This design comes from an exercise in tuning for small area on the open sky130 flow, not from production work. Where RTL was checked, it was by simulation tests only, not by an equivalence proof against the original. Some runs may be left out. An edit can pass the tests and still lose a function that they never use. Only the layout flow was run in runs 4 and 5; the RTL was not checked for function there. Power is estimated from default activity; no workload was simulated.

Figure 1. Register map, names as in the netlist (run 1).
Bar = 100 µm. Other sequential cells in the stronger gray, the rest of the logic in the fainter gray.
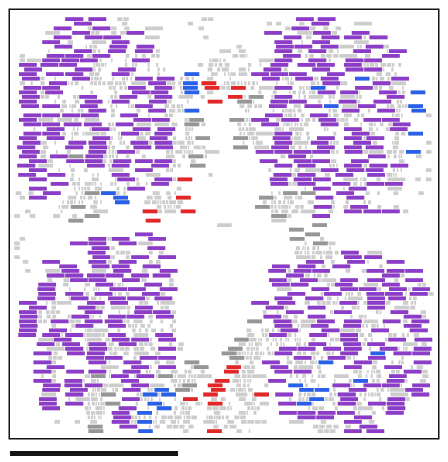
Figure 2. Cell placement (run 1).
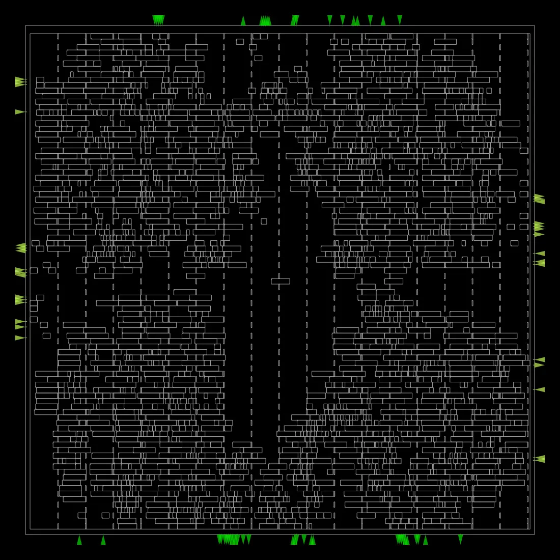
Figure 3. Cell sizes after repair (run 1).
Bar = 100 µm.
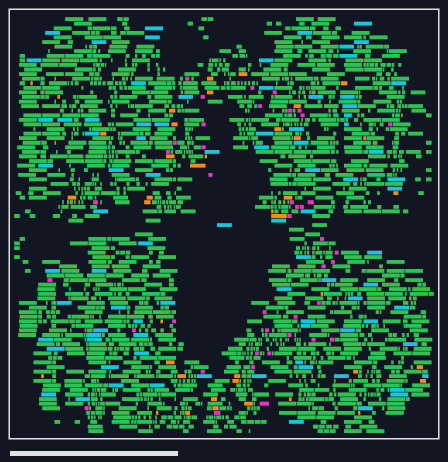
**design/flow/run.sh**
```bash
#!/bin/bash
# synth_recipe.tcl (not shown) runs the flow's synth.tcl, then flattens the netlist and writes it again
# the make line also repeats each setting of config.mk as NAME=value (left out here)
make -C /OpenROAD-flow-scripts/flow DESIGN_CONFIG=/design/flow/config.mk WORK_HOME=/design/flow/orfs CLKGATE_MAP_FILE= SYNTH_SCRIPT=/design/flow/synth_recipe.tcl finish
```
**design/flow/config.mk**
```make
export PLATFORM = sky130hd
export DESIGN_NAME = MULTI_FIFOS
export DESIGN_NICKNAME = MULTI_FIFOS
export VERILOG_FILES = /design/flow/design.v
export SDC_FILE = /design/flow/constraint.sdc
export NUM_CORES = 4
export LEC_CHECK = 0
export CAP_MARGIN = 20
export CORE_MARGIN = 2
export CORE_UTILIZATION = 40
export SLEW_MARGIN = 20
```
**design/flow/design.v**
```verilog
module FIFO #(
    parameter DATA_WIDTH = 8,            
    parameter FIFO_DEPTH = 16            
)(
    input  wire CLK,                     
    input  wire RST_N,                   
    input  wire WR_EN,                   
    input  wire RD_EN,                   
    input  wire [DATA_WIDTH-1:0] DIN,    
    output reg  [DATA_WIDTH-1:0] DOUT,   
    output reg  FULL,                    
    output reg  EMPTY,                   
    output reg  [1:0] ERROR_FLAGS        
);
    reg [DATA_WIDTH-1:0] mem [FIFO_DEPTH-1:0];   
    reg [$clog2(FIFO_DEPTH):0] write_ptr;    
    reg [$clog2(FIFO_DEPTH):0] read_ptr;     
    reg [$clog2(FIFO_DEPTH):0] fifo_count;   
    always @(*) begin
        if (!RST_N) begin
            FULL = 1'b0;
        end else begin
            FULL = (fifo_count == FIFO_DEPTH);
        end
    end
    always @(*) begin
        if (!RST_N) begin
            EMPTY = 1'b1;
        end else begin
            EMPTY = (fifo_count == 0);
        end
    end
    always @(posedge CLK or negedge RST_N) begin
        if (!RST_N) begin
            write_ptr <= 1'b0;
        end else if (WR_EN && !FULL && !RD_EN) begin
            mem[write_ptr] <= DIN;
            write_ptr <= (write_ptr == FIFO_DEPTH-1) ? 0 : (write_ptr + 1);
        end
    end
    always @(posedge CLK or negedge RST_N) begin
        if (!RST_N) begin
            read_ptr <= 1'b0;
            DOUT <= 0;
        end else if (RD_EN && !EMPTY && !WR_EN) begin
            DOUT <= mem[read_ptr];
            read_ptr <= (read_ptr == FIFO_DEPTH-1) ? 0 : (read_ptr + 1);
        end else if (EMPTY) begin
          	DOUT <= 0;
        end
    end
    always @(posedge CLK or negedge RST_N) begin
        if (!RST_N) begin
            fifo_count <= 0;
        end else begin
            case ({WR_EN, RD_EN})
                2'b10: if (!FULL) fifo_count <= fifo_count + 1;      
                2'b01: if (!EMPTY) fifo_count <= fifo_count - 1;     
                default: ;                                           
            endcase
        end
    end
    always @(posedge CLK or negedge RST_N) begin
        if (!RST_N) begin
            ERROR_FLAGS <= 2'b00;
        end else begin
            ERROR_FLAGS[1] <= WR_EN && FULL && !RD_EN;               
            ERROR_FLAGS[0] <= RD_EN && EMPTY && !WR_EN;              
        end
    end
endmodule
module MULTI_FIFOS #(
    parameter DATA_WIDTH = 8,                        
    parameter FIFO_DEPTH = 16,                       
    parameter NUM_FIFOS = 4                          
)(
    input  wire CLK,
    input  wire RST_N,
    input  wire [NUM_FIFOS-1:0] WR_EN,                
    input  wire [NUM_FIFOS-1:0] RD_EN,                
    input  wire [NUM_FIFOS*DATA_WIDTH-1:0] DIN,       
    output wire [NUM_FIFOS*DATA_WIDTH-1:0] DOUT,     
    output wire [NUM_FIFOS-1:0] FULL,                
    output wire [NUM_FIFOS-1:0] EMPTY                
);
    genvar i;
    generate
        for (i=0; i<NUM_FIFOS; i=i+1) begin : fifo_instances
            FIFO #(
                .DATA_WIDTH(DATA_WIDTH),
                .FIFO_DEPTH(FIFO_DEPTH)
            ) fifo_inst (
                .CLK(CLK),
                .RST_N(RST_N),
                .WR_EN(WR_EN[i]),
                .RD_EN(RD_EN[i]),
                .DIN(DIN[(i + 1) * DATA_WIDTH - 1:i * DATA_WIDTH]),
                .DOUT(DOUT[(i + 1) * DATA_WIDTH - 1:i * DATA_WIDTH]),
                .FULL(FULL[i]),
                .EMPTY(EMPTY[i])
            );
        end
    endgenerate
endmodule
```
**design/flow/constraint.sdc**
```tcl
create_clock -name core_clock -period 5.0 [get_ports {CLK}]
set_input_delay 1.0000 -clock core_clock [delete_from_list [all_inputs] [get_ports {CLK}]]
set_output_delay 1.0000 -clock core_clock [all_outputs]
set_load 0.01 [all_outputs]
```
==> metrics.md, run 1 <==
| Metric | Value |
|---|---|
| Drt total wl | `64000 µm` |
| Initial antenna violation count | `0` |
| Total global routing track utilization | `0.199` |
| Fillers | `roughly 5400` |
| Final #Nets | `1941` |
| LEAKAGE | `slightly below 10 nW` |
| Most used DFF post-synth | `edfxtp_1` |
| Die area | `roughly 65000 µm²` |
| Final setup viols | `0` |
| Vias per cell | `5.71` |
| Dpl hpwl | `about 40000 µm` |
| Pre-CTS setup slack | `1.31 ns` |
| Initial drt markers | `1680` |
| Via count | `15600` |
| Synth unique cells | `66` |
| Critical path type | `flop to output port` |
| Final Cycle Share | `0.725` |
| Skew final | `roughly 0.028 ns` |
| Layout cells sized above 1 | `0.0875` |
| H-Tree Level Count | `3` |
| Leading post-synthesis cells by cell area | `edfxtp_1 (61%), dfrtp_1 (9.2%), ha_1 (2.6%)` |
| Number of global-route vias before repair | `approximately 16000` |
| Post-synthesis sequential area ratio | `0.705` |
| Pin count of the biggest net entering global routing | `52` |
| Critical path required time | `around 4 ns` |
| Yosys top cell by area | `edfxtp_1` |
| Tmin final | `3.63 ns` |
| Rows | `91` |
| CTS tree | `done` |
| Power Density | `528 nW/µm²` |
| Worst-Margin Slew | `between 1 and 1.5 ns` |
| Synth cell count leaders | `edfxtp_1 (512), nand2_1 (125), dfrtp_1 (92)` |
| Worst-case clock buffer depth | `3` |
| FF+latch area | `between 15000 and 20000 µm²` |
| Status | `no timing/DRC/antenna violations` |
Notes on Figure 1 above:
Key: red = fifo_instances.fifo_inst.fifo_count [placed flops 20]; blue = fifo_instances.fifo_inst.DOUT [placed flops 32, where widely spread]; purple = fifo_instances.fifo_inst.mem [placed flops 512, where widely spread]

Notes on Figure 2 above:
final core occ: 0.469
sequential cell count: 604
CORE AREA: 61800 µm²
TAP cells: 837
filler-free cell count of the finished design: 2735

Notes on Figure 3 above:
Key: green = x1 and smaller [cells 1732, share 91%]; magenta = x3 and x4 [cells 41, share 2.2%]; cyan = x6 and larger [cells 85, share 4.5%]; orange = x2 [cells 40, share 2.1%]

==> run 1: through the flow <==
stage          instances  hold slack, ns
2_1_floorplan       1769           0.449
3_3_place_gp        2610           0.468
3_5_place_dp        2610           0.474
4_1_cts             2734           0.318
5_1_grt             2735           0.335
6_report            2735           0.336
==> run 1: metal layers <==
metal | track usage | wire length, µm
met1 | 0.269 | 27100
met2 | 0.322 | 30700
met3 | 0.0359 | 4160
met4 | 0.0708 | 2000
met5 | 0 | 0
==> run 1: power breakdown <==
group | switching (mW) | internal, mW | total (mW)
Clock | 2.00 | 3.02 | 5.03
Combinational | 2.53 | 1.48 | 4.01
Sequential | 0.438 | 5.83 | 6.27
Total | 4.97 | 10.3 | 15.3
==> run 1: cell families (layout without fill, tap and decap cells) <==
family / count (synthesis) / after routing / share of synthesized area
DFF: 604 / 604 / 0.705
AOI/OAI and AO/OA: 446 / 446 / 0.126
and+or+nand+nor: 431 / 431 / 0.0859
buffers and inverters: 162 / 291 / 0.0267
adders and majority gates: 56 / 56 / 0.0292
muxes: 42 / 42 / 0.0175
xor gates and xnor gates: 28 / 28 / 0.00978
==> run 1: final timing paths <==
| check | endpoint | cells past startpoint | slack (ns) | start |
|---|---|---|---|---|
| max | FULL[0] | 3 | 1.37 | fifo_instances[0].fifo_inst.fifo_count[1] |
| min | fifo_instances[2].fifo_inst.DOUT[3] | 1 | 0.34 | RST_N |
| max reg2reg | fifo_instances[3].fifo_inst.DOUT[3] | 7 | 1.66 | fifo_instances[3].fifo_inst.read_ptr[0] |
| min reg2reg | fifo_instances[3].fifo_inst.DOUT[2] | 2 | 0.48 | fifo_instances[3].fifo_inst.DOUT[2] |
| max in group asynchronous | fifo_instances[3].fifo_inst.DOUT[7] | 2 | 3.86 | RST_N |
| min in group core_clock | fifo_instances[3].fifo_inst.DOUT[2] | 2 | 0.48 | fifo_instances[3].fifo_inst.DOUT[2] |
==> run 1: flip-flops by register name, indices dropped and copies added (netlist names) <==
| name | cells |
|---|---|
| fifo_instances.fifo_inst.DOUT | 32 |
| fifo_instances.fifo_inst.fifo_count | 20 |
| fifo_instances.fifo_inst.mem | 512 |
| fifo_instances.fifo_inst.read_ptr | 20 |
| fifo_instances.fifo_inst.write_ptr | 20 |
==> run 1: worst reg2reg max path, stage by stage (launching register included) <==
cell and delay (ns):
dfrtp_1 0.43, inv_1 0.12, ha_1 0.85, o21ai_0 0.25
nand2_1 0.47, o211ai_1 0.23, a2111oi_0 0.69, o21ai_0 0.15
==> run 1: placed cells by master (no fill, tap or decap), drive strengths merged, types with 8 or more instances in the layout <==
master           n
a22o            14
nor4            16
bufinv           8
edfxtp         512
nand2          125
inv             51
nand2b          19
a221oi          45
clkinv          27
a21oi           63
clkbuf          88
ha              52
nor2b           18
nand3b          18
clkdlybuf4s50   80
and3            16
nor3b            8
a222oi          20
o21ai           94
a22oi           64
a31oi           15
nor2            84
a2111oi          8
o211ai          18
nor3            30
a32oi            8
or3             19
a32o             8
nand3           50
buf             36
xnor2           28
dfrtp           92
mux2            14
a211oi          12
o22ai           22
mux2i           28
o21a            15
==> run 1: final cells by class <==
| type | count | area share |
|---|---|---|
| Clock inverter | 37 | 0.0144 |
| Inverter | 50 | 0.00647 |
| Multi-Input combinational cell | 1003 | 0.233 |
| Clock buffer | 87 | 0.0633 |
| Timing Repair Buffer | 117 | 0.0372 |
| Tap cell | 837 | 0.0361 |
| Sequential cell | 604 | 0.610 |
Figure 4. Ports around the boundary (run 1).
Pins as bars across the die edge, other pins in gray.
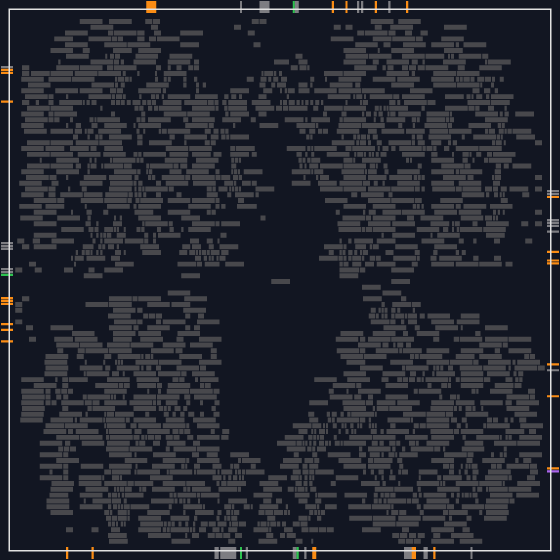

==> run 2: changes to the inputs <==
==> design/flow/design.v (replaced) <==
module FIFO #(
    parameter DATA_WIDTH = 8,
    parameter FIFO_DEPTH = 16
)(
    input  wire CLK,
    input  wire RST_N,
    input  wire WR_EN,
    input  wire RD_EN,
    input  wire [DATA_WIDTH-1:0] DIN,
    output reg  [DATA_WIDTH-1:0] DOUT,
    output wire FULL,
    output wire EMPTY
);
    reg [DATA_WIDTH-1:0] mem [0:15];
    reg [4:0] sn;
    wire [4:0] s = ~sn;             
    assign EMPTY = s[4];
    assign FULL  = (s == 5'd15);
    wire wr_ok = WR_EN & ~RD_EN & ~FULL;
    wire rd_ok = RD_EN & ~WR_EN & ~EMPTY;
    integer k;
    always @(posedge CLK) begin
        if (wr_ok) begin
            mem[0] <= DIN;
            for (k = 1; k < 16; k = k + 1)
                mem[k] <= mem[k-1];
        end
    end
    always @(posedge CLK or negedge RST_N) begin
        if (!RST_N)
            sn <= 5'd0;
        else if (wr_ok)
            sn <= sn - 1'b1;
        else if (rd_ok)
            sn <= sn + 1'b1;
    end
    wire [15:0] oh;
    genvar g;
    generate
        for (g = 0; g < 16; g = g + 1) begin : dec
            assign oh[g] = rd_ok & (s[3:0] == g);
        end
    endgenerate
    wire hold = ~rd_ok & ~EMPTY;
    wire [DATA_WIDTH-1:0] dnext;
    generate
        for (g = 0; g < DATA_WIDTH; g = g + 1) begin : bit_
            wire [4:0] t;
            AO222 a0 (.a(mem[0][g]),  .sa(oh[0]),  .b(mem[1][g]),  .sb(oh[1]),  .c(mem[2][g]),  .sc(oh[2]),  .yn(t[0]));
            AO222 a1 (.a(mem[3][g]),  .sa(oh[3]),  .b(mem[4][g]),  .sb(oh[4]),  .c(mem[5][g]),  .sc(oh[5]),  .yn(t[1]));
            AO222 a2 (.a(mem[6][g]),  .sa(oh[6]),  .b(mem[7][g]),  .sb(oh[7]),  .c(mem[8][g]),  .sc(oh[8]),  .yn(t[2]));
            AO222 a3 (.a(mem[9][g]),  .sa(oh[9]),  .b(mem[10][g]), .sb(oh[10]), .c(mem[11][g]), .sc(oh[11]), .yn(t[3]));
            AO222 a4 (.a(mem[12][g]), .sa(oh[12]), .b(mem[13][g]), .sb(oh[13]), .c(mem[14][g]), .sc(oh[14]), .yn(t[4]));
            SELTAIL tl (.tn(t), .a(mem[15][g]), .sa(oh[15]), .b(DOUT[g]), .sb(hold), .y(dnext[g]));
        end
    endgenerate
    always @(posedge CLK or negedge RST_N) begin
        if (!RST_N)
            DOUT <= 0;
        else
            DOUT <= dnext;
    end
endmodule
module AO222 (
    input  wire a, sa, b, sb, c, sc,
    output wire yn
);
    assign yn = ~((a & sa) | (b & sb) | (c & sc));
endmodule
module SELTAIL (
    input  wire [4:0] tn,
    input  wire a, sa, b, sb,
    output wire y
);
    assign y = ~&tn | (a & sa) | (b & sb);
endmodule
module MULTI_FIFOS #(
    parameter DATA_WIDTH = 8,                        
    parameter FIFO_DEPTH = 16,                       
    parameter NUM_FIFOS = 4                          
)(
    input  wire CLK,
    input  wire RST_N,
    input  wire [NUM_FIFOS-1:0] WR_EN,                
    input  wire [NUM_FIFOS-1:0] RD_EN,                
    input  wire [NUM_FIFOS*DATA_WIDTH-1:0] DIN,       
    output wire [NUM_FIFOS*DATA_WIDTH-1:0] DOUT,     
    output wire [NUM_FIFOS-1:0] FULL,                
    output wire [NUM_FIFOS-1:0] EMPTY                
);
    genvar i;
    generate
        for (i=0; i<NUM_FIFOS; i=i+1) begin : fifo_instances
            FIFO #(
                .DATA_WIDTH(DATA_WIDTH),
                .FIFO_DEPTH(FIFO_DEPTH)
            ) fifo_inst (
                .CLK(CLK),
                .RST_N(RST_N),
                .WR_EN(WR_EN[i]),
                .RD_EN(RD_EN[i]),
                .DIN(DIN[(i + 1) * DATA_WIDTH - 1:i * DATA_WIDTH]),
                .DOUT(DOUT[(i + 1) * DATA_WIDTH - 1:i * DATA_WIDTH]),
                .FULL(FULL[i]),
                .EMPTY(EMPTY[i])
            );
        end
    endgenerate
endmodule
--- a/design/flow/config.mk
+++ b/design/flow/config.mk
@@ -10,2 +10,4 @@
 export CORE_UTILIZATION = 40
 export SLEW_MARGIN = 20
+export SYNTH_HIERARCHICAL = 1
+export SYNTH_MINIMUM_KEEP_SIZE = 0
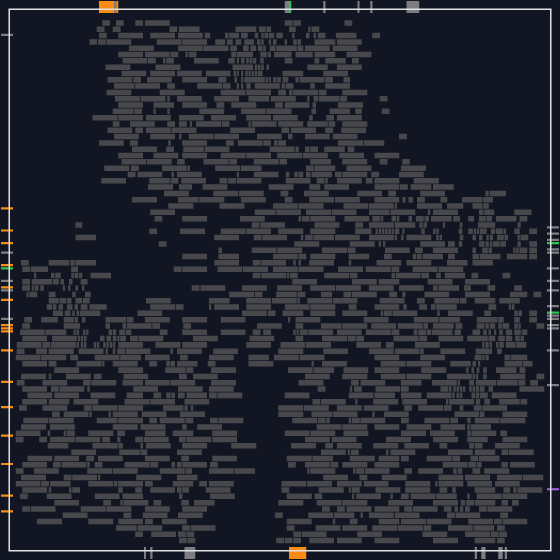
Figure 5: run 2, ports around the boundary.
Pins as bars across the die edge, other pins in gray.
Key: purple = RST_N [pins 1, direction input, edge right]; green = FULL [pins 4, direction output, edge 2 right, 1 left, 1 top]; orange = DIN [pins 32, direction input, edge 16 left, 8 top, 8 bottom]
All pins by edge: 22 left, 21 top, 21 bottom, 18 right.

==> run 2 against run 1 <==
  * Fmax is 13% higher
  * Cell count fell by 27%
  * Critical endpoint is now FULL[2]
  * Critical path depth stayed put
  * Core utilization increased by 0.42 points
  * Routed wire length decreased by 36%
  * Largest power group unchanged
==> metrics.md, run 2 <==
| Metric | Value |
|---|---|
| Final core occ | `0.473` |
| Largest regs | `fifo_instances.fifo_inst.mem x512, fifo_instances.fifo_inst.DOUT x32, fifo_instances.fifo_inst.sn x20` |
| Sw Pwr | `just under 3 mW` |
| GRT Max-Usage Layer | `met1` |
| Via count | `between 10000 and 15000` |
| Pint | `~8.7 mW` |
| CTS tree | `done` |
| Leading post-synthesis cells by cell area | `edfxtp_1 (73%), a222oi_1 (7.7%), dfrtp_1 (6.2%)` |
| Reg2Reg Launch Point | `fifo_instances[1].fifo_inst.sn[2]` |
| Post-synthesis sequential area ratio | `0.797` |
| Status | `no timing/DRC/antenna violations` |
| Met2 usage | `0.215` |
| Worst-Margin Slew | `just over 1 ns` |
| R2R cell count | `10` |
| Number of global-route vias before repair | `approximately 11000` |
| Clock share of power | `0.365` |
| Vias per cell | `~5.7` |
| Commonest non-fill, non-tap cell in the layout | `edfxtp_1` |
| Met1 global-route usage | `0.227` |
| Die area | `~54000 µm²` |
| Top reg by flops | `fifo_instances.fifo_inst.mem` |
| Largest register FFs | `about 510` |
| Final Cycle Share | `0.640` |
| Final setup viols | `0` |
| Initial antenna violation count | `8` |
| Pin count of the biggest net entering global routing | `129` |
| Most frequent cells in the layout | `edfxtp_1 (512), a222oi_1 (160), clkdlybuf4s50_1 (80), nand2_1 (64), clkbuf_16 (58)` |
| Reg2Reg Setup Slack | `approximately 2.5 ns` |
| CORE AREA | `a little over 50000 µm²` |
| Initial drt markers | `~1800` |
| Most used DFF post-synth | `edfxtp_1` |
| Skew final | `roughly 0.018 ns` |
| Dpl hpwl | `26200 µm` |
| Critical path type | `flop to output port` |
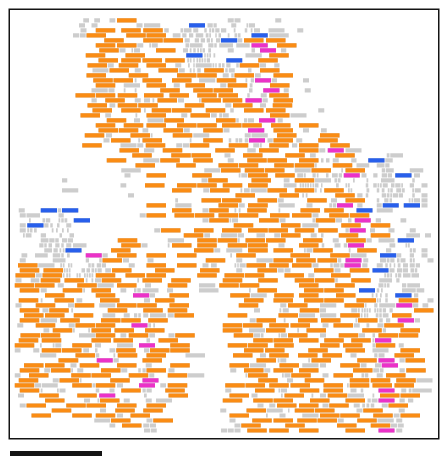
Figure 6: run 2, register map, names as in the netlist.
Bar = 50 µm. Other cells in gray.
Key: blue = fifo_instances.fifo_inst.sn [placed flops 20]; orange = fifo_instances.fifo_inst.mem [placed flops 512, where widely spread]; magenta = fifo_instances.fifo_inst.DOUT [placed flops 32]
sequential power: 5.98 mW
fraction of area in registers: 0.684
FF+latch area: 16700 µm²

## run 2: changes by cell type after synthesis, moves of 56 or more
cell and change:
a22oi_1 -56, clkbuf_1 -68, a222oi_1 +140, nand2_1 -61
o21ai_0 -85
## run 2: layout make-up
type	instances	area (µm²)
Clock buffer	79	1560
Clock inverter	29	308
Inverter	24	105
Fill cell	4384	27100
Tap cell	680	851
Timing Repair Buffer	91	918
Multi-Input combinational cell	532	3950
Sequential cell	564	16700
## run 2: per-stage QoR
step           hold slack [ns]  setup slack (ns)  cell area, µm²
3_5_place_dp             0.431              1.28           22500
3_3_place_gp             0.427              1.41           22500
4_1_cts                  0.408              1.77           24400
6_report                 0.425              1.80           24400
5_1_grt                  0.436              1.60           24400
2_1_floorplan            0.426             0.504           20900
## run 2: worst max-delay path: cells and delay by family (launching register included)
family	cells	cell delay, ns
buf+inv	1	0.53
simple gates	2	0.54
flops	1	0.51
## run 2: cell families (layout without fill, tap and decap cells)
family	Yosys count	in the layout	synth area share
AOI/OAI and AO/OA	256	256	0.110
xor gates and xnor gates	12	12	0.00502
adders and majority gates	16	16	0.0110
buffers and inverters	44	223	0.0141
DFF	564	564	0.797
muxes	4	4	0.00191
and+or+nand+nor	244	244	0.0615
## run 2: routing by layer
metal / vias to the layer above / share of wire
met4: 16 / 0.021
met1: 5678 / 0.46
met5: - / 0.0025
met2: 470 / 0.44
met3: 70 / 0.079
li1: 5175 / -
## run 2: worst min-delay path by stage
stage / startpoint / to / slack, ns / depth (start not counted)
6_report: RST_N / fifo_instances[3].fifo_inst.DOUT[6] / 0.43 / 1
3_3_place_gp: fifo_instances[0].fifo_inst.mem[12][0] / fifo_instances[0].fifo_inst.mem[13][0] / 0.43 / 0
4_1_cts: RST_N / fifo_instances[3].fifo_inst.DOUT[5] / 0.41 / 1
5_1_grt: RST_N / fifo_instances[3].fifo_inst.DOUT[2] / 0.44 / 1
3_5_place_dp: fifo_instances[0].fifo_inst.mem[0][6] / fifo_instances[0].fifo_inst.mem[1][6] / 0.43 / 0
2_1_floorplan: fifo_instances[0].fifo_inst.mem[9][0] / fifo_instances[0].fifo_inst.mem[10][0] / 0.43 / 0
## run 2: power by group through the flow
stage               combinational (mW)  sequential [mW]  clock, mW
detailed placement                1.40             6.07          0
CTS                               1.41             5.97       4.36
finish                            1.40             5.98       4.23
floorplan                         1.05             5.91          0
global route                      1.55             6.03       4.53
global placement                  1.37             6.05          0
## run 2: per-module statistics from Yosys (local to each module, per instance), a selection
module | flip-flops and latches | area (µm²) | times used
SELTAIL | 0 | 23.8 | 32
AO222 | 0 | 10.0 | 160
Figure 7. Path with the least slack (run 2).
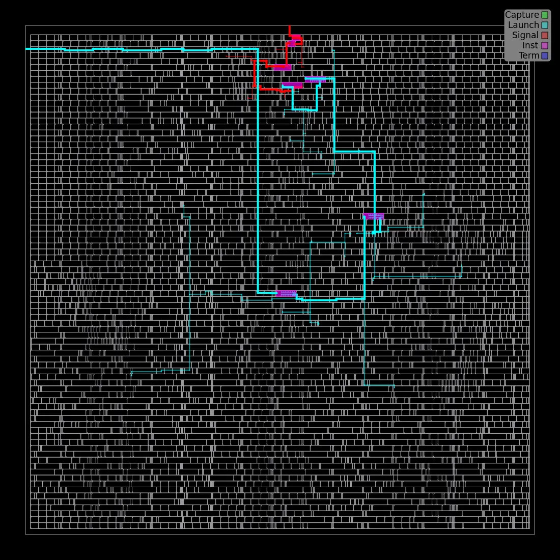

==> run 3: changes to the inputs <==
==> design/flow/flow/run.sh (new file) <==
#!/bin/bash
# Standard ORFS layout (standard.sh, unchanged synthesis) with two changes:
# port buffers use the smallest buffer cell, and clock tree synthesis uses
# small clock buffers without dummy loads.
set -euo pipefail
cd "$(dirname "$0")/.."
source flow/settings.sh
bash standard.sh > flow_make.log 2>&1
==> design/flow/flow/settings.sh (new file) <==
export BUFFER_PORTS_ARGS="-buffer_cell sky130_fd_sc_hd__buf_1"
export CTS_ARGS="-sink_clustering_enable -repair_clock_nets -dont_use_dummy_load -sink_clustering_size 20 -sink_clustering_max_diameter 50 -buf_list sky130_fd_sc_hd__clkbuf_8"
==> design/flow/standard.sh (new file) <==
#!/bin/bash
# synth_recipe.tcl (not shown) runs the flow's synth.tcl, then flattens the netlist and writes it again
# the make line also repeats each setting of config.mk as NAME=value (left out here)
make -C /OpenROAD-flow-scripts/flow DESIGN_CONFIG=/design/flow/config.mk WORK_HOME=/design/flow/orfs CLKGATE_MAP_FILE= SYNTH_SCRIPT=/design/flow/synth_recipe.tcl "${@:-finish}"
--- a/design/flow/config.mk
+++ b/design/flow/config.mk
@@ -8,5 +8,5 @@
 export CAP_MARGIN = 20
 export CORE_MARGIN = 2
-export CORE_UTILIZATION = 40
+export CORE_UTILIZATION = 60
 export SLEW_MARGIN = 20
 export SYNTH_HIERARCHICAL = 1
removed: design/flow/run.sh
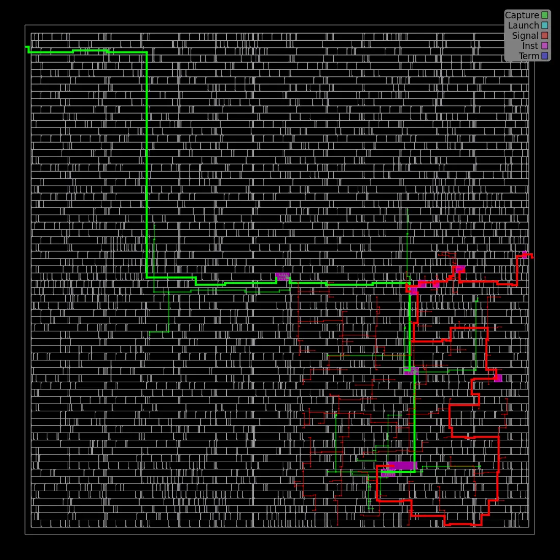
Figure 8: run 3, path with the least slack.
filler-free cell count of the finished design: 1711
post-route setup slack: 2.00 ns
Final TNS setup: 0 ns
Tmin final: 3.00 ns
final core occ: 0.648

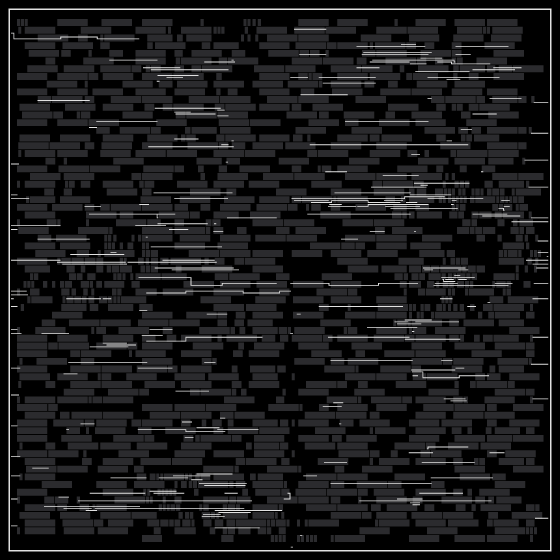
Figure 9: run 3, met3 routing.
Cells faint in the background.
The wires run mostly horizontal. The longest straight run is 61.2 µm. 182 nets have wire on it. The layer holds 7.7% of the routed length. The layer carries 2930 µm of wire.

==> run 3 against run 2 <==
  * Still clean
  * First-iteration DRC count fell by 13%
  * Global-route usage grew 6.0 points
  * Area after synthesis stayed put
  * Critical path depth rose by 3
  * Clock power is about 50% lower
  * Clock skew rose by 0.051 ns
  * Hold slack got worse by 0.0064 ns
  * Largest power group unchanged
==> metrics.md, run 3 <==
| Metric | Value |
|---|---|
| Yosys top cell by area | `edfxtp_1` |
| CTS tree | `done` |
| Total global routing track utilization | `0.210` |
| Status | `no timing/DRC/antenna violations` |
| Initial antenna violation count | `0` |
| Power Density | `around 420 nW/µm²` |
| Critical path required time | `between 5 and 6 ns` |
| Seq pwr share | `0.641` |
| Initial drt markers | `1609` |
| Skew final | `a little under 0.07 ns` |
| Commonest non-fill, non-tap cell in the layout | `edfxtp_1` |
| Synth cell count leaders | `edfxtp_1 (512), a222oi_1 (160), nand2_1 (64)` |
| Critical path type | `input pin to flop` |
| Critical path's top delay family | `buffers and inverters` |
| Sw Ratio | `0.264` |
| LEAKAGE | `about 7.6 nW` |
| Most frequent cells in the layout | `edfxtp_1 (512), a222oi_1 (160), buf_1 (80), nand2_1 (64), nor2_1 (56)` |
| Dpl hpwl | `~25000 µm` |
| Min-delay src | `fifo_instances[0].fifo_inst.mem[10][4]` |
| Most used DFF post-synth | `edfxtp_1` |
| CP Max Fanout | `81` |
| Via count | `11200` |
| Worst-case clock buffer depth | `3` |
| Final #Nets | `approximately 1300` |
| Pin count of the biggest net entering global routing | `about 130` |
| Largest regs | `fifo_instances.fifo_inst.mem x512, fifo_instances.fifo_inst.DOUT x32, fifo_instances.fifo_inst.sn x20` |
| Clock share of power | `0.226` |
| Drt total wl | `about 38000 µm` |
| Rows | `68` |
| Combinational power share | `0.134` |
| Worst-Margin Slew | `roughly 1.1 ns` |
| Pint | `6.84 mW` |
| Sw Pwr | `2.45 mW` |
| Top reg by flops | `fifo_instances.fifo_inst.mem` |
| Finished Cell Area | `between 20000 and 25000 µm²` |
| Crit path buf inv count | `4` |
| Vias per cell | `around 6.6` |
| Final setup viols | `0` |
| Area post-placement | `21700 µm²` |
| Placed Instances | `~1700` |
| Post-synthesis sequential area ratio | `0.797` |
| Die area | `roughly 36000 µm²` |
| Reg2Reg Launch Point | `fifo_instances[0].fifo_inst.sn[3]` |
-- run 3: power groups by stage --
| stage | combinational [mW] | sequential, mW | clock [mW] |
|---|---|---|---|
| 2_1_floorplan | 1.05 | 5.91 | 0 |
| 3_3_place_gp | 1.21 | 6.05 | 0 |
| 3_5_place_dp | 1.24 | 6.06 | 0 |
| 4_1_cts | 1.24 | 5.95 | 2.19 |
| 5_1_grt | 1.40 | 6.01 | 2.33 |
| 6_report | 1.24 | 5.96 | 2.10 |
-- run 3: area by class of cell --
type / instances / area, µm²
multi-input cells: 532 / 3950
fillers: 2417 / 12100
repair buffers: 92 / 404
flip-flops and latches: 564 / 16700
clock buffers: 44 / 606
well taps: 455 / 569
inverters: 24 / 105
-- run 3: routing by layer --
layer / track usage / up-vias / wire length [µm]
li1: - / 5074 / -
met2: 0.314 / 440 / 17400
met5: 0 / - / 0
met1: 0.326 / 5630 / 17100
met3: 0.0357 / 64 / 2930
met4: 0.0584 / 0 / 795
-- run 3: path summary, 6_finish.rpt --
path / end / slack, ns / depth (start not counted)
setup / recovery: fifo_instances[0].fifo_inst.mem[6][0] / 2.00 / 6
hold / removal: fifo_instances[0].fifo_inst.mem[11][4] / 0.42 / 0
setup reg to reg: fifo_instances[0].fifo_inst.mem[6][0] / 2.03 / 6
hold reg to reg: fifo_instances[0].fifo_inst.mem[11][4] / 0.42 / 0
max in group asynchronous: fifo_instances[2].fifo_inst.sn[3] / 3.63 / 2
min in group asynchronous: fifo_instances[0].fifo_inst.sn[0] / 0.43 / 1
-- run 3: logic make-up (layout without fill, tap and decap cells) --
kind of cell,Yosys count,after routing,synth area share
xor gates and xnor gates,12,12,0.00502
DFF,564,564,0.797
AOI/OAI and AO/OA,256,256,0.110
muxes,4,4,0.00191
buffers and inverters,44,160,0.0141
and+or+nand+nor,244,244,0.0615
adders and majority gates,16,16,0.0110
-- run 3: worst register-to-register path, stage by stage (launching register included) --
cell and delay (ns):
dfrtp_1 0.58, nor4_4 0.07, a21oi_2 0.24, nand2_2 0.13
clkinvlp_4 0.13, buf_4 0.48, buf_4 0.87
-- run 3: per-stage QoR --
step,worst slack [ns],hold WS [ns]
after detailed placement,1.41,0.432
after global routing,1.78,0.428
after CTS,2.01,0.419
after global placement,1.53,0.427
final,2.00,0.419
after floorplan,0.504,0.426
-- run 3: modules after synthesis, one instance, submodules excluded, excerpt --
module   copies in the design  cells inside
AO222                     160             1
SELTAIL                    32             4
==> run 4: changes to the inputs <==
--- a/design/flow/design.v
+++ b/design/flow/design.v
@@ -27,11 +27,20 @@
         end
     end
+    wire [4:0] lo1, lo0;
+    assign lo1[0] = 1'b1;
+    assign lo0[0] = 1'b1;
+    genvar i;
+    generate
+        for (i = 1; i < 5; i = i + 1) begin : pfx
+            assign lo1[i] = lo1[i-1] & sn[i-1];
+            assign lo0[i] = lo0[i-1] & ~sn[i-1];
+        end
+    endgenerate
+    wire [4:0] tgl = ({5{rd_ok}} & lo1) | ({5{wr_ok}} & lo0);
     always @(posedge CLK or negedge RST_N) begin
         if (!RST_N)
             sn <= 5'd0;
-        else if (wr_ok)
-            sn <= sn - 1'b1;
-        else if (rd_ok)
-            sn <= sn + 1'b1;
+        else
+            sn <= sn ^ tgl;
     end
     wire [15:0] oh;
==> design/flow/flow/settings.sh (replaced) <==
export BUFFER_PORTS_ARGS="-buffer_cell sky130_fd_sc_hd__buf_1"
export CTS_ARGS="-sink_clustering_enable -repair_clock_nets -dont_use_dummy_load -sink_clustering_size 12 -sink_clustering_max_diameter 40 -buf_list sky130_fd_sc_hd__clkbuf_4"
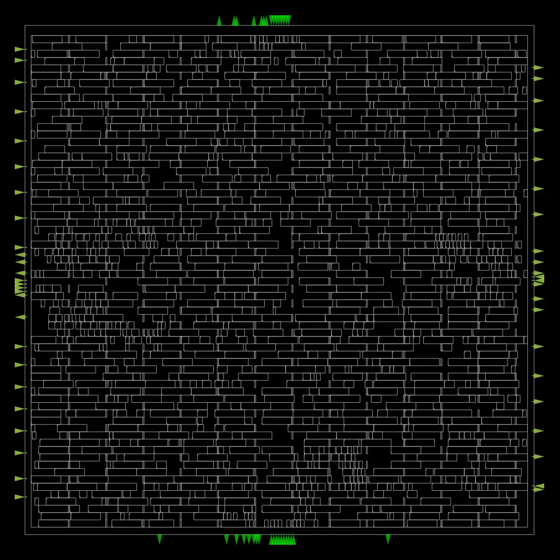
Figure 10: run 4, cell placement.
Rows: 67
CORE AREA: 33500 µm²
final core occ: 0.653
TAP cells: 448
sequential cell count: 564

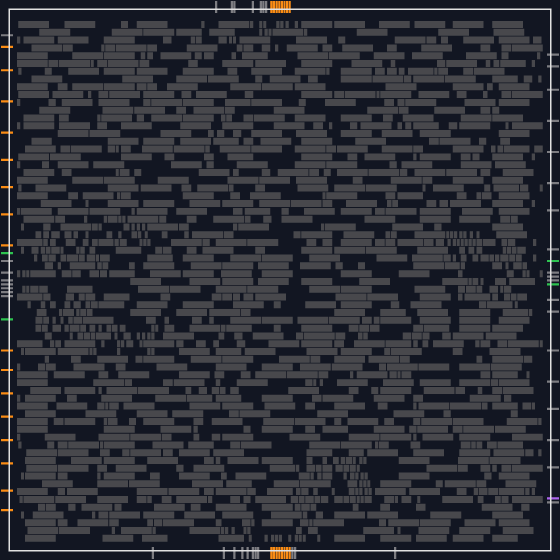
Figure 11: run 4, ports around the boundary.
Pins as bars across the die edge, other pins in gray.
Key: purple = RST_N [pins 1, direction input, edge right]; orange = DIN [pins 32, direction input, edge 16 left, 8 bottom, 8 top]; green = FULL [pins 4, direction output, edge 2 right, 2 left]
DIE WIDTH: 189 µm
Port Buf Inserts: 81
Chip Height: 189 µm

==> run 4 against run 3 <==
  * Sequential share of layout area increased by 1.4 points
  * Largest power group unchanged
  * Core utilization increased by 0.53 points
  * Count of clock-buffer cells in the layout rose by 24
  * Design area fell by 1.9%
==> metrics.md, run 4 <==
| Metric | Value |
|---|---|
| Most used DFF post-synth | `edfxtp_1` |
| Initial antenna violation count | `1` |
| Yosys top cell by area | `edfxtp_1` |
| Via count | `around 11000` |
| Area of the multi-input gates | `between 3000 and 4000 µm²` |
| Synth unique cells | `33` |
| Leading post-synthesis cells by cell area | `edfxtp_1 (75%), a222oi_1 (7.8%), dfrtp_1 (6.4%)` |
| LEAKAGE | `7.34 nW` |
| Largest regs | `fifo_instances.fifo_inst.mem x512, fifo_instances.fifo_inst.DOUT x32, fifo_instances.fifo_inst.sn x20` |
| Slew Limit Fails | `0` |
| Most frequent cells in the layout | `edfxtp_1 (512), a222oi_1 (160), buf_1 (80), clkbuf_4 (68), nor2_1 (60)` |
| Total global routing track utilization | `0.227` |
| Final #Nets | `1285` |
| Initial drt markers | `between 1500 and 2000` |
| Final setup viols | `0` |
| Final Cycle Share | `0.662` |
| Reg2Reg Setup Slack | `2.38 ns` |
| Synth cell count leaders | `edfxtp_1 (512), a222oi_1 (160), nor2_1 (60)` |
| Skew final | `approximately 0.079 ns` |
| Post-synthesis sequential area ratio | `0.815` |
| Final Power | `~9.3 mW` |
| Worst-case clock buffer depth | `3` |
| Critical path required time | `approximately 4.0 ns` |
| Top reg by flops | `fifo_instances.fifo_inst.mem` |
| Final TNS setup | `0 ns` |
| Largest register FFs | `~510` |
| Vias per cell | `approximately 6.7` |
| Status | `no timing/DRC/antenna violations` |
| Drt total wl | `between 40000 and 50000 µm` |
| Number of global-route vias before repair | `10800` |
| Fillers | `about 2400` |
| Tmin final | `about 3.3 ns` |
| Commonest non-fill, non-tap cell in the layout | `edfxtp_1` |
| Root Driver | `clkbuf_4` |
| CP Max Fanout | `10` |
| Critical path type | `flop to output port` |
| CTS tree | `done` |
| FF+latch area | `roughly 17000 µm²` |
| Pin count of the biggest net entering global routing | `85` |
| Layout cells sized above 1 | `0.0967` |
## run 4: cell count changes in the layout (fill, tap and decap cells not counted), moves of 10 or more
cell	change
clkbuf_4	+68
clkbuf_8	-44
nand2_1	-24
a21oi_1	-16
ha_1	-12
or2_2	+12
xnor2_1	-12
nor3_1	-10
## run 4: layer usage
layer | routed length (µm) | share of wire | global-route usage | vias up
met3 | 3300 | 0.082 | 0.0553 | 56
met1 | 17800 | 0.44 | 0.338 | 5666
met2 | 18600 | 0.46 | 0.339 | 496
met4 | 665 | 0.016 | 0.0676 | 0
li1 | - | - | - | 5077
met5 | 0 | 0 | 0 | -
## run 4: worst paths after layout
path | startpoint | to | depth (start not counted)
hold reg to reg | fifo_instances[3].fifo_inst.mem[1][7] | fifo_instances[3].fifo_inst.mem[2][7] | 0
setup reg to reg | fifo_instances[0].fifo_inst.sn[0] | fifo_instances[0].fifo_inst.mem[8][6] | 4
min in group core_clock | fifo_instances[3].fifo_inst.mem[1][7] | fifo_instances[3].fifo_inst.mem[2][7] | 0
hold / removal | RST_N | fifo_instances[0].fifo_inst.DOUT[5] | 1
max in group asynchronous | RST_N | fifo_instances[3].fifo_inst.sn[1] | 2
setup / recovery | fifo_instances[0].fifo_inst.sn[2] | FULL[0] | 3
## run 4: final cells by class
cell class	count	area share
multi-input cells	500	0.167
repair buffers	93	0.0186
diodes	1	0.000114
inverters	16	0.00320
flip-flops and latches	564	0.762
well taps	448	0.0256
clock buffers	68	0.0233
## run 4: where the power goes
| group | internal (mW) | total [mW] | switching [mW] |
|---|---|---|---|
| sequential | 5.67 | 6.05 | 0.381 |
| clock | 0.629 | 1.98 | 1.35 |
| combinational | 0.489 | 1.26 | 0.773 |
| total | 6.79 | 9.29 | 2.50 |
## run 4: cell families after synthesis
group,Yosys count,synth area share
compound gates,256,0.117
flops,564,0.815
buf+inv,36,0.00685
simple gates,244,0.0616
## run 4: per-module statistics from Yosys (local to each module, per instance), a selection
module	cell area, µm²	flops+latches
SELTAIL	23.8	0
AO222	10.0	0
## run 4: worst max-delay path: stages, from the launching register on
cell and delay (ns):
dfrtp_1 0.48, or2_2 0.40, nor3_1 0.47, buf_1 0.22
## run 4: stage by stage
step           hold slack [ns]  utilization  cell area [µm²]  setup slack [ns]  instances
4_1_cts                  0.164        0.653            21900              1.53       1689
6_report                 0.213        0.653            21900              1.69       1690
3_5_place_dp             0.434        0.637            21400              1.87       1621
5_1_grt                  0.169        0.653            21900              1.44       1690
2_1_floorplan            0.426            -            20500             0.688       1100
3_3_place_gp             0.430        0.637            21400              1.93       1621
==> run 5: changes to the inputs <==
--- a/design/flow/design.v
+++ b/design/flow/design.v
@@ -82,5 +82,13 @@
     output wire y
 );
-    assign y = ~&tn | (a & sa) | (b & sb);
+    wire q;
+    NAND3 u_q (.a(tn[0]), .b(tn[1]), .c(tn[2]), .y(q));
+    TAIL2 u_y (.q(q), .t3(tn[3]), .t4(tn[4]), .a(a), .sa(sa), .b(b), .sb(sb), .y(y));
+endmodule
+module NAND3 (input wire a, b, c, output wire y);
+    assign y = ~(a & b & c);
+endmodule
+module TAIL2 (input wire q, t3, t4, a, sa, b, sb, output wire y);
+    assign y = q | ~t3 | ~t4 | (a & sa) | (b & sb);
 endmodule
 module MULTI_FIFOS #(
==> design/flow/flow/settings.sh (replaced) <==
export BUFFER_PORTS_ARGS="-buffer_cell sky130_fd_sc_hd__buf_1"
export CTS_ARGS="-sink_clustering_enable -repair_clock_nets -dont_use_dummy_load -sink_clustering_size 10 -sink_clustering_max_diameter 40 -buf_list sky130_fd_sc_hd__clkbuf_4"
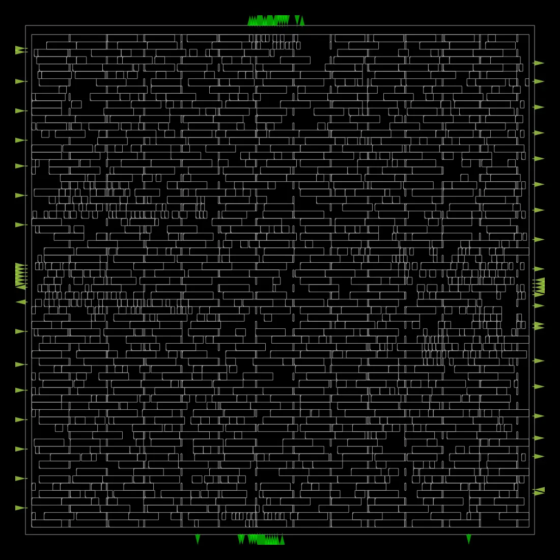
Figure 12: run 5, cell placement.
Fillers: 2361
final core occ: 0.652

==> run 5 against run 4 <==
  * Register-to-register slack better by 0.08 ns
  * Routed wire length fell by 4.2%
  * First-iteration DRC count grew 12%
  * Setup slack better by 0.22 ns
  * Largest cell class unchanged
==> metrics.md, run 5 <==
| Metric | Value |
|---|---|
| Reg2Reg Launch Point | `fifo_instances[1].fifo_inst.sn[0]` |
| Final Cycle Share | `0.618` |
| Synth Area in Compound Gates | `0.115` |
| Sw Ratio | `0.270` |
| Port Buf Inserts | `81` |
| Commonest non-fill, non-tap cell in the layout | `edfxtp_1` |
| Skew final | `0.0460 ns` |
| Root Driver | `clkbuf_4` |
| FF+latch area | `between 15000 and 20000 µm²` |
| Critical path's top delay family | `simple AND/OR/NAND/NOR gates` |
| Final #Nets | `between 1000 and 1500` |
| Worst-Margin Slew | `between 0.9 and 1 ns` |
| Post-Synth Simple-Gate Area | `0.0599` |
| Synth unique cells | `32` |
| DIE WIDTH | `around 190 µm` |
| Status | `no timing/DRC/antenna violations` |
| Filler-free cell count of the finished design | `1664` |
| Top reg by flops | `fifo_instances.fifo_inst.mem` |
| CTS tree | `done` |
| Number of global-route vias before repair | `~11000` |
| Final setup viols | `0` |
| Crit-path slowest cell | `dfrtp_1` |
| Synth Area in Adders | `0` |
| Sw Pwr | `approximately 2.5 mW` |
| Seq pwr share | `0.649` |
| Final TNS setup | `0 ns` |
| Largest register FFs | `512` |
| Critical Path Max Stage Delay | `0.48 ns` |
| Multiplexer share of the synthesized area | `0` |
| Pin count of the biggest net entering global routing | `129` |
| Vias per cell | `between 6 and 7` |
| Tmin final | `approximately 3 ns` |
| Worst-case clock buffer depth | `3` |
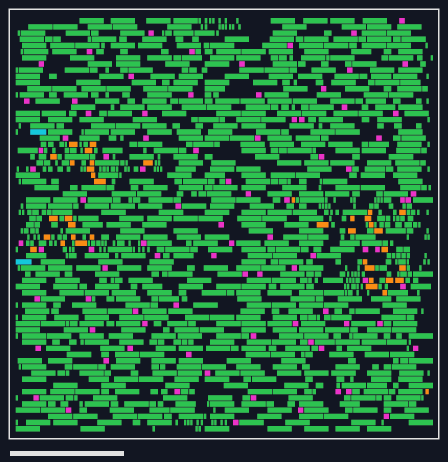
Figure 13: run 5, cell sizes after repair.
Bar = 50 µm.
Key: orange = x2 [cells 38, share 3.1%]; green = x1 and smaller [cells 1088, share 90%]; magenta = x3 and x4 [cells 87, share 7.2%]; cyan = x6 and larger [cells 2, share 0.16%]

## run 5: cell count changes after synthesis, sizes merged
cell | before | now
a22oi | 4 | 36
nand2 | 40 | 8
a22o | 32 | 0
or3 | 40 | 8
nand4b | 4 | 36
## run 5: cells by family (layout without fill, tap and decap cells)
group | Yosys count | count (layout)
buffers and inverters | 36 | 183
other | 0 | 1
AND/OR/NAND/NOR | 212 | 212
AO/OA/AOI/OAI | 256 | 256
flip-flops | 564 | 564
## run 5: path summary, 6_finish.rpt
check / end / slack (ns) / depth (start not counted)
max: FULL[3] / 1.91 / 3
min: fifo_instances[1].fifo_inst.DOUT[2] / 0.34 / 1
max reg2reg: fifo_instances[1].fifo_inst.mem[7][3] / 2.46 / 4
min reg2reg: fifo_instances[0].fifo_inst.mem[11][0] / 0.42 / 0
max in group asynchronous: fifo_instances[3].fifo_inst.sn[2] / 3.65 / 2
min in group core_clock: fifo_instances[0].fifo_inst.mem[11][0] / 0.42 / 0
## run 5: through the flow
step	util	hold WS (ns)	area, µm²	power, mW
global placement	0.635	0.428	21300	7.35
floorplan	-	0.426	20400	6.93
finish	0.652	0.336	21900	9.35
global route	0.652	0.302	21900	9.80
CTS	0.652	0.276	21900	9.45
detailed placement	0.635	0.432	21300	7.39
## run 5: worst register-to-register path, stage by stage, from the launching register on
cell and delay, ns:
dfrtp_1 0.59, nor3_1 0.13, a31o_2 0.29, inv_4 0.65
buf_4 0.54
## run 5: layer usage
layer	vias to the layer above	GRT usage	wire [µm]
met5	-	0	0
met4	0	0.0679	552
met3	49	0.0488	2890
met2	510	0.316	17700
met1	5678	0.337	17600
li1	5014	-	-
## run 5: modules after synthesis (local to each module, per instance), excerpt
| module | cells | cell area, µm² | flops+latches |
|---|---|---|---|
| TAIL2 | 2 | 16.3 | 0 |
| AO222 | 1 | 10.0 | 0 |
| NAND3 | 1 | 5.00 | 0 |
## run 5: area by class of cell
cell class                 instances  area share
timing repair buffer              92      0.0188
sequential                       564       0.762
clock buffer                      75      0.0257
multi-input combinational        468       0.164
tap                              448      0.0256
inverter                          16     0.00320
antenna                            1    0.000114
## run 5: power by group through the flow
stage	logic, mW	registers (mW)	clock network (mW)
2_1_floorplan	0.882	6.04	0
4_1_cts	1.23	6.06	2.16
5_1_grt	1.36	6.12	2.32
3_5_place_dp	1.23	6.16	0
6_report	1.23	6.06	2.06
3_3_place_gp	1.20	6.15	0
==> run 6: changes to the inputs <==
--- a/design/flow/design.v
+++ b/design/flow/design.v
@@ -13,10 +13,10 @@
 );
     reg [DATA_WIDTH-1:0] mem [0:15];
-    reg [4:0] sn;
-    wire [4:0] s = ~sn;             
-    assign EMPTY = s[4];
-    assign FULL  = (s == 5'd15);
-    wire wr_ok = WR_EN & ~RD_EN & ~FULL;
-    wire rd_ok = RD_EN & ~WR_EN & ~EMPTY;
+    wire wr_ok, hold;
+    wire [15:0] oh;
+    FIFO_CTRL u_ctrl (
+        .CLK(CLK), .RST_N(RST_N), .WR_EN(WR_EN), .RD_EN(RD_EN),
+        .wr_ok(wr_ok), .oh(oh), .hold(hold), .FULL(FULL), .EMPTY(EMPTY)
+    );
     integer k;
     always @(posedge CLK) begin
@@ -27,29 +27,5 @@
         end
     end
-    wire [4:0] lo1, lo0;
-    assign lo1[0] = 1'b1;
-    assign lo0[0] = 1'b1;
-    genvar i;
-    generate
-        for (i = 1; i < 5; i = i + 1) begin : pfx
-            assign lo1[i] = lo1[i-1] & sn[i-1];
-            assign lo0[i] = lo0[i-1] & ~sn[i-1];
-        end
-    endgenerate
-    wire [4:0] tgl = ({5{rd_ok}} & lo1) | ({5{wr_ok}} & lo0);
-    always @(posedge CLK or negedge RST_N) begin
-        if (!RST_N)
-            sn <= 5'd0;
-        else
-            sn <= sn ^ tgl;
-    end
-    wire [15:0] oh;
     genvar g;
-    generate
-        for (g = 0; g < 16; g = g + 1) begin : dec
-            assign oh[g] = rd_ok & (s[3:0] == g);
-        end
-    endgenerate
-    wire hold = ~rd_ok & ~EMPTY;
     wire [DATA_WIDTH-1:0] dnext;
     generate
@@ -71,4 +47,75 @@
     end
 endmodule
+module FIFO_CTRL (
+    input  wire CLK,
+    input  wire RST_N,
+    input  wire WR_EN,
+    input  wire RD_EN,
+    output wire wr_ok,
+    output wire [15:0] oh,
+    output wire hold,
+    output wire FULL,
+    output wire EMPTY
+);
+    reg  [4:0] s;
+    wire [4:0] s_nx;
+    always @(posedge CLK or negedge RST_N) begin
+        if (!RST_N)
+            s <= 5'b11111;
+        else
+            s <= s_nx;
+    end
+    assign EMPTY = s[4];
+    wire hin3, rd_ok;
+    G_NAND2  g_hin3 (.a(s[3]), .b(s[2]), .y(hin3));             
+    wire lon0, lon1, lon2, lon3;
+    G_NAND2  g_lon3 (.a(s[1]), .b(s[0]), .y(lon3));             
+    G_NOR3   g_full (.a(s[4]), .b(lon3), .c(hin3), .y(FULL));   
+    G_NOR3B  g_wrok (.a(RD_EN), .b(FULL), .cn(WR_EN), .y(wr_ok));
+    G_NOR3B  g_rdok (.a(WR_EN), .b(s[4]), .cn(RD_EN), .y(rd_ok));
+    G_NOR2   g_hold (.a(rd_ok), .b(s[4]), .y(hold));
+    G_OR2    g_lon0 (.a(s[1]), .b(s[0]), .y(lon0));
+    G_NAND2B g_lon1 (.an(s[1]), .b(s[0]), .y(lon1));
+    G_NAND2B g_lon2 (.an(s[0]), .b(s[1]), .y(lon2));
+    wire [3:0] lon = {lon3, lon2, lon1, lon0};
+    wire [3:0] hrn;
+    G_OR3B   g_hrn0 (.a(s[3]), .b(s[2]), .cn(rd_ok), .y(hrn[0]));
+    G_NAND3B g_hrn1 (.an(s[3]), .b(s[2]), .c(rd_ok), .y(hrn[1]));
+    G_NAND3B g_hrn2 (.an(s[2]), .b(s[3]), .c(rd_ok), .y(hrn[2]));
+    G_NAND3  g_hrn3 (.a(s[3]), .b(s[2]), .c(rd_ok), .y(hrn[3]));
+    genvar g;
+    generate
+        for (g = 0; g < 16; g = g + 1) begin : dec
+            G_NOR2 g_oh (.a(lon[g%4]), .b(hrn[g/4]), .y(oh[g]));
+        end
+    endgenerate
+    wire act, t1n, w, r, t2, t3n, neq, t4;
+    G_OR2    g_act  (.a(wr_ok), .b(rd_ok), .y(act));
+    G_XOR2   g_s0   (.a(s[0]), .b(act), .y(s_nx[0]));
+    G_MUX2I  g_t1   (.a0(rd_ok), .a1(wr_ok), .s(s[0]), .y(t1n));    
+    G_XNOR2  g_s1   (.a(s[1]), .b(t1n), .y(s_nx[1]));
+    G_AND3   g_w    (.a(wr_ok), .b(s[1]), .c(s[0]), .y(w));
+    G_NOR3B  g_r    (.a(s[1]), .b(s[0]), .cn(rd_ok), .y(r));
+    G_OR2    g_t2   (.a(w), .b(r), .y(t2));
+    G_XOR2   g_s2   (.a(s[2]), .b(t2), .y(s_nx[2]));
+    G_MUX2I  g_t3   (.a0(r), .a1(w), .s(s[2]), .y(t3n));           
+    G_XNOR2  g_s3   (.a(s[3]), .b(t3n), .y(s_nx[3]));
+    G_XOR2   g_neq  (.a(s[3]), .b(s[2]), .y(neq));
+    G_NOR2   g_t4   (.a(t3n), .b(neq), .y(t4));
+    G_XOR2   g_s4   (.a(s[4]), .b(t4), .y(s_nx[4]));
+endmodule
+module G_NOR2   (input wire a, b, output wire y);        assign y = ~(a | b);        endmodule
+module G_NAND2  (input wire a, b, output wire y);        assign y = ~(a & b);        endmodule
+module G_OR2    (input wire a, b, output wire y);        assign y = a | b;           endmodule
+module G_NAND2B (input wire an, b, output wire y);       assign y = ~(~an & b);      endmodule
+module G_NOR3   (input wire a, b, c, output wire y);     assign y = ~(a | b | c);    endmodule
+module G_NOR3B  (input wire a, b, cn, output wire y);    assign y = ~(a | b | ~cn);  endmodule
+module G_OR3B   (input wire a, b, cn, output wire y);    assign y = a | b | ~cn;     endmodule
+module G_NAND3  (input wire a, b, c, output wire y);     assign y = ~(a & b & c);    endmodule
+module G_NAND3B (input wire an, b, c, output wire y);    assign y = ~(~an & b & c);  endmodule
+module G_AND3   (input wire a, b, c, output wire y);     assign y = a & b & c;       endmodule
+module G_XOR2   (input wire a, b, output wire y);        assign y = a ^ b;           endmodule
+module G_XNOR2  (input wire a, b, output wire y);        assign y = ~(a ^ b);        endmodule
+module G_MUX2I  (input wire a0, a1, s, output wire y);   assign y = ~(s ? a1 : a0);  endmodule
 module AO222 (
     input  wire a, sa, b, sb, c, sc,
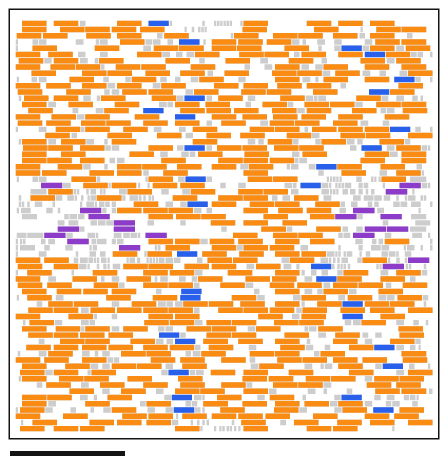
Figure 14: run 6, register map, names as in the netlist.
Bar = 50 µm. Other cells in gray.
Key: blue = fifo_instances.fifo_inst.DOUT [placed flops 32]; purple = fifo_instances.fifo_inst.u_ctrl.s [placed flops 20]; orange = fifo_instances.fifo_inst.mem [placed flops 512, where widely spread]
FF+latch area: 16700 µm²
sequential power: 6.10 mW
fraction of area in registers: 0.775

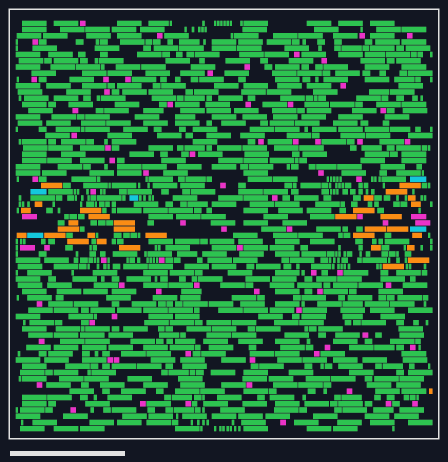
Figure 15: run 6, cell sizes after repair.
Bar = 50 µm.
Key: magenta = x3 and x4 [cells 78, share 6.8%]; cyan = x6 and larger [cells 5, share 0.44%]; orange = x2 [cells 33, share 2.9%]; green = x1 and smaller [cells 1032, share 90%]
synth-to-layout area growth: 7.65%
bufs w/o clock: 88

==> run 6 against run 5 <==
  * First-iteration DRC count is 0.68% lower
  * Critical path depth stayed put
  * Design area is 1.4% lower
  * Area after synthesis is 1.7% lower
  * Core utilization is 0.70 points higher
  * Clock power hardly changed
  * Combinational power is 15% lower
  * Global-route usage is 1.3 points lower
==> metrics.md, run 6 <==
| Metric | Value |
|---|---|
| Status | `no timing/DRC/antenna violations` |
| CORE AREA | `around 33000 µm²` |
| H-Tree Level Count | `3` |
| Largest register FFs | `between 500 and 600` |
| Initial antenna violation count | `1` |
| Placed Instances | `approximately 1500` |
| Fillers | `approximately 2200` |
| CP Max Fanout | `8` |
| Vias per cell | `6.64` |
| Synth unique cells | `19` |
| Top reg by flops | `fifo_instances.fifo_inst.mem` |
| Tmin final | `3.06 ns` |
| Number of global-route vias before repair | `9994` |
| Port Buf Inserts | `a little over 80` |
| Initial drt markers | `1742` |
| Final #Nets | `1192` |
| Most frequent cells in the layout | `edfxtp_1 (512), a222oi_1 (160), buf_1 (80), nor2_1 (72), clkbuf_4 (72)` |
| Via count | `between 10000 and 15000` |
| Yosys top cell by area | `edfxtp_1` |
| Commonest non-fill, non-tap cell in the layout | `edfxtp_1` |
| Final core occ | `0.659` |
| Most used DFF post-synth | `edfxtp_1` |
| Pint | `between 6 and 7 mW` |
| Chip Height | `~190 µm` |
| Worst-Margin Slew | `between 0.8 and 0.9 ns` |
| Filler-free cell count of the finished design | `~1600` |
| Final Cycle Share | `0.611` |
| Critical Path Max Stage Delay | `about 0.62 ns` |
| Final setup viols | `0` |
| DIE WIDTH | `around 190 µm` |
| CTS tree | `done` |
| LEAKAGE | `approximately 7 nW` |
| Main combinational cell family by area after synthesis | `compound AO/OA/AOI/OAI gates` |
| XOR/XNOR Fraction of Synth Area | `0.0105` |
| Skew final | `slightly above 0.07 ns` |
| Layout cells sized above 1 | `0.101` |
| Critical path type | `flop to output port` |
| Pin count of the biggest net entering global routing | `approximately 130` |
| Drt total wl | `approximately 36000 µm` |
| Clock share of power | `0.221` |
| Combinational power share | `0.115` |
| Multiplexer share of the synthesized area | `0.00400` |
| Post-Synth Simple-Gate Area | `0.0597` |
| Power Density | `between 400 and 500 nW/µm²` |
| Root Driver | `clkbuf_4` |
| Worst hold margin | `0.384 ns` |
| Critical path required time | `about 4.0 ns` |
| Final TNS setup | `0 ns` |
-- run 6: cell types whose count changed after synthesis, moves of 12 or more --
cell	previous run	this run
dfrtp_1	52	32
dfstp_2	0	20
clkbuf_1	16	0
inv_1	16	0
xor2_1	0	16
nor2_1	60	72
nor3_1	12	0
nor3b_2	0	12
o21ai_0	12	0
or2_1	0	12
or2_2	12	0
-- run 6: kinds of logic (layout without fill, tap and decap cells) --
logic type             after synthesis  count (layout)
XOR/XNOR                            24              24
buffers and inverters                0             160
flip-flops                         564             564
other                                0               1
AND/OR/NAND/NOR                    200             200
multiplexers                         8               8
AO/OA/AOI/OAI                      192             192
-- run 6: metal layers --
| metal | global-route usage | vias up | part of all wire |
|---|---|---|---|
| li1 | - | 4692 | - |
| met5 | 0 | - | 0 |
| met1 | 0.321 | 5355 | 0.45 |
| met2 | 0.296 | 472 | 0.45 |
| met4 | 0.0723 | 0 | 0.020 |
| met3 | 0.0359 | 51 | 0.075 |
-- run 6: per-module statistics from Yosys, one instance, submodules excluded, excerpt --
| module | cell area (µm²) | cells | flip-flops and latches | copies in the design |
|---|---|---|---|---|
| AO222 | 10.0 | 1 | 0 | 160 |
| G_AND3 | 6.26 | 1 | 0 | 4 |
| G_MUX2I | 10.0 | 1 | 0 | 8 |
| G_NAND2B | 6.26 | 1 | 0 | 8 |
| G_NOR2 | 3.75 | 1 | 0 | 72 |
| G_NOR3 | 10.0 | 1 | 0 | 4 |
| G_XOR2 | 8.76 | 1 | 0 | 16 |
| NAND3 | 5.00 | 1 | 0 | 32 |
-- run 6: power groups by stage --
stage               Combinational (mW)  Clock, mW  Sequential [mW]
floorplan                        0.689          0             6.14
global placement                  1.03          0             6.17
detailed placement                1.05          0             6.20
CTS                               1.05       2.12             6.09
global route                      1.16       2.31             6.16
finish                            1.05       2.03             6.10
-- run 6: path summary, 6_finish.rpt --
path                                                         start                                endpoint  slack, ns  cells after the start
setup / recovery           fifo_instances[1].fifo_inst.u_ctrl.s[0]                                 FULL[1]       1.94                      3
hold / removal               fifo_instances[3].fifo_inst.mem[9][0]  fifo_instances[3].fifo_inst.mem[10][0]       0.38                      0
setup reg to reg           fifo_instances[1].fifo_inst.u_ctrl.s[4]     fifo_instances[1].fifo_inst.DOUT[7]       2.46                      6
hold reg to reg              fifo_instances[3].fifo_inst.mem[9][0]  fifo_instances[3].fifo_inst.mem[10][0]       0.38                      0
max in group asynchronous                                    RST_N     fifo_instances[1].fifo_inst.DOUT[7]       4.02                      2
min in group asynchronous                                    RST_N     fifo_instances[0].fifo_inst.DOUT[2]       0.42                      2
-- run 6: layout make-up --
class	count	area, µm²	area share
Multi-Input combinational cell	424	3350	0.156
Clock buffer	72	541	0.0251
Sequential cell	564	16700	0.775
Timing Repair Buffer	88	412	0.0191
Antenna cell	1	2.50	0.000116
Tap cell	442	553	0.0256
-- run 6: stage by stage --
step | worst slack, ns | instance area (µm²)
finish | 1.94 | 21600
global route | 1.83 | 21600
CTS | 1.86 | 21500
detailed placement | 1.77 | 21000
global placement | 1.84 | 21000
floorplan | -0.164 | 20100
-- run 6: worst max-delay path, delay by kind of cell (launching register included) --
kind	cells	cell delay, ns
simple gates	2	0.55
flops	1	0.62
buf+inv	1	0.19
==> run 7: changes to the inputs <==
==> design/flow/flow/recover.tcl (new file) <==
# Downsize cells off the critical paths (area/power recovery) before detailed placement.
log_cmd repair_timing -recover_power 100
==> design/flow/flow/settings.sh (replaced) <==
export BUFFER_PORTS_ARGS="-buffer_cell sky130_fd_sc_hd__buf_1"
export CTS_ARGS="-sink_clustering_enable -repair_clock_nets -dont_use_dummy_load -sink_clustering_size 10 -sink_clustering_max_diameter 40 -buf_list sky130_fd_sc_hd__clkbuf_4"
export POST_RESIZE_TCL="$PWD/flow/recover.tcl"
==> run 7 against run 6 <==
  * Critical path type unchanged
  * Sequential cell count did not move
  * Still clean on timing, DRC and antenna
  * Clock power about the same
  * Critical path depth stayed put
  * Global-route usage down 0.13 points
  * Die area unchanged
  * Via count increased by 0.21%
  * Routed wire length fell by 0.48%
  * Synthesized cell count unchanged
==> metrics.md, run 7 <==
| Metric | Value |
|---|---|
| Crit path to | `FULL[3]` |
| Power Density | `425 nW/µm²` |
| CTS tree | `done` |
| Layout cells sized above 1 | `0.0871` |
| Final #Nets | `roughly 1200` |
| CORE AREA | `32700 µm²` |
| Commonest non-fill, non-tap cell in the layout | `edfxtp_1` |
| Skew final | `between 0.07 and 0.08 ns` |
| Pin count of the biggest net entering global routing | `approximately 130` |
| Fillers | `2272` |
| Tmin final | `around 3.2 ns` |
| Initial antenna violation count | `2` |
| Drt total wl | `about 36000 µm` |
| Post-synthesis sequential area ratio | `0.834` |
| Port Buf Inserts | `81` |
| Yosys top cell by area | `edfxtp_1` |
| Setup crit start | `fifo_instances[3].fifo_inst.u_ctrl.s[0]` |
| H-Tree Level Count | `3` |
| Critical path required time | `4.00 ns` |
| Synth unique cells | `19` |
| Slew Limit Fails | `0` |
| Worst hold margin | `~0.4 ns` |
| Synth Area in Compound Gates | `0.0920` |
| Synth-to-layout area growth | `7.33%` |
| Dpl hpwl | `22500 µm` |
| Most frequent cells in the layout | `edfxtp_1 (512), a222oi_1 (160), buf_1 (80), nor2_1 (72), clkbuf_4 (71)` |
| Rows | `66` |
| Worst reg2reg endpoint | `fifo_instances[2].fifo_inst.DOUT[4]` |
| Final Power | `~9.1 mW` |
| Status | `no timing/DRC/antenna violations` |
| R2R cell count | `6` |
| LEAKAGE | `between 6 and 7 nW` |
| CP Max Fanout | `8` |
| Post-Synth Simple-Gate Area | `0.0597` |
| Worst-case clock buffer depth | `3` |
| CTS buffer count | `71` |
| Root Driver | `clkbuf_4` |
| Crit-path cells | `nand2_1 > nor3_1 > buf_1` |
| Reg2Reg Setup Slack | `around 2.1 ns` |
| Via count | `~11000` |
| Initial drt markers | `approximately 1600` |
| XOR/XNOR Fraction of Synth Area | `0.0105` |
| Main combinational cell family by area after synthesis | `compound AO/OA/AOI/OAI gates` |
| Critical path type | `flop to output port` |
| Number of global-route vias before repair | `10000` |
| Synth cell count leaders | `edfxtp_1 (512), a222oi_1 (160), nor2_1 (72)` |
| Multiplexer share of the synthesized area | `0.00400` |
| Largest regs | `fifo_instances.fifo_inst.mem x512, fifo_instances.fifo_inst.DOUT x32, fifo_instances.fifo_inst.u_ctrl.s x20` |
| Leading post-synthesis cells by cell area | `edfxtp_1 (77%), a222oi_1 (8.0%), dfrtp_1 (4.0%)` |
| Top reg by flops | `fifo_instances.fifo_inst.mem` |
| Die area | `34900 µm²` |
==> run 7: cell count changes in the layout (fill, tap and decap cells not counted), moves of 3 or more <==
cell	change
nor3b_4	-3
nor3b_2	-5
dfstp_2	-4
nor3_1	+4
nor3_2	-4
nor3b_1	+8
dfstp_1	+4
==> run 7: modules after synthesis (local to each module, per instance), a selection <==
module | cells inside | flip-flops and latches | cell area, µm²
FIFO_CTRL | 5 | 5 | 131
TAIL2 | 2 | 0 | 16.3
G_NOR3B | 1 | 0 | 12.5
G_MUX2I | 1 | 0 | 10.0
AO222 | 1 | 0 | 10.0
G_NOR3 | 1 | 0 | 10.0
G_OR3B | 1 | 0 | 8.76
G_XOR2 | 1 | 0 | 8.76
G_NAND3B | 1 | 0 | 7.51
G_AND3 | 1 | 0 | 6.26
G_NAND2B | 1 | 0 | 6.26
G_OR2 | 1 | 0 | 6.26
NAND3 | 1 | 0 | 5.00
G_NOR2 | 1 | 0 | 3.75
G_NAND2 | 1 | 0 | 3.75
==> run 7: how the worst min path moves through the flow <==
stage | slack, ns | depth (start not counted) | endpoint | from
floorplan | 0.43 | 0 | fifo_instances[0].fifo_inst.mem[10][0] | fifo_instances[0].fifo_inst.mem[9][0]
global placement | 0.43 | 0 | fifo_instances[0].fifo_inst.mem[13][6] | fifo_instances[0].fifo_inst.mem[12][6]
detailed placement | 0.43 | 0 | fifo_instances[2].fifo_inst.mem[10][4] | fifo_instances[2].fifo_inst.mem[9][4]
CTS | 0.32 | 1 | fifo_instances[2].fifo_inst.mem[0][6] | DIN[22]
global route | 0.34 | 1 | fifo_instances[1].fifo_inst.mem[0][2] | DIN[10]
finish | 0.40 | 0 | fifo_instances[3].fifo_inst.mem[10][7] | fifo_instances[3].fifo_inst.mem[9][7]
==> run 7: kinds of logic after synthesis <==
family	after synthesis
simple gates	200
mux	8
flops	564
compound gates	192
xor+xnor	24
==> run 7: cell type report <==
cell class	instances	area, µm²	area share
sequential	564	16700	0.777
multi-input combinational	424	3270	0.152
tap	442	553	0.0257
clock buffer	71	533	0.0248
timing repair buffer	89	432	0.0201
antenna	2	5.00	0.000233
==> run 7: routing by layer <==
metal | GRT usage | share of wire
met1 | 0.313 | 0.45
met2 | 0.298 | 0.45
met3 | 0.0433 | 0.077
met4 | 0.0629 | 0.019
met5 | 0 | 0
==> run 7: where the power goes <==
part	total (mW)	internal (mW)	leakage (nW)	switching (mW)
logic	1.04	0.386	1.16	0.650
clock network	2.02	0.657	0.327	1.36
registers	6.08	5.72	5.43	0.363
total	9.13	6.76	6.92	2.37
==> run 7: through the flow <==
stage / std cells / area, µm²
after global placement: 1517 / 21000
after detailed placement: 1517 / 20900
after floorplan: 988 / 20100
after CTS: 1588 / 21400
after global routing: 1592 / 21500
final: 1592 / 21500
==> run 7: worst max-delay path: cells and delay by family, from the launching register on <==
family / cells / cell delay (ns)
buffers and inverters: 1 / 0.20
DFF: 1 / 0.63
and+or+nand+nor: 2 / 0.63
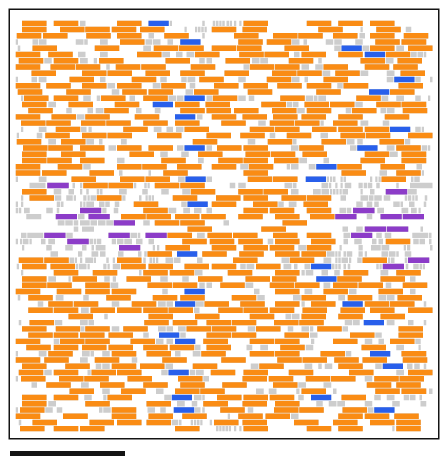
Figure 16: run 7, register map, names as in the netlist.
Bar = 50 µm. Other cells in gray.
Key: orange = fifo_instances.fifo_inst.mem [placed flops 512, where widely spread]; purple = fifo_instances.fifo_inst.u_ctrl.s [placed flops 20]; blue = fifo_instances.fifo_inst.DOUT [placed flops 32]
final core occ: 0.657
sequential power: 6.08 mW

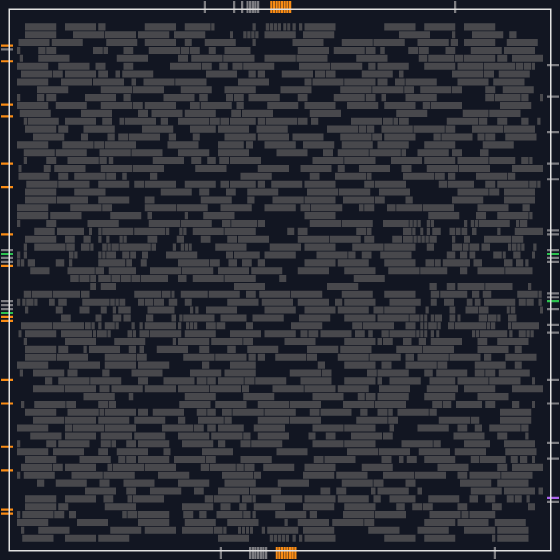
Figure 17: run 7, ports around the boundary.
Pins as bars across the die edge, other pins in gray.
Key: orange = DIN [pins 32, direction input, edge 16 left, 8 bottom, 8 top]; green = FULL [pins 4, direction output, edge 2 right, 2 left]; purple = RST_N [pins 1, direction input, edge right]
All pins by edge: 25 left, 23 right, 17 bottom, 17 top.

Figure 18. Cell placement (run 7).
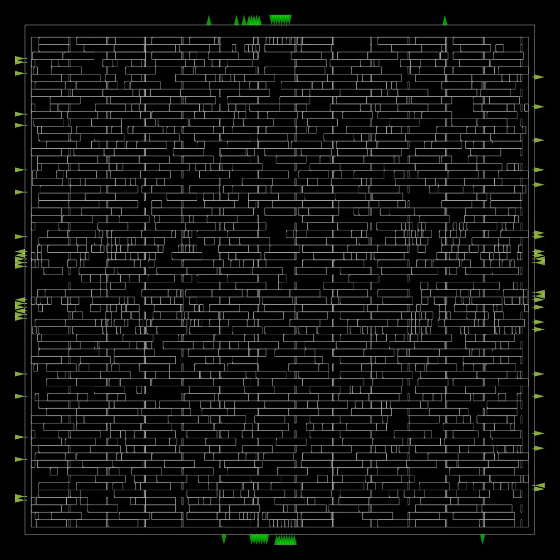

==> run 8: changes to the inputs <==
--- a/design/flow/config.mk
+++ b/design/flow/config.mk
@@ -8,5 +8,5 @@
 export CAP_MARGIN = 20
 export CORE_MARGIN = 2
-export CORE_UTILIZATION = 60
+export CORE_UTILIZATION = 75
 export SLEW_MARGIN = 20
 export SYNTH_HIERARCHICAL = 1
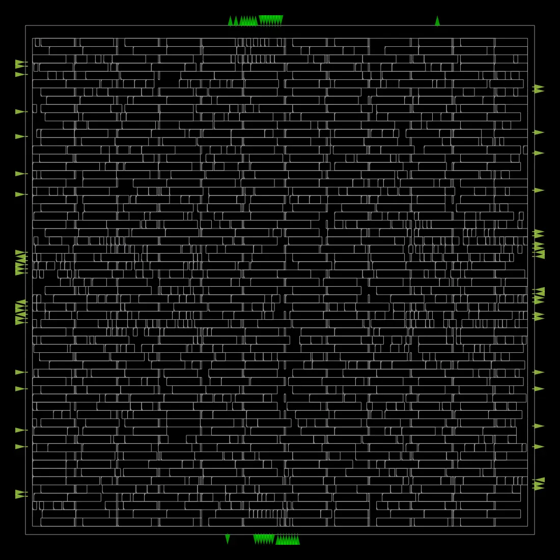
Figure 19: run 8, cell placement.
TAP cells: 335
fraction of area in registers: 0.783
final core occ: 0.816

==> run 8 against run 7 <==
  * Routed wire length fell by 0.22%
  * Register-to-register slack improved by 0.07 ns
  * Fmax up 2.8%
  * Clock skew fell by 0.023 ns
  * Synthesized cell count is the same
  * Sequential share of layout area up 0.64 points
  * Count of clock-buffer cells in the layout shrank 4
  * Hold slack better by 0.012 ns
  * Core utilization rose by 16 points
  * Setup slack better by 0.087 ns
  * Via count rose by 2.2%
  * Critical path type unchanged
==> metrics.md, run 8 <==
| Metric | Value |
|---|---|
| Area post-placement | `around 21000 µm²` |
| Synth unique cells | `19` |
| Post-synthesis sequential area ratio | `0.834` |
| Worst-Margin Slew | `roughly 1.0 ns` |
| Finished Cell Area | `around 21000 µm²` |
| CORE AREA | `26100 µm²` |
| Synth top area share | `0.768` |
| CP Max Fanout | `8` |
| Synth cell count leaders | `edfxtp_1 (512), a222oi_1 (160), nor2_1 (72)` |
| Via count | `about 11000` |
| Pin count of the biggest net entering global routing | `132` |
| Chip Height | `167 µm` |
| Final #Nets | `1187` |
| Status | `no timing/DRC/antenna violations` |
| Dpl hpwl | `~23000 µm` |
| Critical path required time | `roughly 4 ns` |
| Slew Limit Fails | `0` |
| Clock share of power | `0.213` |
| Number of global-route vias before repair | `slightly above 10000` |
| Skew final | `~0.052 ns` |
| Largest register FFs | `between 500 and 600` |
| Vias per cell | `about 7.3` |
| Total global routing track utilization | `0.255` |
| Root Driver | `clkbuf_4` |
| Most used DFF post-synth | `edfxtp_1` |
| Final TNS setup | `0 ns` |
| Seq pwr share | `0.671` |
| Pint | `roughly 6.7 mW` |
| DIE WIDTH | `167 µm` |
| Worst-case clock buffer depth | `3` |
| Port Buf Inserts | `a little over 80` |
| Rows | `between 50 and 60` |
| CTS tree | `done` |
| Initial antenna violation count | `1` |
| Maxcap violations | `0` |
| Fillers | `1320` |
| Drt total wl | `approximately 36000 µm` |
| Worst hold margin | `~0.4 ns` |
| CTS buffer count | `67` |
| Layout cells sized above 1 | `0.0840` |
| Top reg by flops | `fifo_instances.fifo_inst.mem` |
| Final Power | `between 9 and 10 mW` |
| Final setup viols | `0` |
| Most frequent cells in the layout | `edfxtp_1 (512), a222oi_1 (160), buf_1 (80), nor2_1 (72), clkbuf_4 (67)` |
| Critical path type | `flop to output port` |
| H-Tree Level Count | `3` |
| Yosys top cell by area | `edfxtp_1` |
| Synth-to-layout area growth | `6.45%` |
| Final Cycle Share | `0.624` |
| Commonest non-fill, non-tap cell in the layout | `edfxtp_1` |
| Combinational power share | `0.116` |
| Initial drt markers | `1960` |
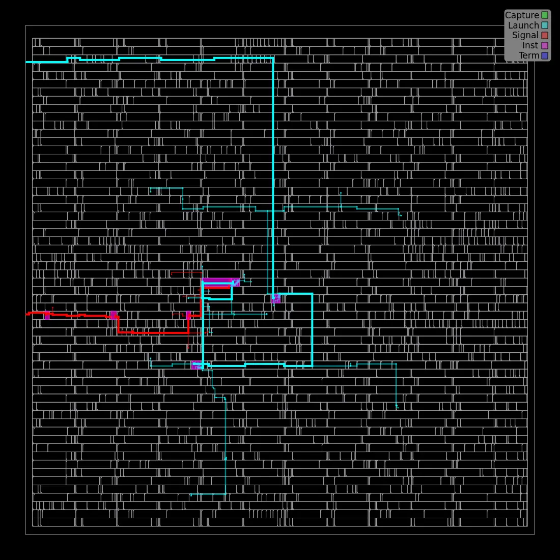
Figure 20: run 8, path with the least slack.
post-route setup slack: 1.88 ns
Tmin final: 3.12 ns
filler-free cell count of the finished design: 1479

-- run 8: cell count changes in the layout (fill, tap and decap cells not counted), sizes merged --
| cell | before | now |
|---|---|---|
| diode | 2 | 1 |
| buf | 87 | 86 |
| clkbuf | 73 | 69 |
-- run 8: per-layer routing --
metal	global-route usage	part of all wire	up-vias
li1	-	-	4680
met3	0.0515	0.097	72
met2	0.381	0.47	677
met5	0	0	-
met4	0.0802	0.024	0
met1	0.395	0.41	5400
-- run 8: final cells by class --
class                           instances  area (µm²)  share of cell area
Sequential cell                       564       16700               0.783
Multi-Input combinational cell        424        3280               0.154
Clock buffer                           67         503              0.0236
Tap cell                              335         419              0.0197
Timing Repair Buffer                   88         417              0.0195
Antenna cell                            1        2.50            0.000117
-- run 8: worst paths after layout --
kind | slack [ns] | from | depth (start not counted) | endpoint
max in group asynchronous | 3.99 | RST_N | 2 | fifo_instances[3].fifo_inst.DOUT[2]
worst min register to register | 0.41 | fifo_instances[0].fifo_inst.mem[4][5] | 0 | fifo_instances[0].fifo_inst.mem[5][5]
worst max-delay path | 1.88 | fifo_instances[1].fifo_inst.u_ctrl.s[0] | 3 | FULL[1]
worst max register to register | 2.17 | fifo_instances[0].fifo_inst.u_ctrl.s[4] | 6 | fifo_instances[0].fifo_inst.DOUT[5]
worst min-delay path | 0.41 | fifo_instances[0].fifo_inst.mem[4][5] | 0 | fifo_instances[0].fifo_inst.mem[5][5]
min in group asynchronous | 0.44 | RST_N | 2 | fifo_instances[0].fifo_inst.DOUT[4]
-- run 8: cell families after synthesis --
kind of cell	Yosys count	synth area share
flops	564	0.834
compound gates	192	0.0920
xor+xnor	24	0.0105
simple gates	200	0.0597
mux	8	0.00400
-- run 8: worst max-delay path, cell delays in order (launching register included) --
cell and delay, ns:
dfstp_2 0.63, nand2_1 0.17, nor3_1 0.45, buf_1 0.20
-- run 8: power groups by stage --
stage                     clock [mW]  combinational (mW)  sequential, mW
after floorplan                    0               0.689            6.14
after global placement             0                1.01            6.17
after detailed placement           0                1.04            6.20
after CTS                       2.00                1.04            6.10
after global routing            2.17                1.15            6.15
final                           1.94                1.05            6.10
-- run 8: per-stage QoR --
stage / setup WS [ns] / utilization / std cells
final: 1.88 / 0.816 / 1479
after global routing: 1.69 / 0.816 / 1479
after CTS: 1.75 / 0.814 / 1477
after detailed placement: 1.39 / 0.795 / 1410
after global placement: 1.91 / 0.799 / 1410
after floorplan: -0.164 / - / 988
-- run 8: modules after synthesis (local to each module, per instance), a selection --
module     times used  area [µm²]  flip-flops and latches
G_OR2              12        6.26                       0
G_NAND3B            8        7.51                       0
FIFO_CTRL           4         131                       5
G_AND3              4        6.26                       0
TAIL2              32        16.3                       0
G_NOR3B            12        12.5                       0
==> run 9: changes to the inputs <==
--- a/design/flow/design.v
+++ b/design/flow/design.v
@@ -67,9 +67,9 @@
     end
     assign EMPTY = s[4];
-    wire hin3, rd_ok;
-    G_NAND2  g_hin3 (.a(s[3]), .b(s[2]), .y(hin3));             
+    wire ones, rd_ok;
+    G_NAND4  g_ones (.a(s[3]), .b(s[2]), .c(s[1]), .d(s[0]), .y(ones));  
+    G_NOR2   g_full (.a(s[4]), .b(ones), .y(FULL));                      
     wire lon0, lon1, lon2, lon3;
     G_NAND2  g_lon3 (.a(s[1]), .b(s[0]), .y(lon3));             
-    G_NOR3   g_full (.a(s[4]), .b(lon3), .c(hin3), .y(FULL));   
     G_NOR3B  g_wrok (.a(RD_EN), .b(FULL), .cn(WR_EN), .y(wr_ok));
     G_NOR3B  g_rdok (.a(WR_EN), .b(s[4]), .cn(RD_EN), .y(rd_ok));
@@ -109,5 +109,5 @@
 module G_OR2    (input wire a, b, output wire y);        assign y = a | b;           endmodule
 module G_NAND2B (input wire an, b, output wire y);       assign y = ~(~an & b);      endmodule
-module G_NOR3   (input wire a, b, c, output wire y);     assign y = ~(a | b | c);    endmodule
+module G_NAND4  (input wire a, b, c, d, output wire y);  assign y = ~(a & b & c & d); endmodule
 module G_NOR3B  (input wire a, b, cn, output wire y);    assign y = ~(a | b | ~cn);  endmodule
 module G_OR3B   (input wire a, b, cn, output wire y);    assign y = a | b | ~cn;     endmodule
--- a/design/flow/config.mk
+++ b/design/flow/config.mk
@@ -6,8 +6,8 @@
 export NUM_CORES = 4
 export LEC_CHECK = 0
-export CAP_MARGIN = 20
+export CAP_MARGIN = 0
 export CORE_MARGIN = 2
-export CORE_UTILIZATION = 75
-export SLEW_MARGIN = 20
+export CORE_UTILIZATION = 60
+export SLEW_MARGIN = 0
 export SYNTH_HIERARCHICAL = 1
 export SYNTH_MINIMUM_KEEP_SIZE = 0
==> run 9 against run 8 <==
  * Critical path depth unchanged
  * Combinational power about the same
  * Sequential cell count unchanged
  * Design area up 0.65%
  * Routed wire length up 2.3%
  * Total power up 0.40%
  * Sequential share of layout area down 0.51 points
  * Clock power up 3%
  * Hold slack better by 0.0061 ns
  * Largest cell class unchanged
==> metrics.md, run 9 <==
| Metric | Value |
|---|---|
| Main combinational cell family by area after synthesis | `compound AO/OA/AOI/OAI gates` |
| Largest regs | `fifo_instances.fifo_inst.mem x512, fifo_instances.fifo_inst.DOUT x32, fifo_instances.fifo_inst.u_ctrl.s x20` |
| CTS buffer count | `70` |
| Skew final | `between 0.04 and 0.05 ns` |
| Initial drt markers | `~1700` |
| Most frequent cells in the layout | `edfxtp_1 (512), a222oi_1 (160), buf_1 (80), nor2_1 (76), clkbuf_4 (70)` |
| Commonest non-fill, non-tap cell in the layout | `edfxtp_1` |
| Port Buf Inserts | `81` |
| Post-synthesis sequential area ratio | `0.834` |
| Synth-to-layout area growth | `7.23%` |
| Die area | `between 30000 and 40000 µm²` |
| Status | `no timing/DRC/antenna violations` |
| Top reg by flops | `fifo_instances.fifo_inst.mem` |
| Via count | `roughly 11000` |
| Finished Cell Area | `21500 µm²` |
| Layout cells sized above 1 | `0.0820` |
| Critical path required time | `about 4.0 ns` |
| GR Util met3 | `0.0376` |
| XOR/XNOR Fraction of Synth Area | `0.0105` |
| Leading post-synthesis cells by cell area | `edfxtp_1 (77%), a222oi_1 (8.0%), dfrtp_1 (4.0%)` |
| CORE AREA | `roughly 33000 µm²` |
| GRT Max-Usage Layer | `met1` |
| Maxcap violations | `0` |
| Most used DFF post-synth | `edfxtp_1` |
| Drt total wl | `roughly 37000 µm` |
| Synth unique cells | `19` |
| Vias per cell | `approximately 6.6` |
| Total global routing track utilization | `0.209` |
| Dpl hpwl | `22500 µm` |
| Final #Nets | `approximately 1200` |
| Power Density | `425 nW/µm²` |
| Synth top area share | `0.768` |
| Multiplexer share of the synthesized area | `0.00400` |
| Root Driver | `clkbuf_4` |
| Final TNS setup | `0 ns` |
run 9: final timing paths:
kind | startpoint | endpoint | slack [ns] | cells past startpoint
hold reg to reg | fifo_instances[1].fifo_inst.mem[5][7] | fifo_instances[1].fifo_inst.mem[6][7] | 0.42 | 0
setup / recovery | fifo_instances[3].fifo_inst.u_ctrl.s[0] | FULL[3] | 2.06 | 3
setup reg to reg | fifo_instances[0].fifo_inst.u_ctrl.s[4] | fifo_instances[0].fifo_inst.DOUT[0] | 2.18 | 6
max in group asynchronous | RST_N | fifo_instances[1].fifo_inst.DOUT[7] | 4.02 | 2
hold / removal | fifo_instances[1].fifo_inst.mem[5][7] | fifo_instances[1].fifo_inst.mem[6][7] | 0.42 | 0
min in group asynchronous | RST_N | fifo_instances[0].fifo_inst.DOUT[2] | 0.43 | 2
run 9: worst max-delay path, stage by stage, from the launching register on:
cell,delay [ns]
dfstp_1,0.73
nand4_1,0.16
nor2_1,0.17
buf_1,0.17
run 9: layer usage:
metal / vias to the layer above / part of all wire
li1: 4704 / -
met1: 5347 / 0.46
met2: 458 / 0.45
met3: 57 / 0.077
met4: 0 / 0.019
met5: - / 0
run 9: logic make-up after synthesis:
group	after synthesis
DFF	564
and+or+nand+nor	200
AOI/OAI and AO/OA	192
xor gates and xnor gates	24
muxes	8
run 9: per-stage QoR:
step / power, mW / utilization / cells
2_1_floorplan: 6.83 / - / 988
3_3_place_gp: 7.19 / 0.642 / 1517
3_5_place_dp: 7.22 / 0.639 / 1517
4_1_cts: 9.23 / 0.655 / 1587
5_1_grt: 9.58 / 0.656 / 1589
6_report: 9.13 / 0.656 / 1589
run 9: final cells by class:
type | instances | area, µm² | share of cell area
repair buffers | 88 | 405 | 0.0189
well taps | 442 | 553 | 0.0258
diodes | 1 | 2.50 | 0.000117
flip-flops and latches | 564 | 16700 | 0.778
clock buffers | 70 | 526 | 0.0245
multi-input cells | 424 | 3270 | 0.153
run 9: where the power goes:
group / internal, mW / total [mW] / switching, mW
registers: 5.72 / 6.09 / 0.372
logic: 0.382 / 1.03 / 0.651
clock network: 0.648 / 2.00 / 1.36
run 9: Yosys stat by module, one instance, submodules excluded, excerpt:
module | copies in the design | cell area, µm² | flip-flops and latches | cells inside
G_NAND2 | 4 | 3.75 | 0 | 1
G_AND3 | 4 | 6.26 | 0 | 1
G_OR3B | 4 | 8.76 | 0 | 1
G_XNOR2 | 8 | 8.76 | 0 | 1
G_MUX2I | 8 | 10.0 | 0 | 1
FIFO_CTRL | 4 | 131 | 5 | 5
G_NAND4 | 4 | 6.26 | 0 | 1
G_NOR2 | 76 | 3.75 | 0 | 1
TAIL2 | 32 | 16.3 | 0 | 2
NAND3 | 32 | 5.00 | 0 | 1
G_NAND2B | 8 | 6.26 | 0 | 1
G_NOR3B | 12 | 12.5 | 0 | 1
G_NAND3 | 4 | 5.00 | 0 | 1
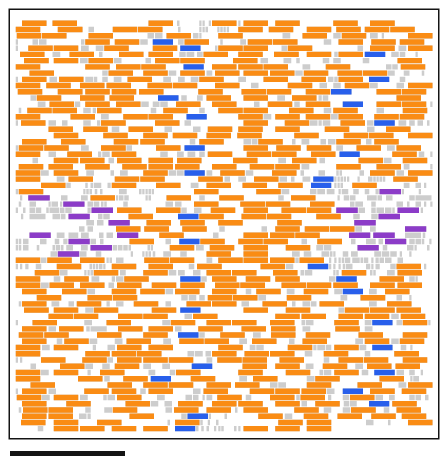
Figure 21: run 9, register map, names as in the netlist.
Bar = 50 µm. Other cells in gray.
Key: blue = fifo_instances.fifo_inst.DOUT [placed flops 32]; orange = fifo_instances.fifo_inst.mem [placed flops 512, where widely spread]; purple = fifo_instances.fifo_inst.u_ctrl.s [placed flops 20]
final core occ: 0.656
sequential power: 6.09 mW
fraction of area in registers: 0.778

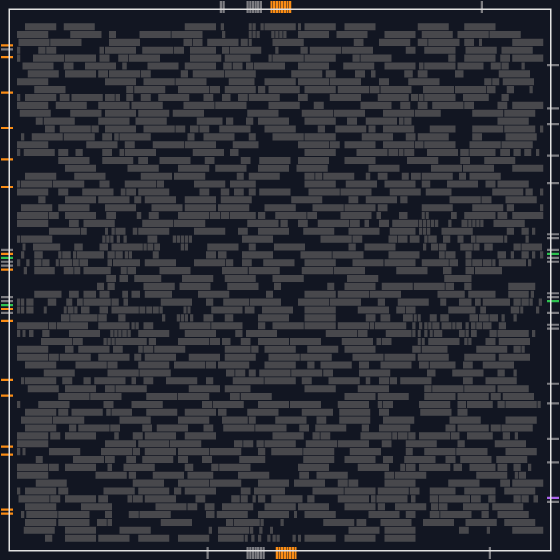
Figure 22: run 9, ports around the boundary.
Pins as bars across the die edge, other pins in gray.
Key: purple = RST_N [pins 1, direction input, edge right]; green = FULL [pins 4, direction output, edge 2 right, 2 left]; orange = DIN [pins 32, direction input, edge 16 left, 8 bottom, 8 top]
All pins by edge: 25 left, 23 right, 17 bottom, 17 top.
DIE WIDTH: 187 µm
Chip Height: 187 µm

==> run 10: changes to the inputs <==
--- a/design/flow/config.mk
+++ b/design/flow/config.mk
@@ -8,5 +8,5 @@
 export CAP_MARGIN = 0
 export CORE_MARGIN = 2
-export CORE_UTILIZATION = 60
+export CORE_UTILIZATION = 70
 export SLEW_MARGIN = 0
 export SYNTH_HIERARCHICAL = 1
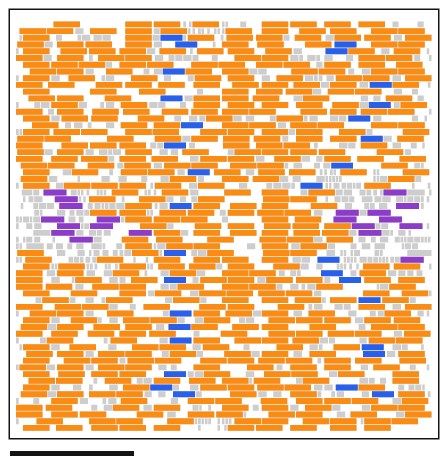
Figure 23: run 10, register map, names as in the netlist.
Bar = 50 µm. Other cells in gray.
Key: orange = fifo_instances.fifo_inst.mem [placed flops 512, where widely spread]; purple = fifo_instances.fifo_inst.u_ctrl.s [placed flops 20]; blue = fifo_instances.fifo_inst.DOUT [placed flops 32]
final core occ: 0.765
fraction of area in registers: 0.781
sequential power: 6.10 mW

==> run 10 against run 9 <==
  * Still clean
  * Sequential cell count is the same
  * Design area shrank 0.37%
  * Sequential power is essentially flat
  * Area after synthesis is the same
  * Synthesized cell count is the same
  * Non-clock buffer count is the same
  * First-iteration DRC count grew 19%
  * Count of clock-buffer cells in the layout shrank 1
  * Critical path depth is the same
  * Routed wire length shrank 2.2%
  * Sequential share of layout area grew 0.29 points
==> metrics.md, run 10 <==
| Metric | Value |
|---|---|
| Status | `no timing/DRC/antenna violations` |
| Number of global-route vias before repair | `about 10000` |
| Reg2Reg Launch Point | `fifo_instances[2].fifo_inst.u_ctrl.s[4]` |
| Die area | `30000 µm²` |
| CTS buffer count | `just under 70` |
| Synth cell count leaders | `edfxtp_1 (512), a222oi_1 (160), nor2_1 (76)` |
| Skew final | `0.0518 ns` |
| Largest register FFs | `roughly 510` |
| Root Driver | `clkbuf_4` |
| Port Buf Inserts | `a little over 80` |
| Pin count of the biggest net entering global routing | `around 130` |
| Worst-Margin Slew | `roughly 1.2 ns` |
| Sw Pwr | `roughly 2.4 mW` |
| Power Density | `approximately 430 nW/µm²` |
| Crit-path slowest cell | `dfstp_1` |
| Crit-path cells | `nand4_1 > nor2_1 > buf_1` |
| Initial antenna violation count | `2` |
| CTS tree | `done` |
| Critical path required time | `approximately 4.0 ns` |
| Top reg by flops | `fifo_instances.fifo_inst.mem` |
| Critical Path Max Stage Delay | `around 0.73 ns` |
| Synth-to-layout area growth | `6.83%` |
| Pint | `between 6 and 7 mW` |
| Seq pwr share | `0.670` |
| Final Power | `9.10 mW` |
| Initial drt markers | `about 2000` |
| Most used DFF post-synth | `edfxtp_1` |
| DIE WIDTH | `about 170 µm` |
| Total global routing track utilization | `0.237` |
| Synth unique cells | `19` |
| Final TNS setup | `0 ns` |
| Critical path's top delay family | `flip-flops` |
| Slew Limit Fails | `0` |
| Combinational power share | `0.113` |
| Setup crit start | `fifo_instances[1].fifo_inst.u_ctrl.s[0]` |
| LEAKAGE | `just under 7 nW` |
| Final #Nets | `1189` |
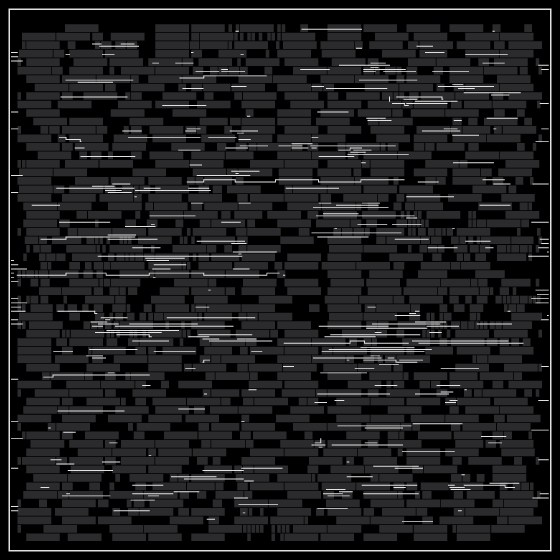
Figure 24: run 10, met3 routing.
Cells faint in the background.
The layer holds 8.2% of the routed length. The wires run mostly horizontal. The longest straight run is 46.0 µm. 246 nets have wire on it. The layer carries 2940 µm of wire.

## run 10: cell counts after synthesis
No cell type changed its count.
## run 10: kinds of logic (layout without fill, tap and decap cells)
kind of cell,count (synthesis),count (layout),share of synthesized area
AOI/OAI and AO/OA,192,192,0.0920
and+or+nand+nor,200,200,0.0590
buffers and inverters,0,157,0
DFF,564,564,0.834
other,0,2,0
muxes,8,8,0.00400
xor gates and xnor gates,24,24,0.0105
## run 10: path summary, 6_finish.rpt
check / to / slack [ns] / cells past startpoint
min reg2reg: fifo_instances[0].fifo_inst.mem[11][5] / 0.41 / 0
max reg2reg: fifo_instances[2].fifo_inst.DOUT[7] / 2.25 / 6
min in group core_clock: fifo_instances[0].fifo_inst.mem[11][5] / 0.41 / 0
min: fifo_instances[0].fifo_inst.DOUT[3] / 0.13 / 1
max: FULL[1] / 2.09 / 3
max in group asynchronous: fifo_instances[1].fifo_inst.DOUT[2] / 3.85 / 2
## run 10: cell type report
class                   instances  area [µm²]
repair buffers                 88         410
diodes                          2        5.00
flip-flops and latches        564       16700
well taps                     378         473
fillers                      1609        6550
clock buffers                  69         518
multi-input cells             424        3270
## run 10: worst register-to-register path, stage by stage, from the launching register on
cell	delay [ns]
dfstp_1	0.41
nor3b_1	0.69
or3b_1	0.48
nor2_1	0.53
a222oi_1	0.29
nand3_1	0.17
nand4b_1	0.12
## run 10: per-module statistics from Yosys (local to each module, per instance), a selection
module,times used,flip-flops and latches,cells
G_OR2,12,0,1
G_AND3,4,0,1
G_NOR3B,12,0,1
G_MUX2I,8,0,1
TAIL2,32,0,2
G_XOR2,16,0,1
G_OR3B,4,0,1
G_NAND4,4,0,1
FIFO_CTRL,4,5,5
AO222,160,0,1
G_NAND3,4,0,1
NAND3,32,0,1
G_NOR2,76,0,1
G_NAND2,4,0,1
G_NAND2B,8,0,1
G_NAND3B,8,0,1
## run 10: power by group through the flow
| stage | Clock, mW | Combinational [mW] | Sequential [mW] |
|---|---|---|---|
| 2_1_floorplan | 0 | 0.678 | 6.15 |
| 3_3_place_gp | 0 | 0.997 | 6.18 |
| 3_5_place_dp | 0 | 1.02 | 6.20 |
| 4_1_cts | 2.03 | 1.02 | 6.10 |
| 5_1_grt | 2.21 | 1.13 | 6.15 |
| 6_report | 1.97 | 1.03 | 6.10 |
## run 10: routing by layer
metal	wire length, µm	up-vias	share of wire	global-route usage
met2	16700	592	0.47	0.357
met4	840	0	0.024	0.0763
met5	0	-	0	0
li1	-	4684	-	-
met1	15200	5409	0.43	0.362
met3	2940	71	0.082	0.0444
## run 10: stage by stage
stage	setup slack, ns	instances	hold slack [ns]	area [µm²]
finish	2.09	1525	0.135	21400
detailed placement	1.26	1453	0.431	20800
global placement	1.89	1453	0.428	20900
CTS	1.67	1522	0.104	21300
floorplan	-0.164	988	0.426	20000
global route	1.94	1524	0.0995	21400
==> run 11: changes to the inputs <==
--- a/design/flow/config.mk
+++ b/design/flow/config.mk
@@ -8,5 +8,5 @@
 export CAP_MARGIN = 0
 export CORE_MARGIN = 2
-export CORE_UTILIZATION = 70
+export CORE_UTILIZATION = 80
 export SLEW_MARGIN = 0
 export SYNTH_HIERARCHICAL = 1
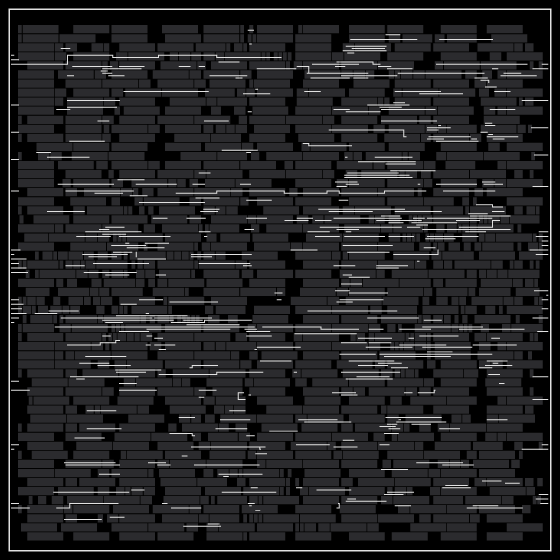
Figure 25: run 11, met3 routing.
Cells faint in the background.
299 nets have wire on it. The layer carries 3400 µm of wire. The longest straight run is 59.8 µm. The layer holds 9.1% of the routed length. The wires run mostly horizontal.
drt total wl: 37400 µm
GR Util met3: 0.0552
via count: 11000

==> run 11 against run 10 <==
  * Still clean on timing, DRC and antenna
  * Critical path depth stayed put
  * Hold slack better by 0.30 ns
  * Sequential power hardly changed
  * Design area is 0.43% lower
  * Critical path type unchanged
==> metrics.md, run 11 <==
| Metric | Value |
|---|---|
| Status | `no timing/DRC/antenna violations` |
| Synth top area share | `0.768` |
| Root Driver | `clkbuf_4` |
| Final setup viols | `0` |
| Met2 routed WL | `between 15000 and 20000 µm` |
| Layout cells sized above 1 | `0.0789` |
| Skew final | `roughly 0.057 ns` |
| Wl on met1 | `14800 µm` |
| Critical path required time | `about 4 ns` |
| Die area | `roughly 26000 µm²` |
| Commonest non-fill, non-tap cell in the layout | `edfxtp_1` |
| Met3 Wirelength | `between 3000 and 4000 µm` |
| Synth-to-layout area growth | `6.37%` |
| Highest routed layer | `met4` |
| Pre-CTS setup slack | `roughly 1.5 ns` |
| Slew Limit Fails | `0` |
| Most frequent cells in the layout | `edfxtp_1 (512), a222oi_1 (160), buf_1 (80), nor2_1 (76), clkbuf_4 (67)` |
| Total global routing track utilization | `0.286` |
| Tmin final | `about 3.0 ns` |
| Vias per cell | `7.52` |
| Post-route setup slack | `1.96 ns` |
| Power Density | `between 400 and 500 nW/µm²` |
| Final TNS setup | `0 ns` |
| Largest regs | `fifo_instances.fifo_inst.mem x512, fifo_instances.fifo_inst.DOUT x32, fifo_instances.fifo_inst.u_ctrl.s x20` |
| Worst-Margin Slew | `roughly 1.2 ns` |
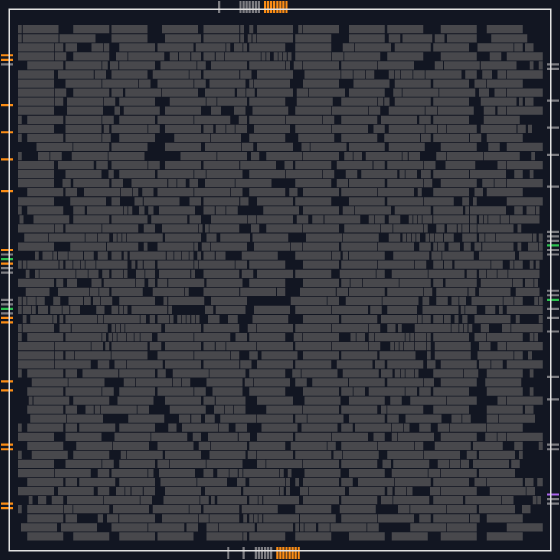
Figure 26: run 11, ports around the boundary.
Pins as bars across the die edge, other pins in gray.
Key: orange = DIN [pins 32, direction input, edge 16 left, 8 bottom, 8 top]; green = FULL [pins 4, direction output, edge 2 right, 2 left]; purple = RST_N [pins 1, direction input, edge right]
All pins by edge: 25 left, 25 right, 16 bottom, 16 top.

## run 11: cell counts after synthesis
No cell type changed its count.
## run 11: cell families (layout without fill, tap and decap cells)
kind of cell / Yosys count / in the layout / share of synthesized area
DFF: 564 / 564 / 0.834
and+or+nand+nor: 200 / 200 / 0.0590
AOI/OAI and AO/OA: 192 / 192 / 0.0920
xor gates and xnor gates: 24 / 24 / 0.0105
muxes: 8 / 8 / 0.00400
other: 0 / 1 / 0
buffers and inverters: 0 / 153 / 0
## run 11: final timing paths
| kind | start | to | cells past startpoint |
|---|---|---|---|
| max | fifo_instances[3].fifo_inst.u_ctrl.s[0] | FULL[3] | 3 |
| min | fifo_instances[0].fifo_inst.mem[8][6] | fifo_instances[0].fifo_inst.mem[9][6] | 0 |
| max reg2reg | fifo_instances[0].fifo_inst.u_ctrl.s[4] | fifo_instances[0].fifo_inst.DOUT[4] | 6 |
| min reg2reg | fifo_instances[0].fifo_inst.mem[8][6] | fifo_instances[0].fifo_inst.mem[9][6] | 0 |
| max in group asynchronous | RST_N | fifo_instances[3].fifo_inst.DOUT[2] | 2 |
| min in group asynchronous | RST_N | fifo_instances[0].fifo_inst.DOUT[2] | 2 |
## run 11: power breakdown
part,internal [mW],total (mW),switching [mW],leakage [nW]
Clock,0.622,1.92,1.30,0.308
Sequential,5.72,6.12,0.399,5.43
Combinational,0.381,1.07,0.684,1.14
Total,6.72,9.10,2.38,6.88
## run 11: metrics by stage
| step | utilization | total power, mW | hold WS, ns | instance area, µm² | cells |
|---|---|---|---|---|---|
| floorplan | - | 6.83 | 0.426 | 20000 | 988 |
| global placement | 0.852 | 7.15 | 0.427 | 20800 | 1398 |
| detailed placement | 0.850 | 7.25 | 0.432 | 20800 | 1398 |
| CTS | 0.870 | 9.12 | 0.422 | 21300 | 1465 |
| global route | 0.870 | 9.43 | 0.427 | 21300 | 1466 |
| finish | 0.870 | 9.10 | 0.431 | 21300 | 1466 |
## run 11: routing by layer
metal	global-route usage	up-vias
li1	-	4682
met1	0.420	5532
met2	0.454	739
met3	0.0552	65
met4	0.0925	0
met5	0	-
## run 11: modules after synthesis, one instance, submodules excluded, excerpt
module	cells inside	flops+latches	cell area (µm²)	times used
FIFO_CTRL	5	5	131	4
TAIL2	2	0	16.3	32
G_NOR3B	1	0	12.5	12
G_MUX2I	1	0	10.0	8
AO222	1	0	10.0	160
G_OR3B	1	0	8.76	4
G_XNOR2	1	0	8.76	8
G_XOR2	1	0	8.76	16
G_NAND3B	1	0	7.51	8
G_OR2	1	0	6.26	12
G_AND3	1	0	6.26	4
NAND3	1	0	5.00	32
G_NAND2	1	0	3.75	4
G_NOR2	1	0	3.75	76
## run 11: worst max-delay path, cell delays in order (launching register included)
cell     delay (ns)
dfstp_1        0.75
nand4_1        0.17
nor2_1         0.28
buf_1          0.19
## run 11: layout make-up
| cell class | instances | area (µm²) |
|---|---|---|
| Tap cell | 324 | 405 |
| Antenna cell | 1 | 2.50 |
| Clock buffer | 67 | 503 |
| Sequential cell | 564 | 16700 |
| Timing Repair Buffer | 86 | 393 |
| Multi-Input combinational cell | 424 | 3280 |
| Fill cell | 1003 | 3170 |
Figure 27. Cell sizes after repair (run 11).
Bar = 50 µm.
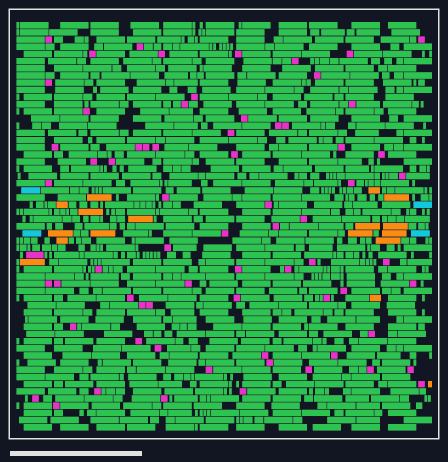

==> run 12: changes to the inputs <==
==> design/flow/flow/settings.sh (replaced) <==
export BUFFER_PORTS_ARGS="-buffer_cell sky130_fd_sc_hd__buf_1"
export CTS_ARGS="-sink_clustering_enable -repair_clock_nets -dont_use_dummy_load -sink_clustering_size 16 -sink_clustering_max_diameter 40 -buf_list sky130_fd_sc_hd__clkbuf_8"
export POST_RESIZE_TCL="$PWD/flow/recover.tcl"
--- a/design/flow/config.mk
+++ b/design/flow/config.mk
@@ -6,8 +6,8 @@
 export NUM_CORES = 4
 export LEC_CHECK = 0
-export CAP_MARGIN = 0
+export CAP_MARGIN = 20
 export CORE_MARGIN = 2
-export CORE_UTILIZATION = 80
-export SLEW_MARGIN = 0
+export CORE_UTILIZATION = 60
+export SLEW_MARGIN = 20
 export SYNTH_HIERARCHICAL = 1
 export SYNTH_MINIMUM_KEEP_SIZE = 0
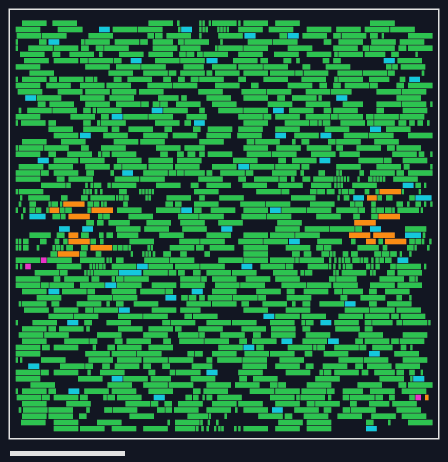
Figure 28: run 12, cell sizes after repair.
Bar = 50 µm.
Key: magenta = x3 and x4 [cells 3, share 0.27%]; orange = x2 [cells 17, share 1.5%]; green = x1 and smaller [cells 1052, share 93%]; cyan = x6 and larger [cells 60, share 5.3%]

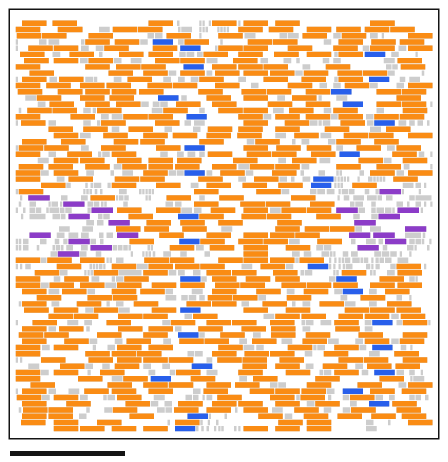
Figure 29: run 12, register map, names as in the netlist.
Bar = 50 µm. Other cells in gray.
Key: purple = fifo_instances.fifo_inst.u_ctrl.s [placed flops 20]; orange = fifo_instances.fifo_inst.mem [placed flops 512, where widely spread]; blue = fifo_instances.fifo_inst.DOUT [placed flops 32]
fraction of area in registers: 0.769
final core occ: 0.664

==> run 12 against run 11 <==
  * Routed wire length is 3.4% lower
  * First-iteration DRC count is 25% lower
  * Core utilization is 21 points lower
  * Register-to-register slack better by 0.11 ns
  * Die area grew 32%
  * Combinational power fell by 4%
  * Total power is 4.3% higher
  * Count of clock-buffer cells in the layout shrank 11
  * Global-route usage shrank 8.0 points
  * Cell count increased by 7.4%
  * Synthesized cell count unchanged
  * Highest routed layer unchanged
==> metrics.md, run 12 <==
| Metric | Value |
|---|---|
| Status | `no timing/DRC/antenna violations` |
| Largest regs | `fifo_instances.fifo_inst.mem x512, fifo_instances.fifo_inst.DOUT x32, fifo_instances.fifo_inst.u_ctrl.s x20` |
| Filler-free cell count of the finished design | `approximately 1600` |
| Number of global-route vias before repair | `roughly 10000` |
| Fillers | `between 2000 and 2500` |
| Worst hold margin | `0.408 ns` |
| Top reg by flops | `fifo_instances.fifo_inst.mem` |
| CTS buffer count | `56` |
| Most used DFF post-synth | `edfxtp_1` |
| Power Density | `around 440 nW/µm²` |
| Yosys top cell by area | `edfxtp_1` |
| Placed Instances | `1517` |
| Layout cells sized above 1 | `0.0707` |
| Root Driver | `clkbuf_8` |
| Most frequent cells in the layout | `edfxtp_1 (512), a222oi_1 (160), buf_1 (80), nor2_1 (76), clkbuf_8 (56)` |
| Final TNS setup | `0 ns` |
| Critical Path Max Stage Delay | `between 0.6 and 0.7 ns` |
| Chip Height | `between 150 and 200 µm` |
| Commonest non-fill, non-tap cell in the layout | `edfxtp_1` |
| Worst-Margin Slew | `between 0.8 and 0.9 ns` |
| Leading post-synthesis cells by cell area | `edfxtp_1 (77%), a222oi_1 (8.0%), dfrtp_1 (4.0%)` |
| Port Buf Inserts | `81` |
| Synth-to-layout area growth | `8.49%` |
| Vias per cell | `around 6.7` |
| Final Cycle Share | `0.570` |
| Crit path buf inv count | `1` |
| Critical path type | `input pin to flop` |
| Crit-path cells | `buf_1 > nor3b_1 > or3b_1 > nor2_1 > a222oi_1 > nand3_1 > nand4b_1` |
run 12: changes by cell type in the layout (fill, tap and decap cells not counted), sizes merged:
| cell | before | now |
|---|---|---|
| diode | 1 | 0 |
| buf | 85 | 86 |
| clkbuf | 68 | 58 |
run 12: layer usage:
metal | routed length [µm] | vias up | global-route usage
met5 | 0 | - | 0
met4 | 833 | 0 | 0.0681
met3 | 2640 | 60 | 0.0307
met2 | 16300 | 481 | 0.299
met1 | 16400 | 5318 | 0.326
li1 | - | 4651 | -
run 12: per-stage QoR:
step           setup slack (ns)  utilization  power (mW)
6_report                   2.15        0.664        9.49
5_1_grt                    2.04        0.664        9.92
4_1_cts                    1.50        0.663        9.59
3_5_place_dp               1.07        0.639        7.22
3_3_place_gp               1.81        0.642        7.19
2_1_floorplan            -0.164            -        6.83
run 12: cell families after synthesis:
| family | share of synthesized area |
|---|---|
| compound gates | 0.0920 |
| xor+xnor | 0.0105 |
| flops | 0.834 |
| mux | 0.00400 |
| simple gates | 0.0590 |
run 12: path summary, 6_finish.rpt:
check                                                              from                                     to  slack, ns  cells after the start
worst min register to register    fifo_instances[2].fifo_inst.mem[7][2]  fifo_instances[2].fifo_inst.mem[8][2]       0.41                      0
worst max register to register  fifo_instances[0].fifo_inst.u_ctrl.s[4]    fifo_instances[0].fifo_inst.DOUT[0]       2.23                      6
worst min-delay path              fifo_instances[2].fifo_inst.mem[7][2]  fifo_instances[2].fifo_inst.mem[8][2]       0.41                      0
max in group asynchronous                                         RST_N    fifo_instances[3].fifo_inst.DOUT[4]       3.90                      2
min in group asynchronous                                         RST_N    fifo_instances[0].fifo_inst.DOUT[5]       0.54                      2
worst max-delay path                                           RD_EN[0]    fifo_instances[0].fifo_inst.DOUT[0]       2.15                      7
run 12: worst reg2reg max path, delay by kind of cell, from the launching register on:
kind | cells | cell delay [ns]
compound gates | 1 | 0.30
flops | 1 | 0.40
simple gates | 5 | 2.03
run 12: area by class of cell:
type | instances | share of cell area
clock buffers | 56 | 0.0355
multi-input cells | 424 | 0.151
repair buffers | 88 | 0.0191
flip-flops and latches | 564 | 0.769
well taps | 442 | 0.0255
run 12: Yosys stat by module (local to each module, per instance), excerpt:
module | copies in the design | flip-flops and latches
FIFO_CTRL | 4 | 5
TAIL2 | 32 | 0
G_NOR3B | 12 | 0
AO222 | 160 | 0
G_XNOR2 | 8 | 0
G_OR3B | 4 | 0
G_XOR2 | 16 | 0
G_NAND3B | 8 | 0
G_NAND4 | 4 | 0
G_NAND2B | 8 | 0
G_AND3 | 4 | 0
G_OR2 | 12 | 0
NAND3 | 32 | 0
run 12: report_power, final:
part / internal [mW] / total [mW] / leakage [nW] / switching [mW]
clock: 0.992 / 2.36 / 0.403 / 1.37
combinational: 0.383 / 1.03 / 1.15 / 0.652
sequential: 5.72 / 6.09 / 5.43 / 0.372
==> run 13: changes to the inputs <==
==> design/flow/flow/settings.sh (replaced) <==
export BUFFER_PORTS_ARGS="-buffer_cell sky130_fd_sc_hd__buf_1"
export CTS_ARGS="-sink_clustering_enable -repair_clock_nets -dont_use_dummy_load -sink_clustering_size 5 -sink_clustering_max_diameter 30 -buf_list sky130_fd_sc_hd__clkbuf_2"
export POST_RESIZE_TCL="$PWD/flow/recover.tcl"
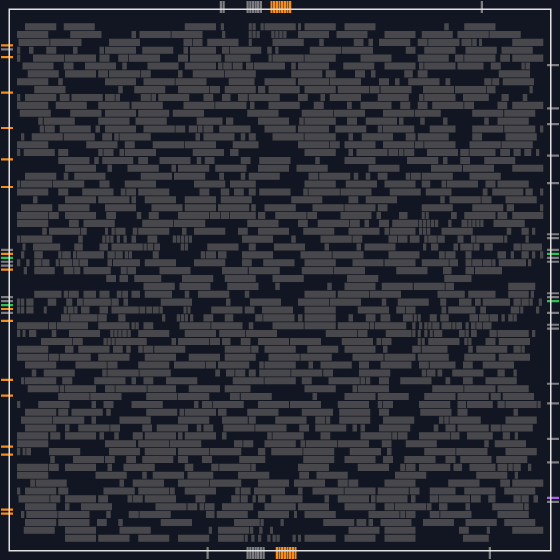
Figure 30: run 13, ports around the boundary.
Pins as bars across the die edge, other pins in gray.
Key: purple = RST_N [pins 1, direction input, edge right]; green = FULL [pins 4, direction output, edge 2 right, 2 left]; orange = DIN [pins 32, direction input, edge 16 left, 8 bottom, 8 top]
All pins by edge: 25 left, 23 right, 17 bottom, 17 top.

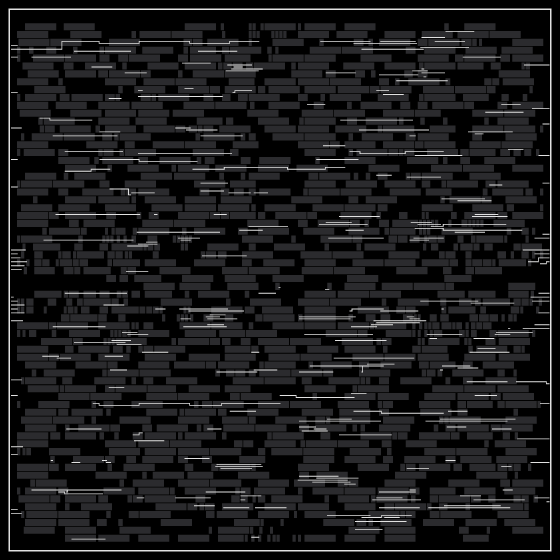
Figure 31: run 13, met3 routing.
Cells faint in the background.
The layer holds 7.7% of the routed length. The longest straight run is 32.2 µm. The layer carries 2850 µm of wire. 203 nets have wire on it.
GR Util met3: 0.0513
drt total wl: 36900 µm
via count: 10800

==> run 13 against run 12 <==
  * Clock skew rose by 0.021 ns
  * First-iteration DRC count fell by 1.2%
  * Cell count rose by 5.0%
  * Clock power fell by 7%
  * Hold slack got worse by 0.18 ns
  * Design area fell by 0.45%
  * Core utilization fell by 0.30 points
  * Count of clock-buffer cells in the layout rose by 78
  * Die area did not move
==> metrics.md, run 13 <==
| Metric | Value |
|---|---|
| Status | `no timing/DRC/antenna violations` |
| Largest register FFs | `between 500 and 600` |
| Finished Cell Area | `between 20000 and 25000 µm²` |
| Drc violations | `0` |
| Area post-placement | `roughly 21000 µm²` |
| Critical Path Max Stage Delay | `about 0.74 ns` |
| Slew Limit Fails | `0` |
| Post-Synth Simple-Gate Area | `0.0590` |
| Commonest non-fill, non-tap cell in the layout | `edfxtp_1` |
| CTS buffer count | `~130` |
| CORE AREA | `~33000 µm²` |
| Vias per cell | `around 6.5` |
| Number of global-route vias before repair | `about 11000` |
| Yosys top cell by area | `edfxtp_1` |
| Critical path type | `flop to output port` |
| Pin count of the biggest net entering global routing | `roughly 130` |
| Die area | `about 35000 µm²` |
| Multiplexer share of the synthesized area | `0.00400` |
| LEAKAGE | `about 7.1 nW` |
| DIE WIDTH | `about 190 µm` |
| Critical path's top delay family | `flip-flops` |
| CP Max Fanout | `9` |
| Synth Area in Adders | `0` |
| H-Tree Level Count | `4` |
| Gp weighted congestion | `roughly 0.8` |
| Filler-free cell count of the finished design | `1653` |
| Setup crit start | `fifo_instances[3].fifo_inst.u_ctrl.s[0]` |
| Tmin final | `3.14 ns` |
| Root Driver | `clkbuf_2` |
| Crit-path cells | `nand4_1 > nor2_1 > buf_1` |
| Reg2Reg Launch Point | `fifo_instances[0].fifo_inst.u_ctrl.s[4]` |
| Final Cycle Share | `0.627` |
| CTS tree | `done` |
| Final #Nets | `roughly 1300` |
| Synth top area share | `0.768` |
| I/O pin count | `between 80 and 90` |
| Power Density | `~430 nW/µm²` |
| Placed Instances | `roughly 1500` |
| Most used DFF post-synth | `edfxtp_1` |
| Leading post-synthesis cells by cell area | `edfxtp_1 (77%), a222oi_1 (8.0%), dfrtp_1 (4.0%)` |
| Post-synthesis sequential area ratio | `0.834` |
| Worst-Margin Slew | `~0.9 ns` |
| XOR/XNOR Fraction of Synth Area | `0.0105` |
| Initial drt markers | `~1700` |
| Maxcap violations | `0` |
| Crit-path slowest cell | `dfstp_1` |
| Dpl hpwl | `22500 µm` |
| Cells after Synth | `between 900 and 1000` |
| Synth unique cells | `19` |
| Final setup viols | `0` |
| Crit path buf inv count | `1` |
| Synth-to-layout area growth | `8.00%` |
| Port Buf Inserts | `81` |
| Layout cells sized above 1 | `0.131` |
| Critical path required time | `roughly 4.0 ns` |
| Top reg by flops | `fifo_instances.fifo_inst.mem` |
| Rows | `66` |
| Worst-case clock buffer depth | `3` |
| Main combinational cell family by area after synthesis | `compound AO/OA/AOI/OAI gates` |
| Setup bufs post-CTS | `0` |
[run 13: kinds of logic (layout without fill, tap and decap cells)]
group	after synthesis	count (layout)
muxes	8	8
DFF	564	564
xor gates and xnor gates	24	24
buffers and inverters	0	222
AOI/OAI and AO/OA	192	192
other	0	1
and+or+nand+nor	200	200
[run 13: worst paths after layout]
check / to / slack, ns / cells after the start
max in group asynchronous: fifo_instances[1].fifo_inst.DOUT[2] / 4.18 / 2
worst min-delay path: fifo_instances[2].fifo_inst.mem[0][7] / 0.23 / 1
worst min register to register: fifo_instances[3].fifo_inst.mem[11][6] / 0.42 / 0
worst max-delay path: FULL[3] / 1.86 / 3
min in group asynchronous: fifo_instances[0].fifo_inst.DOUT[0] / 0.25 / 2
worst max register to register: fifo_instances[0].fifo_inst.DOUT[4] / 2.19 / 6
[run 13: per-layer routing]
metal  GRT usage  up-vias  share of wire
li1            -     4843              -
met1       0.328     5397           0.46
met2       0.300      502           0.45
met3      0.0513       21          0.077
met4      0.0672        0         0.0079
met5           0        -              0
[run 13: layout make-up]
class                      count  area [µm²]
antenna                        1        2.50
clock buffer                 134         671
fill                        2316       11100
multi-input combinational    424        3270
sequential                   564       16700
tap                          442         553
timing repair buffer          88         415
[run 13: metrics by stage]
step | worst slack (ns) | utilization | setup TNS (ns) | power [mW] | hold slack [ns]
after floorplan | -0.164 | - | -1.08 | 6.83 | 0.426
after global placement | 1.81 | 0.642 | 0 | 7.19 | 0.428
after detailed placement | 1.07 | 0.639 | 0 | 7.22 | 0.431
after CTS | 1.48 | 0.660 | 0 | 9.43 | 0.0671
after global routing | 1.62 | 0.661 | 0 | 9.81 | 0.0638
final | 1.86 | 0.661 | 0 | 9.33 | 0.226
[run 13: power by group]
group          switching [mW]  leakage, nW  total [mW]  internal (mW)
Combinational           0.656         1.15        1.04          0.383
Sequential              0.373         5.43        6.09           5.72
Clock                    1.50        0.557        2.20          0.699
Total                    2.53         7.14        9.33           6.80
[run 13: modules after synthesis (local to each module, per instance), a selection]
module | flops+latches | copies in the design | cells inside
G_XOR2 | 0 | 16 | 1
G_NAND4 | 0 | 4 | 1
FIFO_CTRL | 5 | 4 | 5
TAIL2 | 0 | 32 | 2
G_NAND2B | 0 | 8 | 1
NAND3 | 0 | 32 | 1
G_NAND3 | 0 | 4 | 1
G_NOR3B | 0 | 12 | 1
AO222 | 0 | 160 | 1
[run 13: worst register-to-register path, delay by kind of cell (launching register included)]
family / cells / cell delay (ns)
and+or+nand+nor: 5 / 2.01
DFF: 1 / 0.41
AOI/OAI and AO/OA: 1 / 0.29
==> run 14: changes to the inputs <==
==> design/flow/flow/run.sh (replaced) <==
#!/bin/bash
# Standard ORFS layout (standard.sh, unchanged synthesis) with three changes,
# all set in settings.sh: port buffers use the smallest buffer cell, clock
# tree synthesis uses small clock buffers without dummy loads, and after the
# placement repair, cells off the critical paths are sized down
# (recover.tcl). ORFS writes each step's log under orfs/logs; make's own
# output goes to flow_make.log.
set -euo pipefail
cd "$(dirname "$0")/.."
source flow/settings.sh
bash standard.sh > flow_make.log 2>&1
==> design/flow/flow/settings.sh (replaced) <==
export BUFFER_PORTS_ARGS="-buffer_cell sky130_fd_sc_hd__buf_1"
export CTS_ARGS="-sink_clustering_enable -repair_clock_nets -dont_use_dummy_load -sink_clustering_size 10 -sink_clustering_max_diameter 40 -buf_list sky130_fd_sc_hd__clkbuf_4"
export POST_RESIZE_TCL="$PWD/flow/recover.tcl"
--- a/design/flow/config.mk
+++ b/design/flow/config.mk
@@ -6,8 +6,8 @@
 export NUM_CORES = 4
 export LEC_CHECK = 0
-export CAP_MARGIN = 20
+export CAP_MARGIN = 0
 export CORE_MARGIN = 2
-export CORE_UTILIZATION = 60
-export SLEW_MARGIN = 20
+export CORE_UTILIZATION = 70
+export SLEW_MARGIN = 0
 export SYNTH_HIERARCHICAL = 1
 export SYNTH_MINIMUM_KEEP_SIZE = 0
==> run 14 against run 13 <==
  * Fmax up 7.7%
  * Area after synthesis unchanged
  * Synthesized cell count unchanged
  * Sequential power about the same
  * Critical path depth unchanged
  * Largest cell class unchanged
  * Combinational power about the same
  * Design area down 1.1%
  * Routed wire length down 3.2%
  * Via count about the same
  * Count of clock-buffer cells in the layout down 65
  * Sequential share of layout area up 0.85 points
  * Non-clock buffer count unchanged
  * Critical endpoint is now FULL[1]
==> metrics.md, run 14 <==
| Metric | Value |
|---|---|
| Leading post-synthesis cells by cell area | `edfxtp_1 (77%), a222oi_1 (8.0%), dfrtp_1 (4.0%)` |
| Vias per cell | `7.05` |
| Root Driver | `clkbuf_4` |
| Crit-path slowest cell | `dfstp_1` |
| Worst-Margin Slew | `between 1 and 1.5 ns` |
| Port Buf Inserts | `between 80 and 90` |
| Pin count of the biggest net entering global routing | `~130` |
| Layout cells sized above 1 | `0.0795` |
| Cells after Synth | `slightly below 1000` |
| Drt total wl | `35700 µm` |
| Commonest non-fill, non-tap cell in the layout | `edfxtp_1` |
| CP Max Fanout | `9` |
| Slew Limit Fails | `0` |
| Avg Inst Size Synth | `a little over 20 µm²` |
| Via count | `between 10000 and 15000` |
| Yosys top cell by area | `edfxtp_1` |
| Final TNS setup | `0 ns` |
| Area post-placement | `20800 µm²` |
| Synth-to-layout area growth | `6.83%` |
| CORE AREA | `between 20000 and 30000 µm²` |
| Final #Nets | `approximately 1200` |
| Final Power | `between 9 and 10 mW` |
| Number of global-route vias before repair | `roughly 10000` |
| Total global routing track utilization | `0.237` |
| Power Density | `roughly 430 nW/µm²` |
| Rows | `61` |
| Most frequent cells in the layout | `edfxtp_1 (512), a222oi_1 (160), buf_1 (80), nor2_1 (76), clkbuf_4 (69)` |
| Drc violations | `0` |
| Synth cell count leaders | `edfxtp_1 (512), a222oi_1 (160), nor2_1 (76)` |
| TritonCTS sink count | `around 560` |
| CTS tree | `done` |
| Largest regs | `fifo_instances.fifo_inst.mem x512, fifo_instances.fifo_inst.DOUT x32, fifo_instances.fifo_inst.u_ctrl.s x20` |
| LEAKAGE | `between 6 and 7 nW` |
| H-Tree Level Count | `3` |
| Dpl hpwl | `around 23000 µm` |
| Crit-path cells | `nand4_1 > nor2_1 > buf_1` |
| Critical path type | `flop to output port` |
| Critical Path Max Stage Delay | `~0.73 ns` |
| Setup bufs post-CTS | `0` |
| Status | `no timing/DRC/antenna violations` |
| #FFs+latches synth | `approximately 560` |
| Gp weighted congestion | `between 0.7 and 0.8` |
| Chip Height | `about 170 µm` |
| Worst-case clock buffer depth | `3` |
| Die area | `~30000 µm²` |
| Top reg by flops | `fifo_instances.fifo_inst.mem` |
| I/O pin count | `slightly above 80` |
| Maxcap violations | `0` |
| Skew final | `0.0518 ns` |
| Largest register FFs | `just over 500` |
| Final setup viols | `0` |
| Synth top area share | `0.768` |
| Finished Cell Area | `between 20000 and 25000 µm²` |
| Final Cycle Share | `0.582` |
| Initial drt markers | `2027` |
| Most used DFF post-synth | `edfxtp_1` |
| Post-synthesis sequential area ratio | `0.834` |
| CTS buffer count | `69` |
| Critical path required time | `4.00 ns` |
| Initial antenna violation count | `2` |
==> run 14: cell counts after synthesis <==
No cell type changed its count.
==> run 14: final timing paths <==
| check | start | end | slack, ns | cells past startpoint |
|---|---|---|---|---|
| max | fifo_instances[1].fifo_inst.u_ctrl.s[0] | FULL[1] | 2.09 | 3 |
| min | RST_N | fifo_instances[0].fifo_inst.DOUT[3] | 0.13 | 1 |
| max reg2reg | fifo_instances[2].fifo_inst.u_ctrl.s[4] | fifo_instances[2].fifo_inst.DOUT[7] | 2.25 | 6 |
| min reg2reg | fifo_instances[0].fifo_inst.mem[10][5] | fifo_instances[0].fifo_inst.mem[11][5] | 0.41 | 0 |
| max in group asynchronous | RST_N | fifo_instances[1].fifo_inst.DOUT[2] | 3.85 | 2 |
| min in group core_clock | fifo_instances[0].fifo_inst.mem[10][5] | fifo_instances[0].fifo_inst.mem[11][5] | 0.41 | 0 |
==> run 14: critical path, delay by kind of cell, from the launching register on <==
kind | cells | cell delay, ns
AND/OR/NAND/NOR | 2 | 0.33
buffers and inverters | 1 | 0.17
flip-flops | 1 | 0.73
==> run 14: cells by family (layout without fill, tap and decap cells) <==
family | after synthesis | after routing | share of synthesized area
DFF | 564 | 564 | 0.834
xor gates and xnor gates | 24 | 24 | 0.0105
and+or+nand+nor | 200 | 200 | 0.0590
muxes | 8 | 8 | 0.00400
AOI/OAI and AO/OA | 192 | 192 | 0.0920
buffers and inverters | 0 | 157 | 0
other | 0 | 2 | 0
==> run 14: stage by stage <==
stage	utilization	std cells	hold WS, ns	setup slack [ns]
6_report	0.765	1525	0.135	2.09
5_1_grt	0.765	1524	0.0995	1.94
4_1_cts	0.764	1522	0.104	1.67
3_5_place_dp	0.746	1453	0.431	1.26
3_3_place_gp	0.749	1453	0.428	1.89
2_1_floorplan	-	988	0.426	-0.164
==> run 14: report_power, final <==
group,leakage [nW],internal [mW],switching [mW]
clock,0.317,0.640,1.33
combinational,1.14,0.382,0.646
sequential,5.43,5.72,0.382
total,6.89,6.74,2.36
==> run 14: Yosys stat by module, one instance, submodules excluded, excerpt <==
module     area (µm²)  cells inside  flip-flops and latches  copies in the design
G_OR3B           8.76             1                       0                     4
G_NOR3B          12.5             1                       0                    12
FIFO_CTRL         131             5                       5                     4
AO222            10.0             1                       0                   160
G_XOR2           8.76             1                       0                    16
G_NAND2B         6.26             1                       0                     8
G_NAND3B         7.51             1                       0                     8
G_MUX2I          10.0             1                       0                     8
G_NOR2           3.75             1                       0                    76
G_AND3           6.26             1                       0                     4
G_NAND3          5.00             1                       0                     4
G_NAND4          6.26             1                       0                     4
NAND3            5.00             1                       0                    32
G_XNOR2          8.76             1                       0                     8
G_OR2            6.26             1                       0                    12
==> run 14: layout make-up <==
type                            instances  area, µm²
Antenna cell                            2       5.00
Tap cell                              378        473
Multi-Input combinational cell        424       3270
Sequential cell                       564      16700
Fill cell                            1609       6550
Timing Repair Buffer                   88        410
Clock buffer                           69        518
==> run 14: metal layers <==
metal,GRT usage,vias to the layer above,part of all wire
met5,0,-,0
met4,0.0763,0,0.024
met3,0.0444,71,0.082
met2,0.357,592,0.47
met1,0.362,5409,0.43
li1,-,4684,-
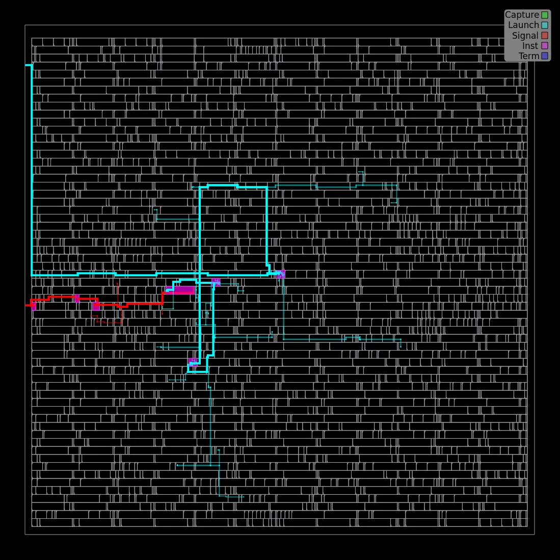
Figure 32: run 14, path with the least slack.
Tmin final: 2.91 ns
filler-free cell count of the finished design: 1525
final core occ: 0.765
post-route setup slack: 2.09 ns

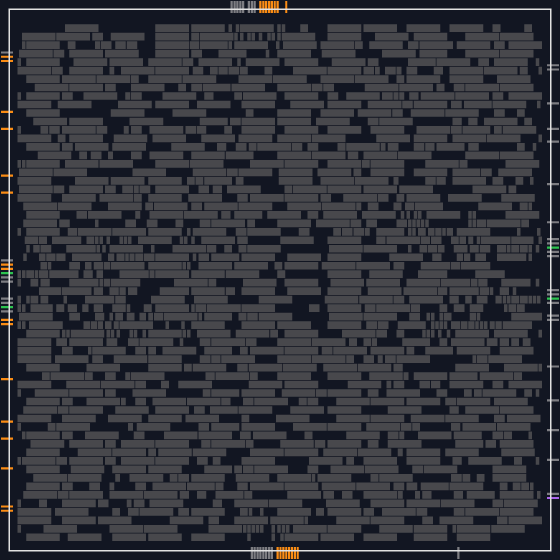
Figure 33: run 14, ports around the boundary.
Pins as bars across the die edge, other pins in gray.
Key: purple = RST_N [pins 1, direction input, edge right]; green = FULL [pins 4, direction output, edge 2 right, 2 left]; orange = DIN [pins 32, direction input, edge 16 left, 8 bottom, 8 top]
All pins by edge: 25 left, 24 right, 17 bottom, 16 top.

[separate check: timing with driven ports]
The results above use ideal ports. As a check the final layouts listed here were re-extracted and re-timed, cells and wires unchanged.
Step 1: set_driving_cell puts a clkbuf_16 on CLK and a buf_2 on each other input, an assumption about the parent block.
Step 2 times the ports against the registers' clock, not the clock port: input delays grow and output delays shrink by t, the midpoint of the rising clock arrivals with the driver on.
Slacks: ideal ports / drivers / drivers and shift; pairs: ideal ports / drivers.
run	t, ns	setup slack, ns	worst data-port slew with drivers (ns)
run 1	0.655	1.375 / 1.315 / 1.321	0.04
run 2	0.663	1.802 / 1.743 / 1.246	0.08
run 3	0.623	1.997 / 2.025 / 1.406	0.04
run 4	0.762	1.692 / 1.642 / 1.842	0.03
run 5	0.748	1.909 / 1.859 / 1.880	0.04
run 6	0.760	1.943 / 1.895 / 1.713	0.03
run 7	0.753	1.790 / 1.748 / 1.424	0.03
run 8	0.715	1.878 / 1.832 / 1.502	0.04
run 9	0.768	2.061 / 2.013 / 1.493	0.04
run 10	0.728	2.088 / 2.041 / 1.567	0.05
run 11	0.707	1.958 / 1.913 / 1.417	0.04
run 12	0.657	2.150 / 2.134 / 1.516	0.04
run 13	0.951	1.864 / 1.814 / 1.534	0.04
run 14	0.728	2.088 / 2.041 / 1.567	0.05
After both steps setup and hold are still met in every run listed. The setup slack of run 12, which loses most, moves by -0.016 ns with the drivers and by -0.634 ns with both steps.
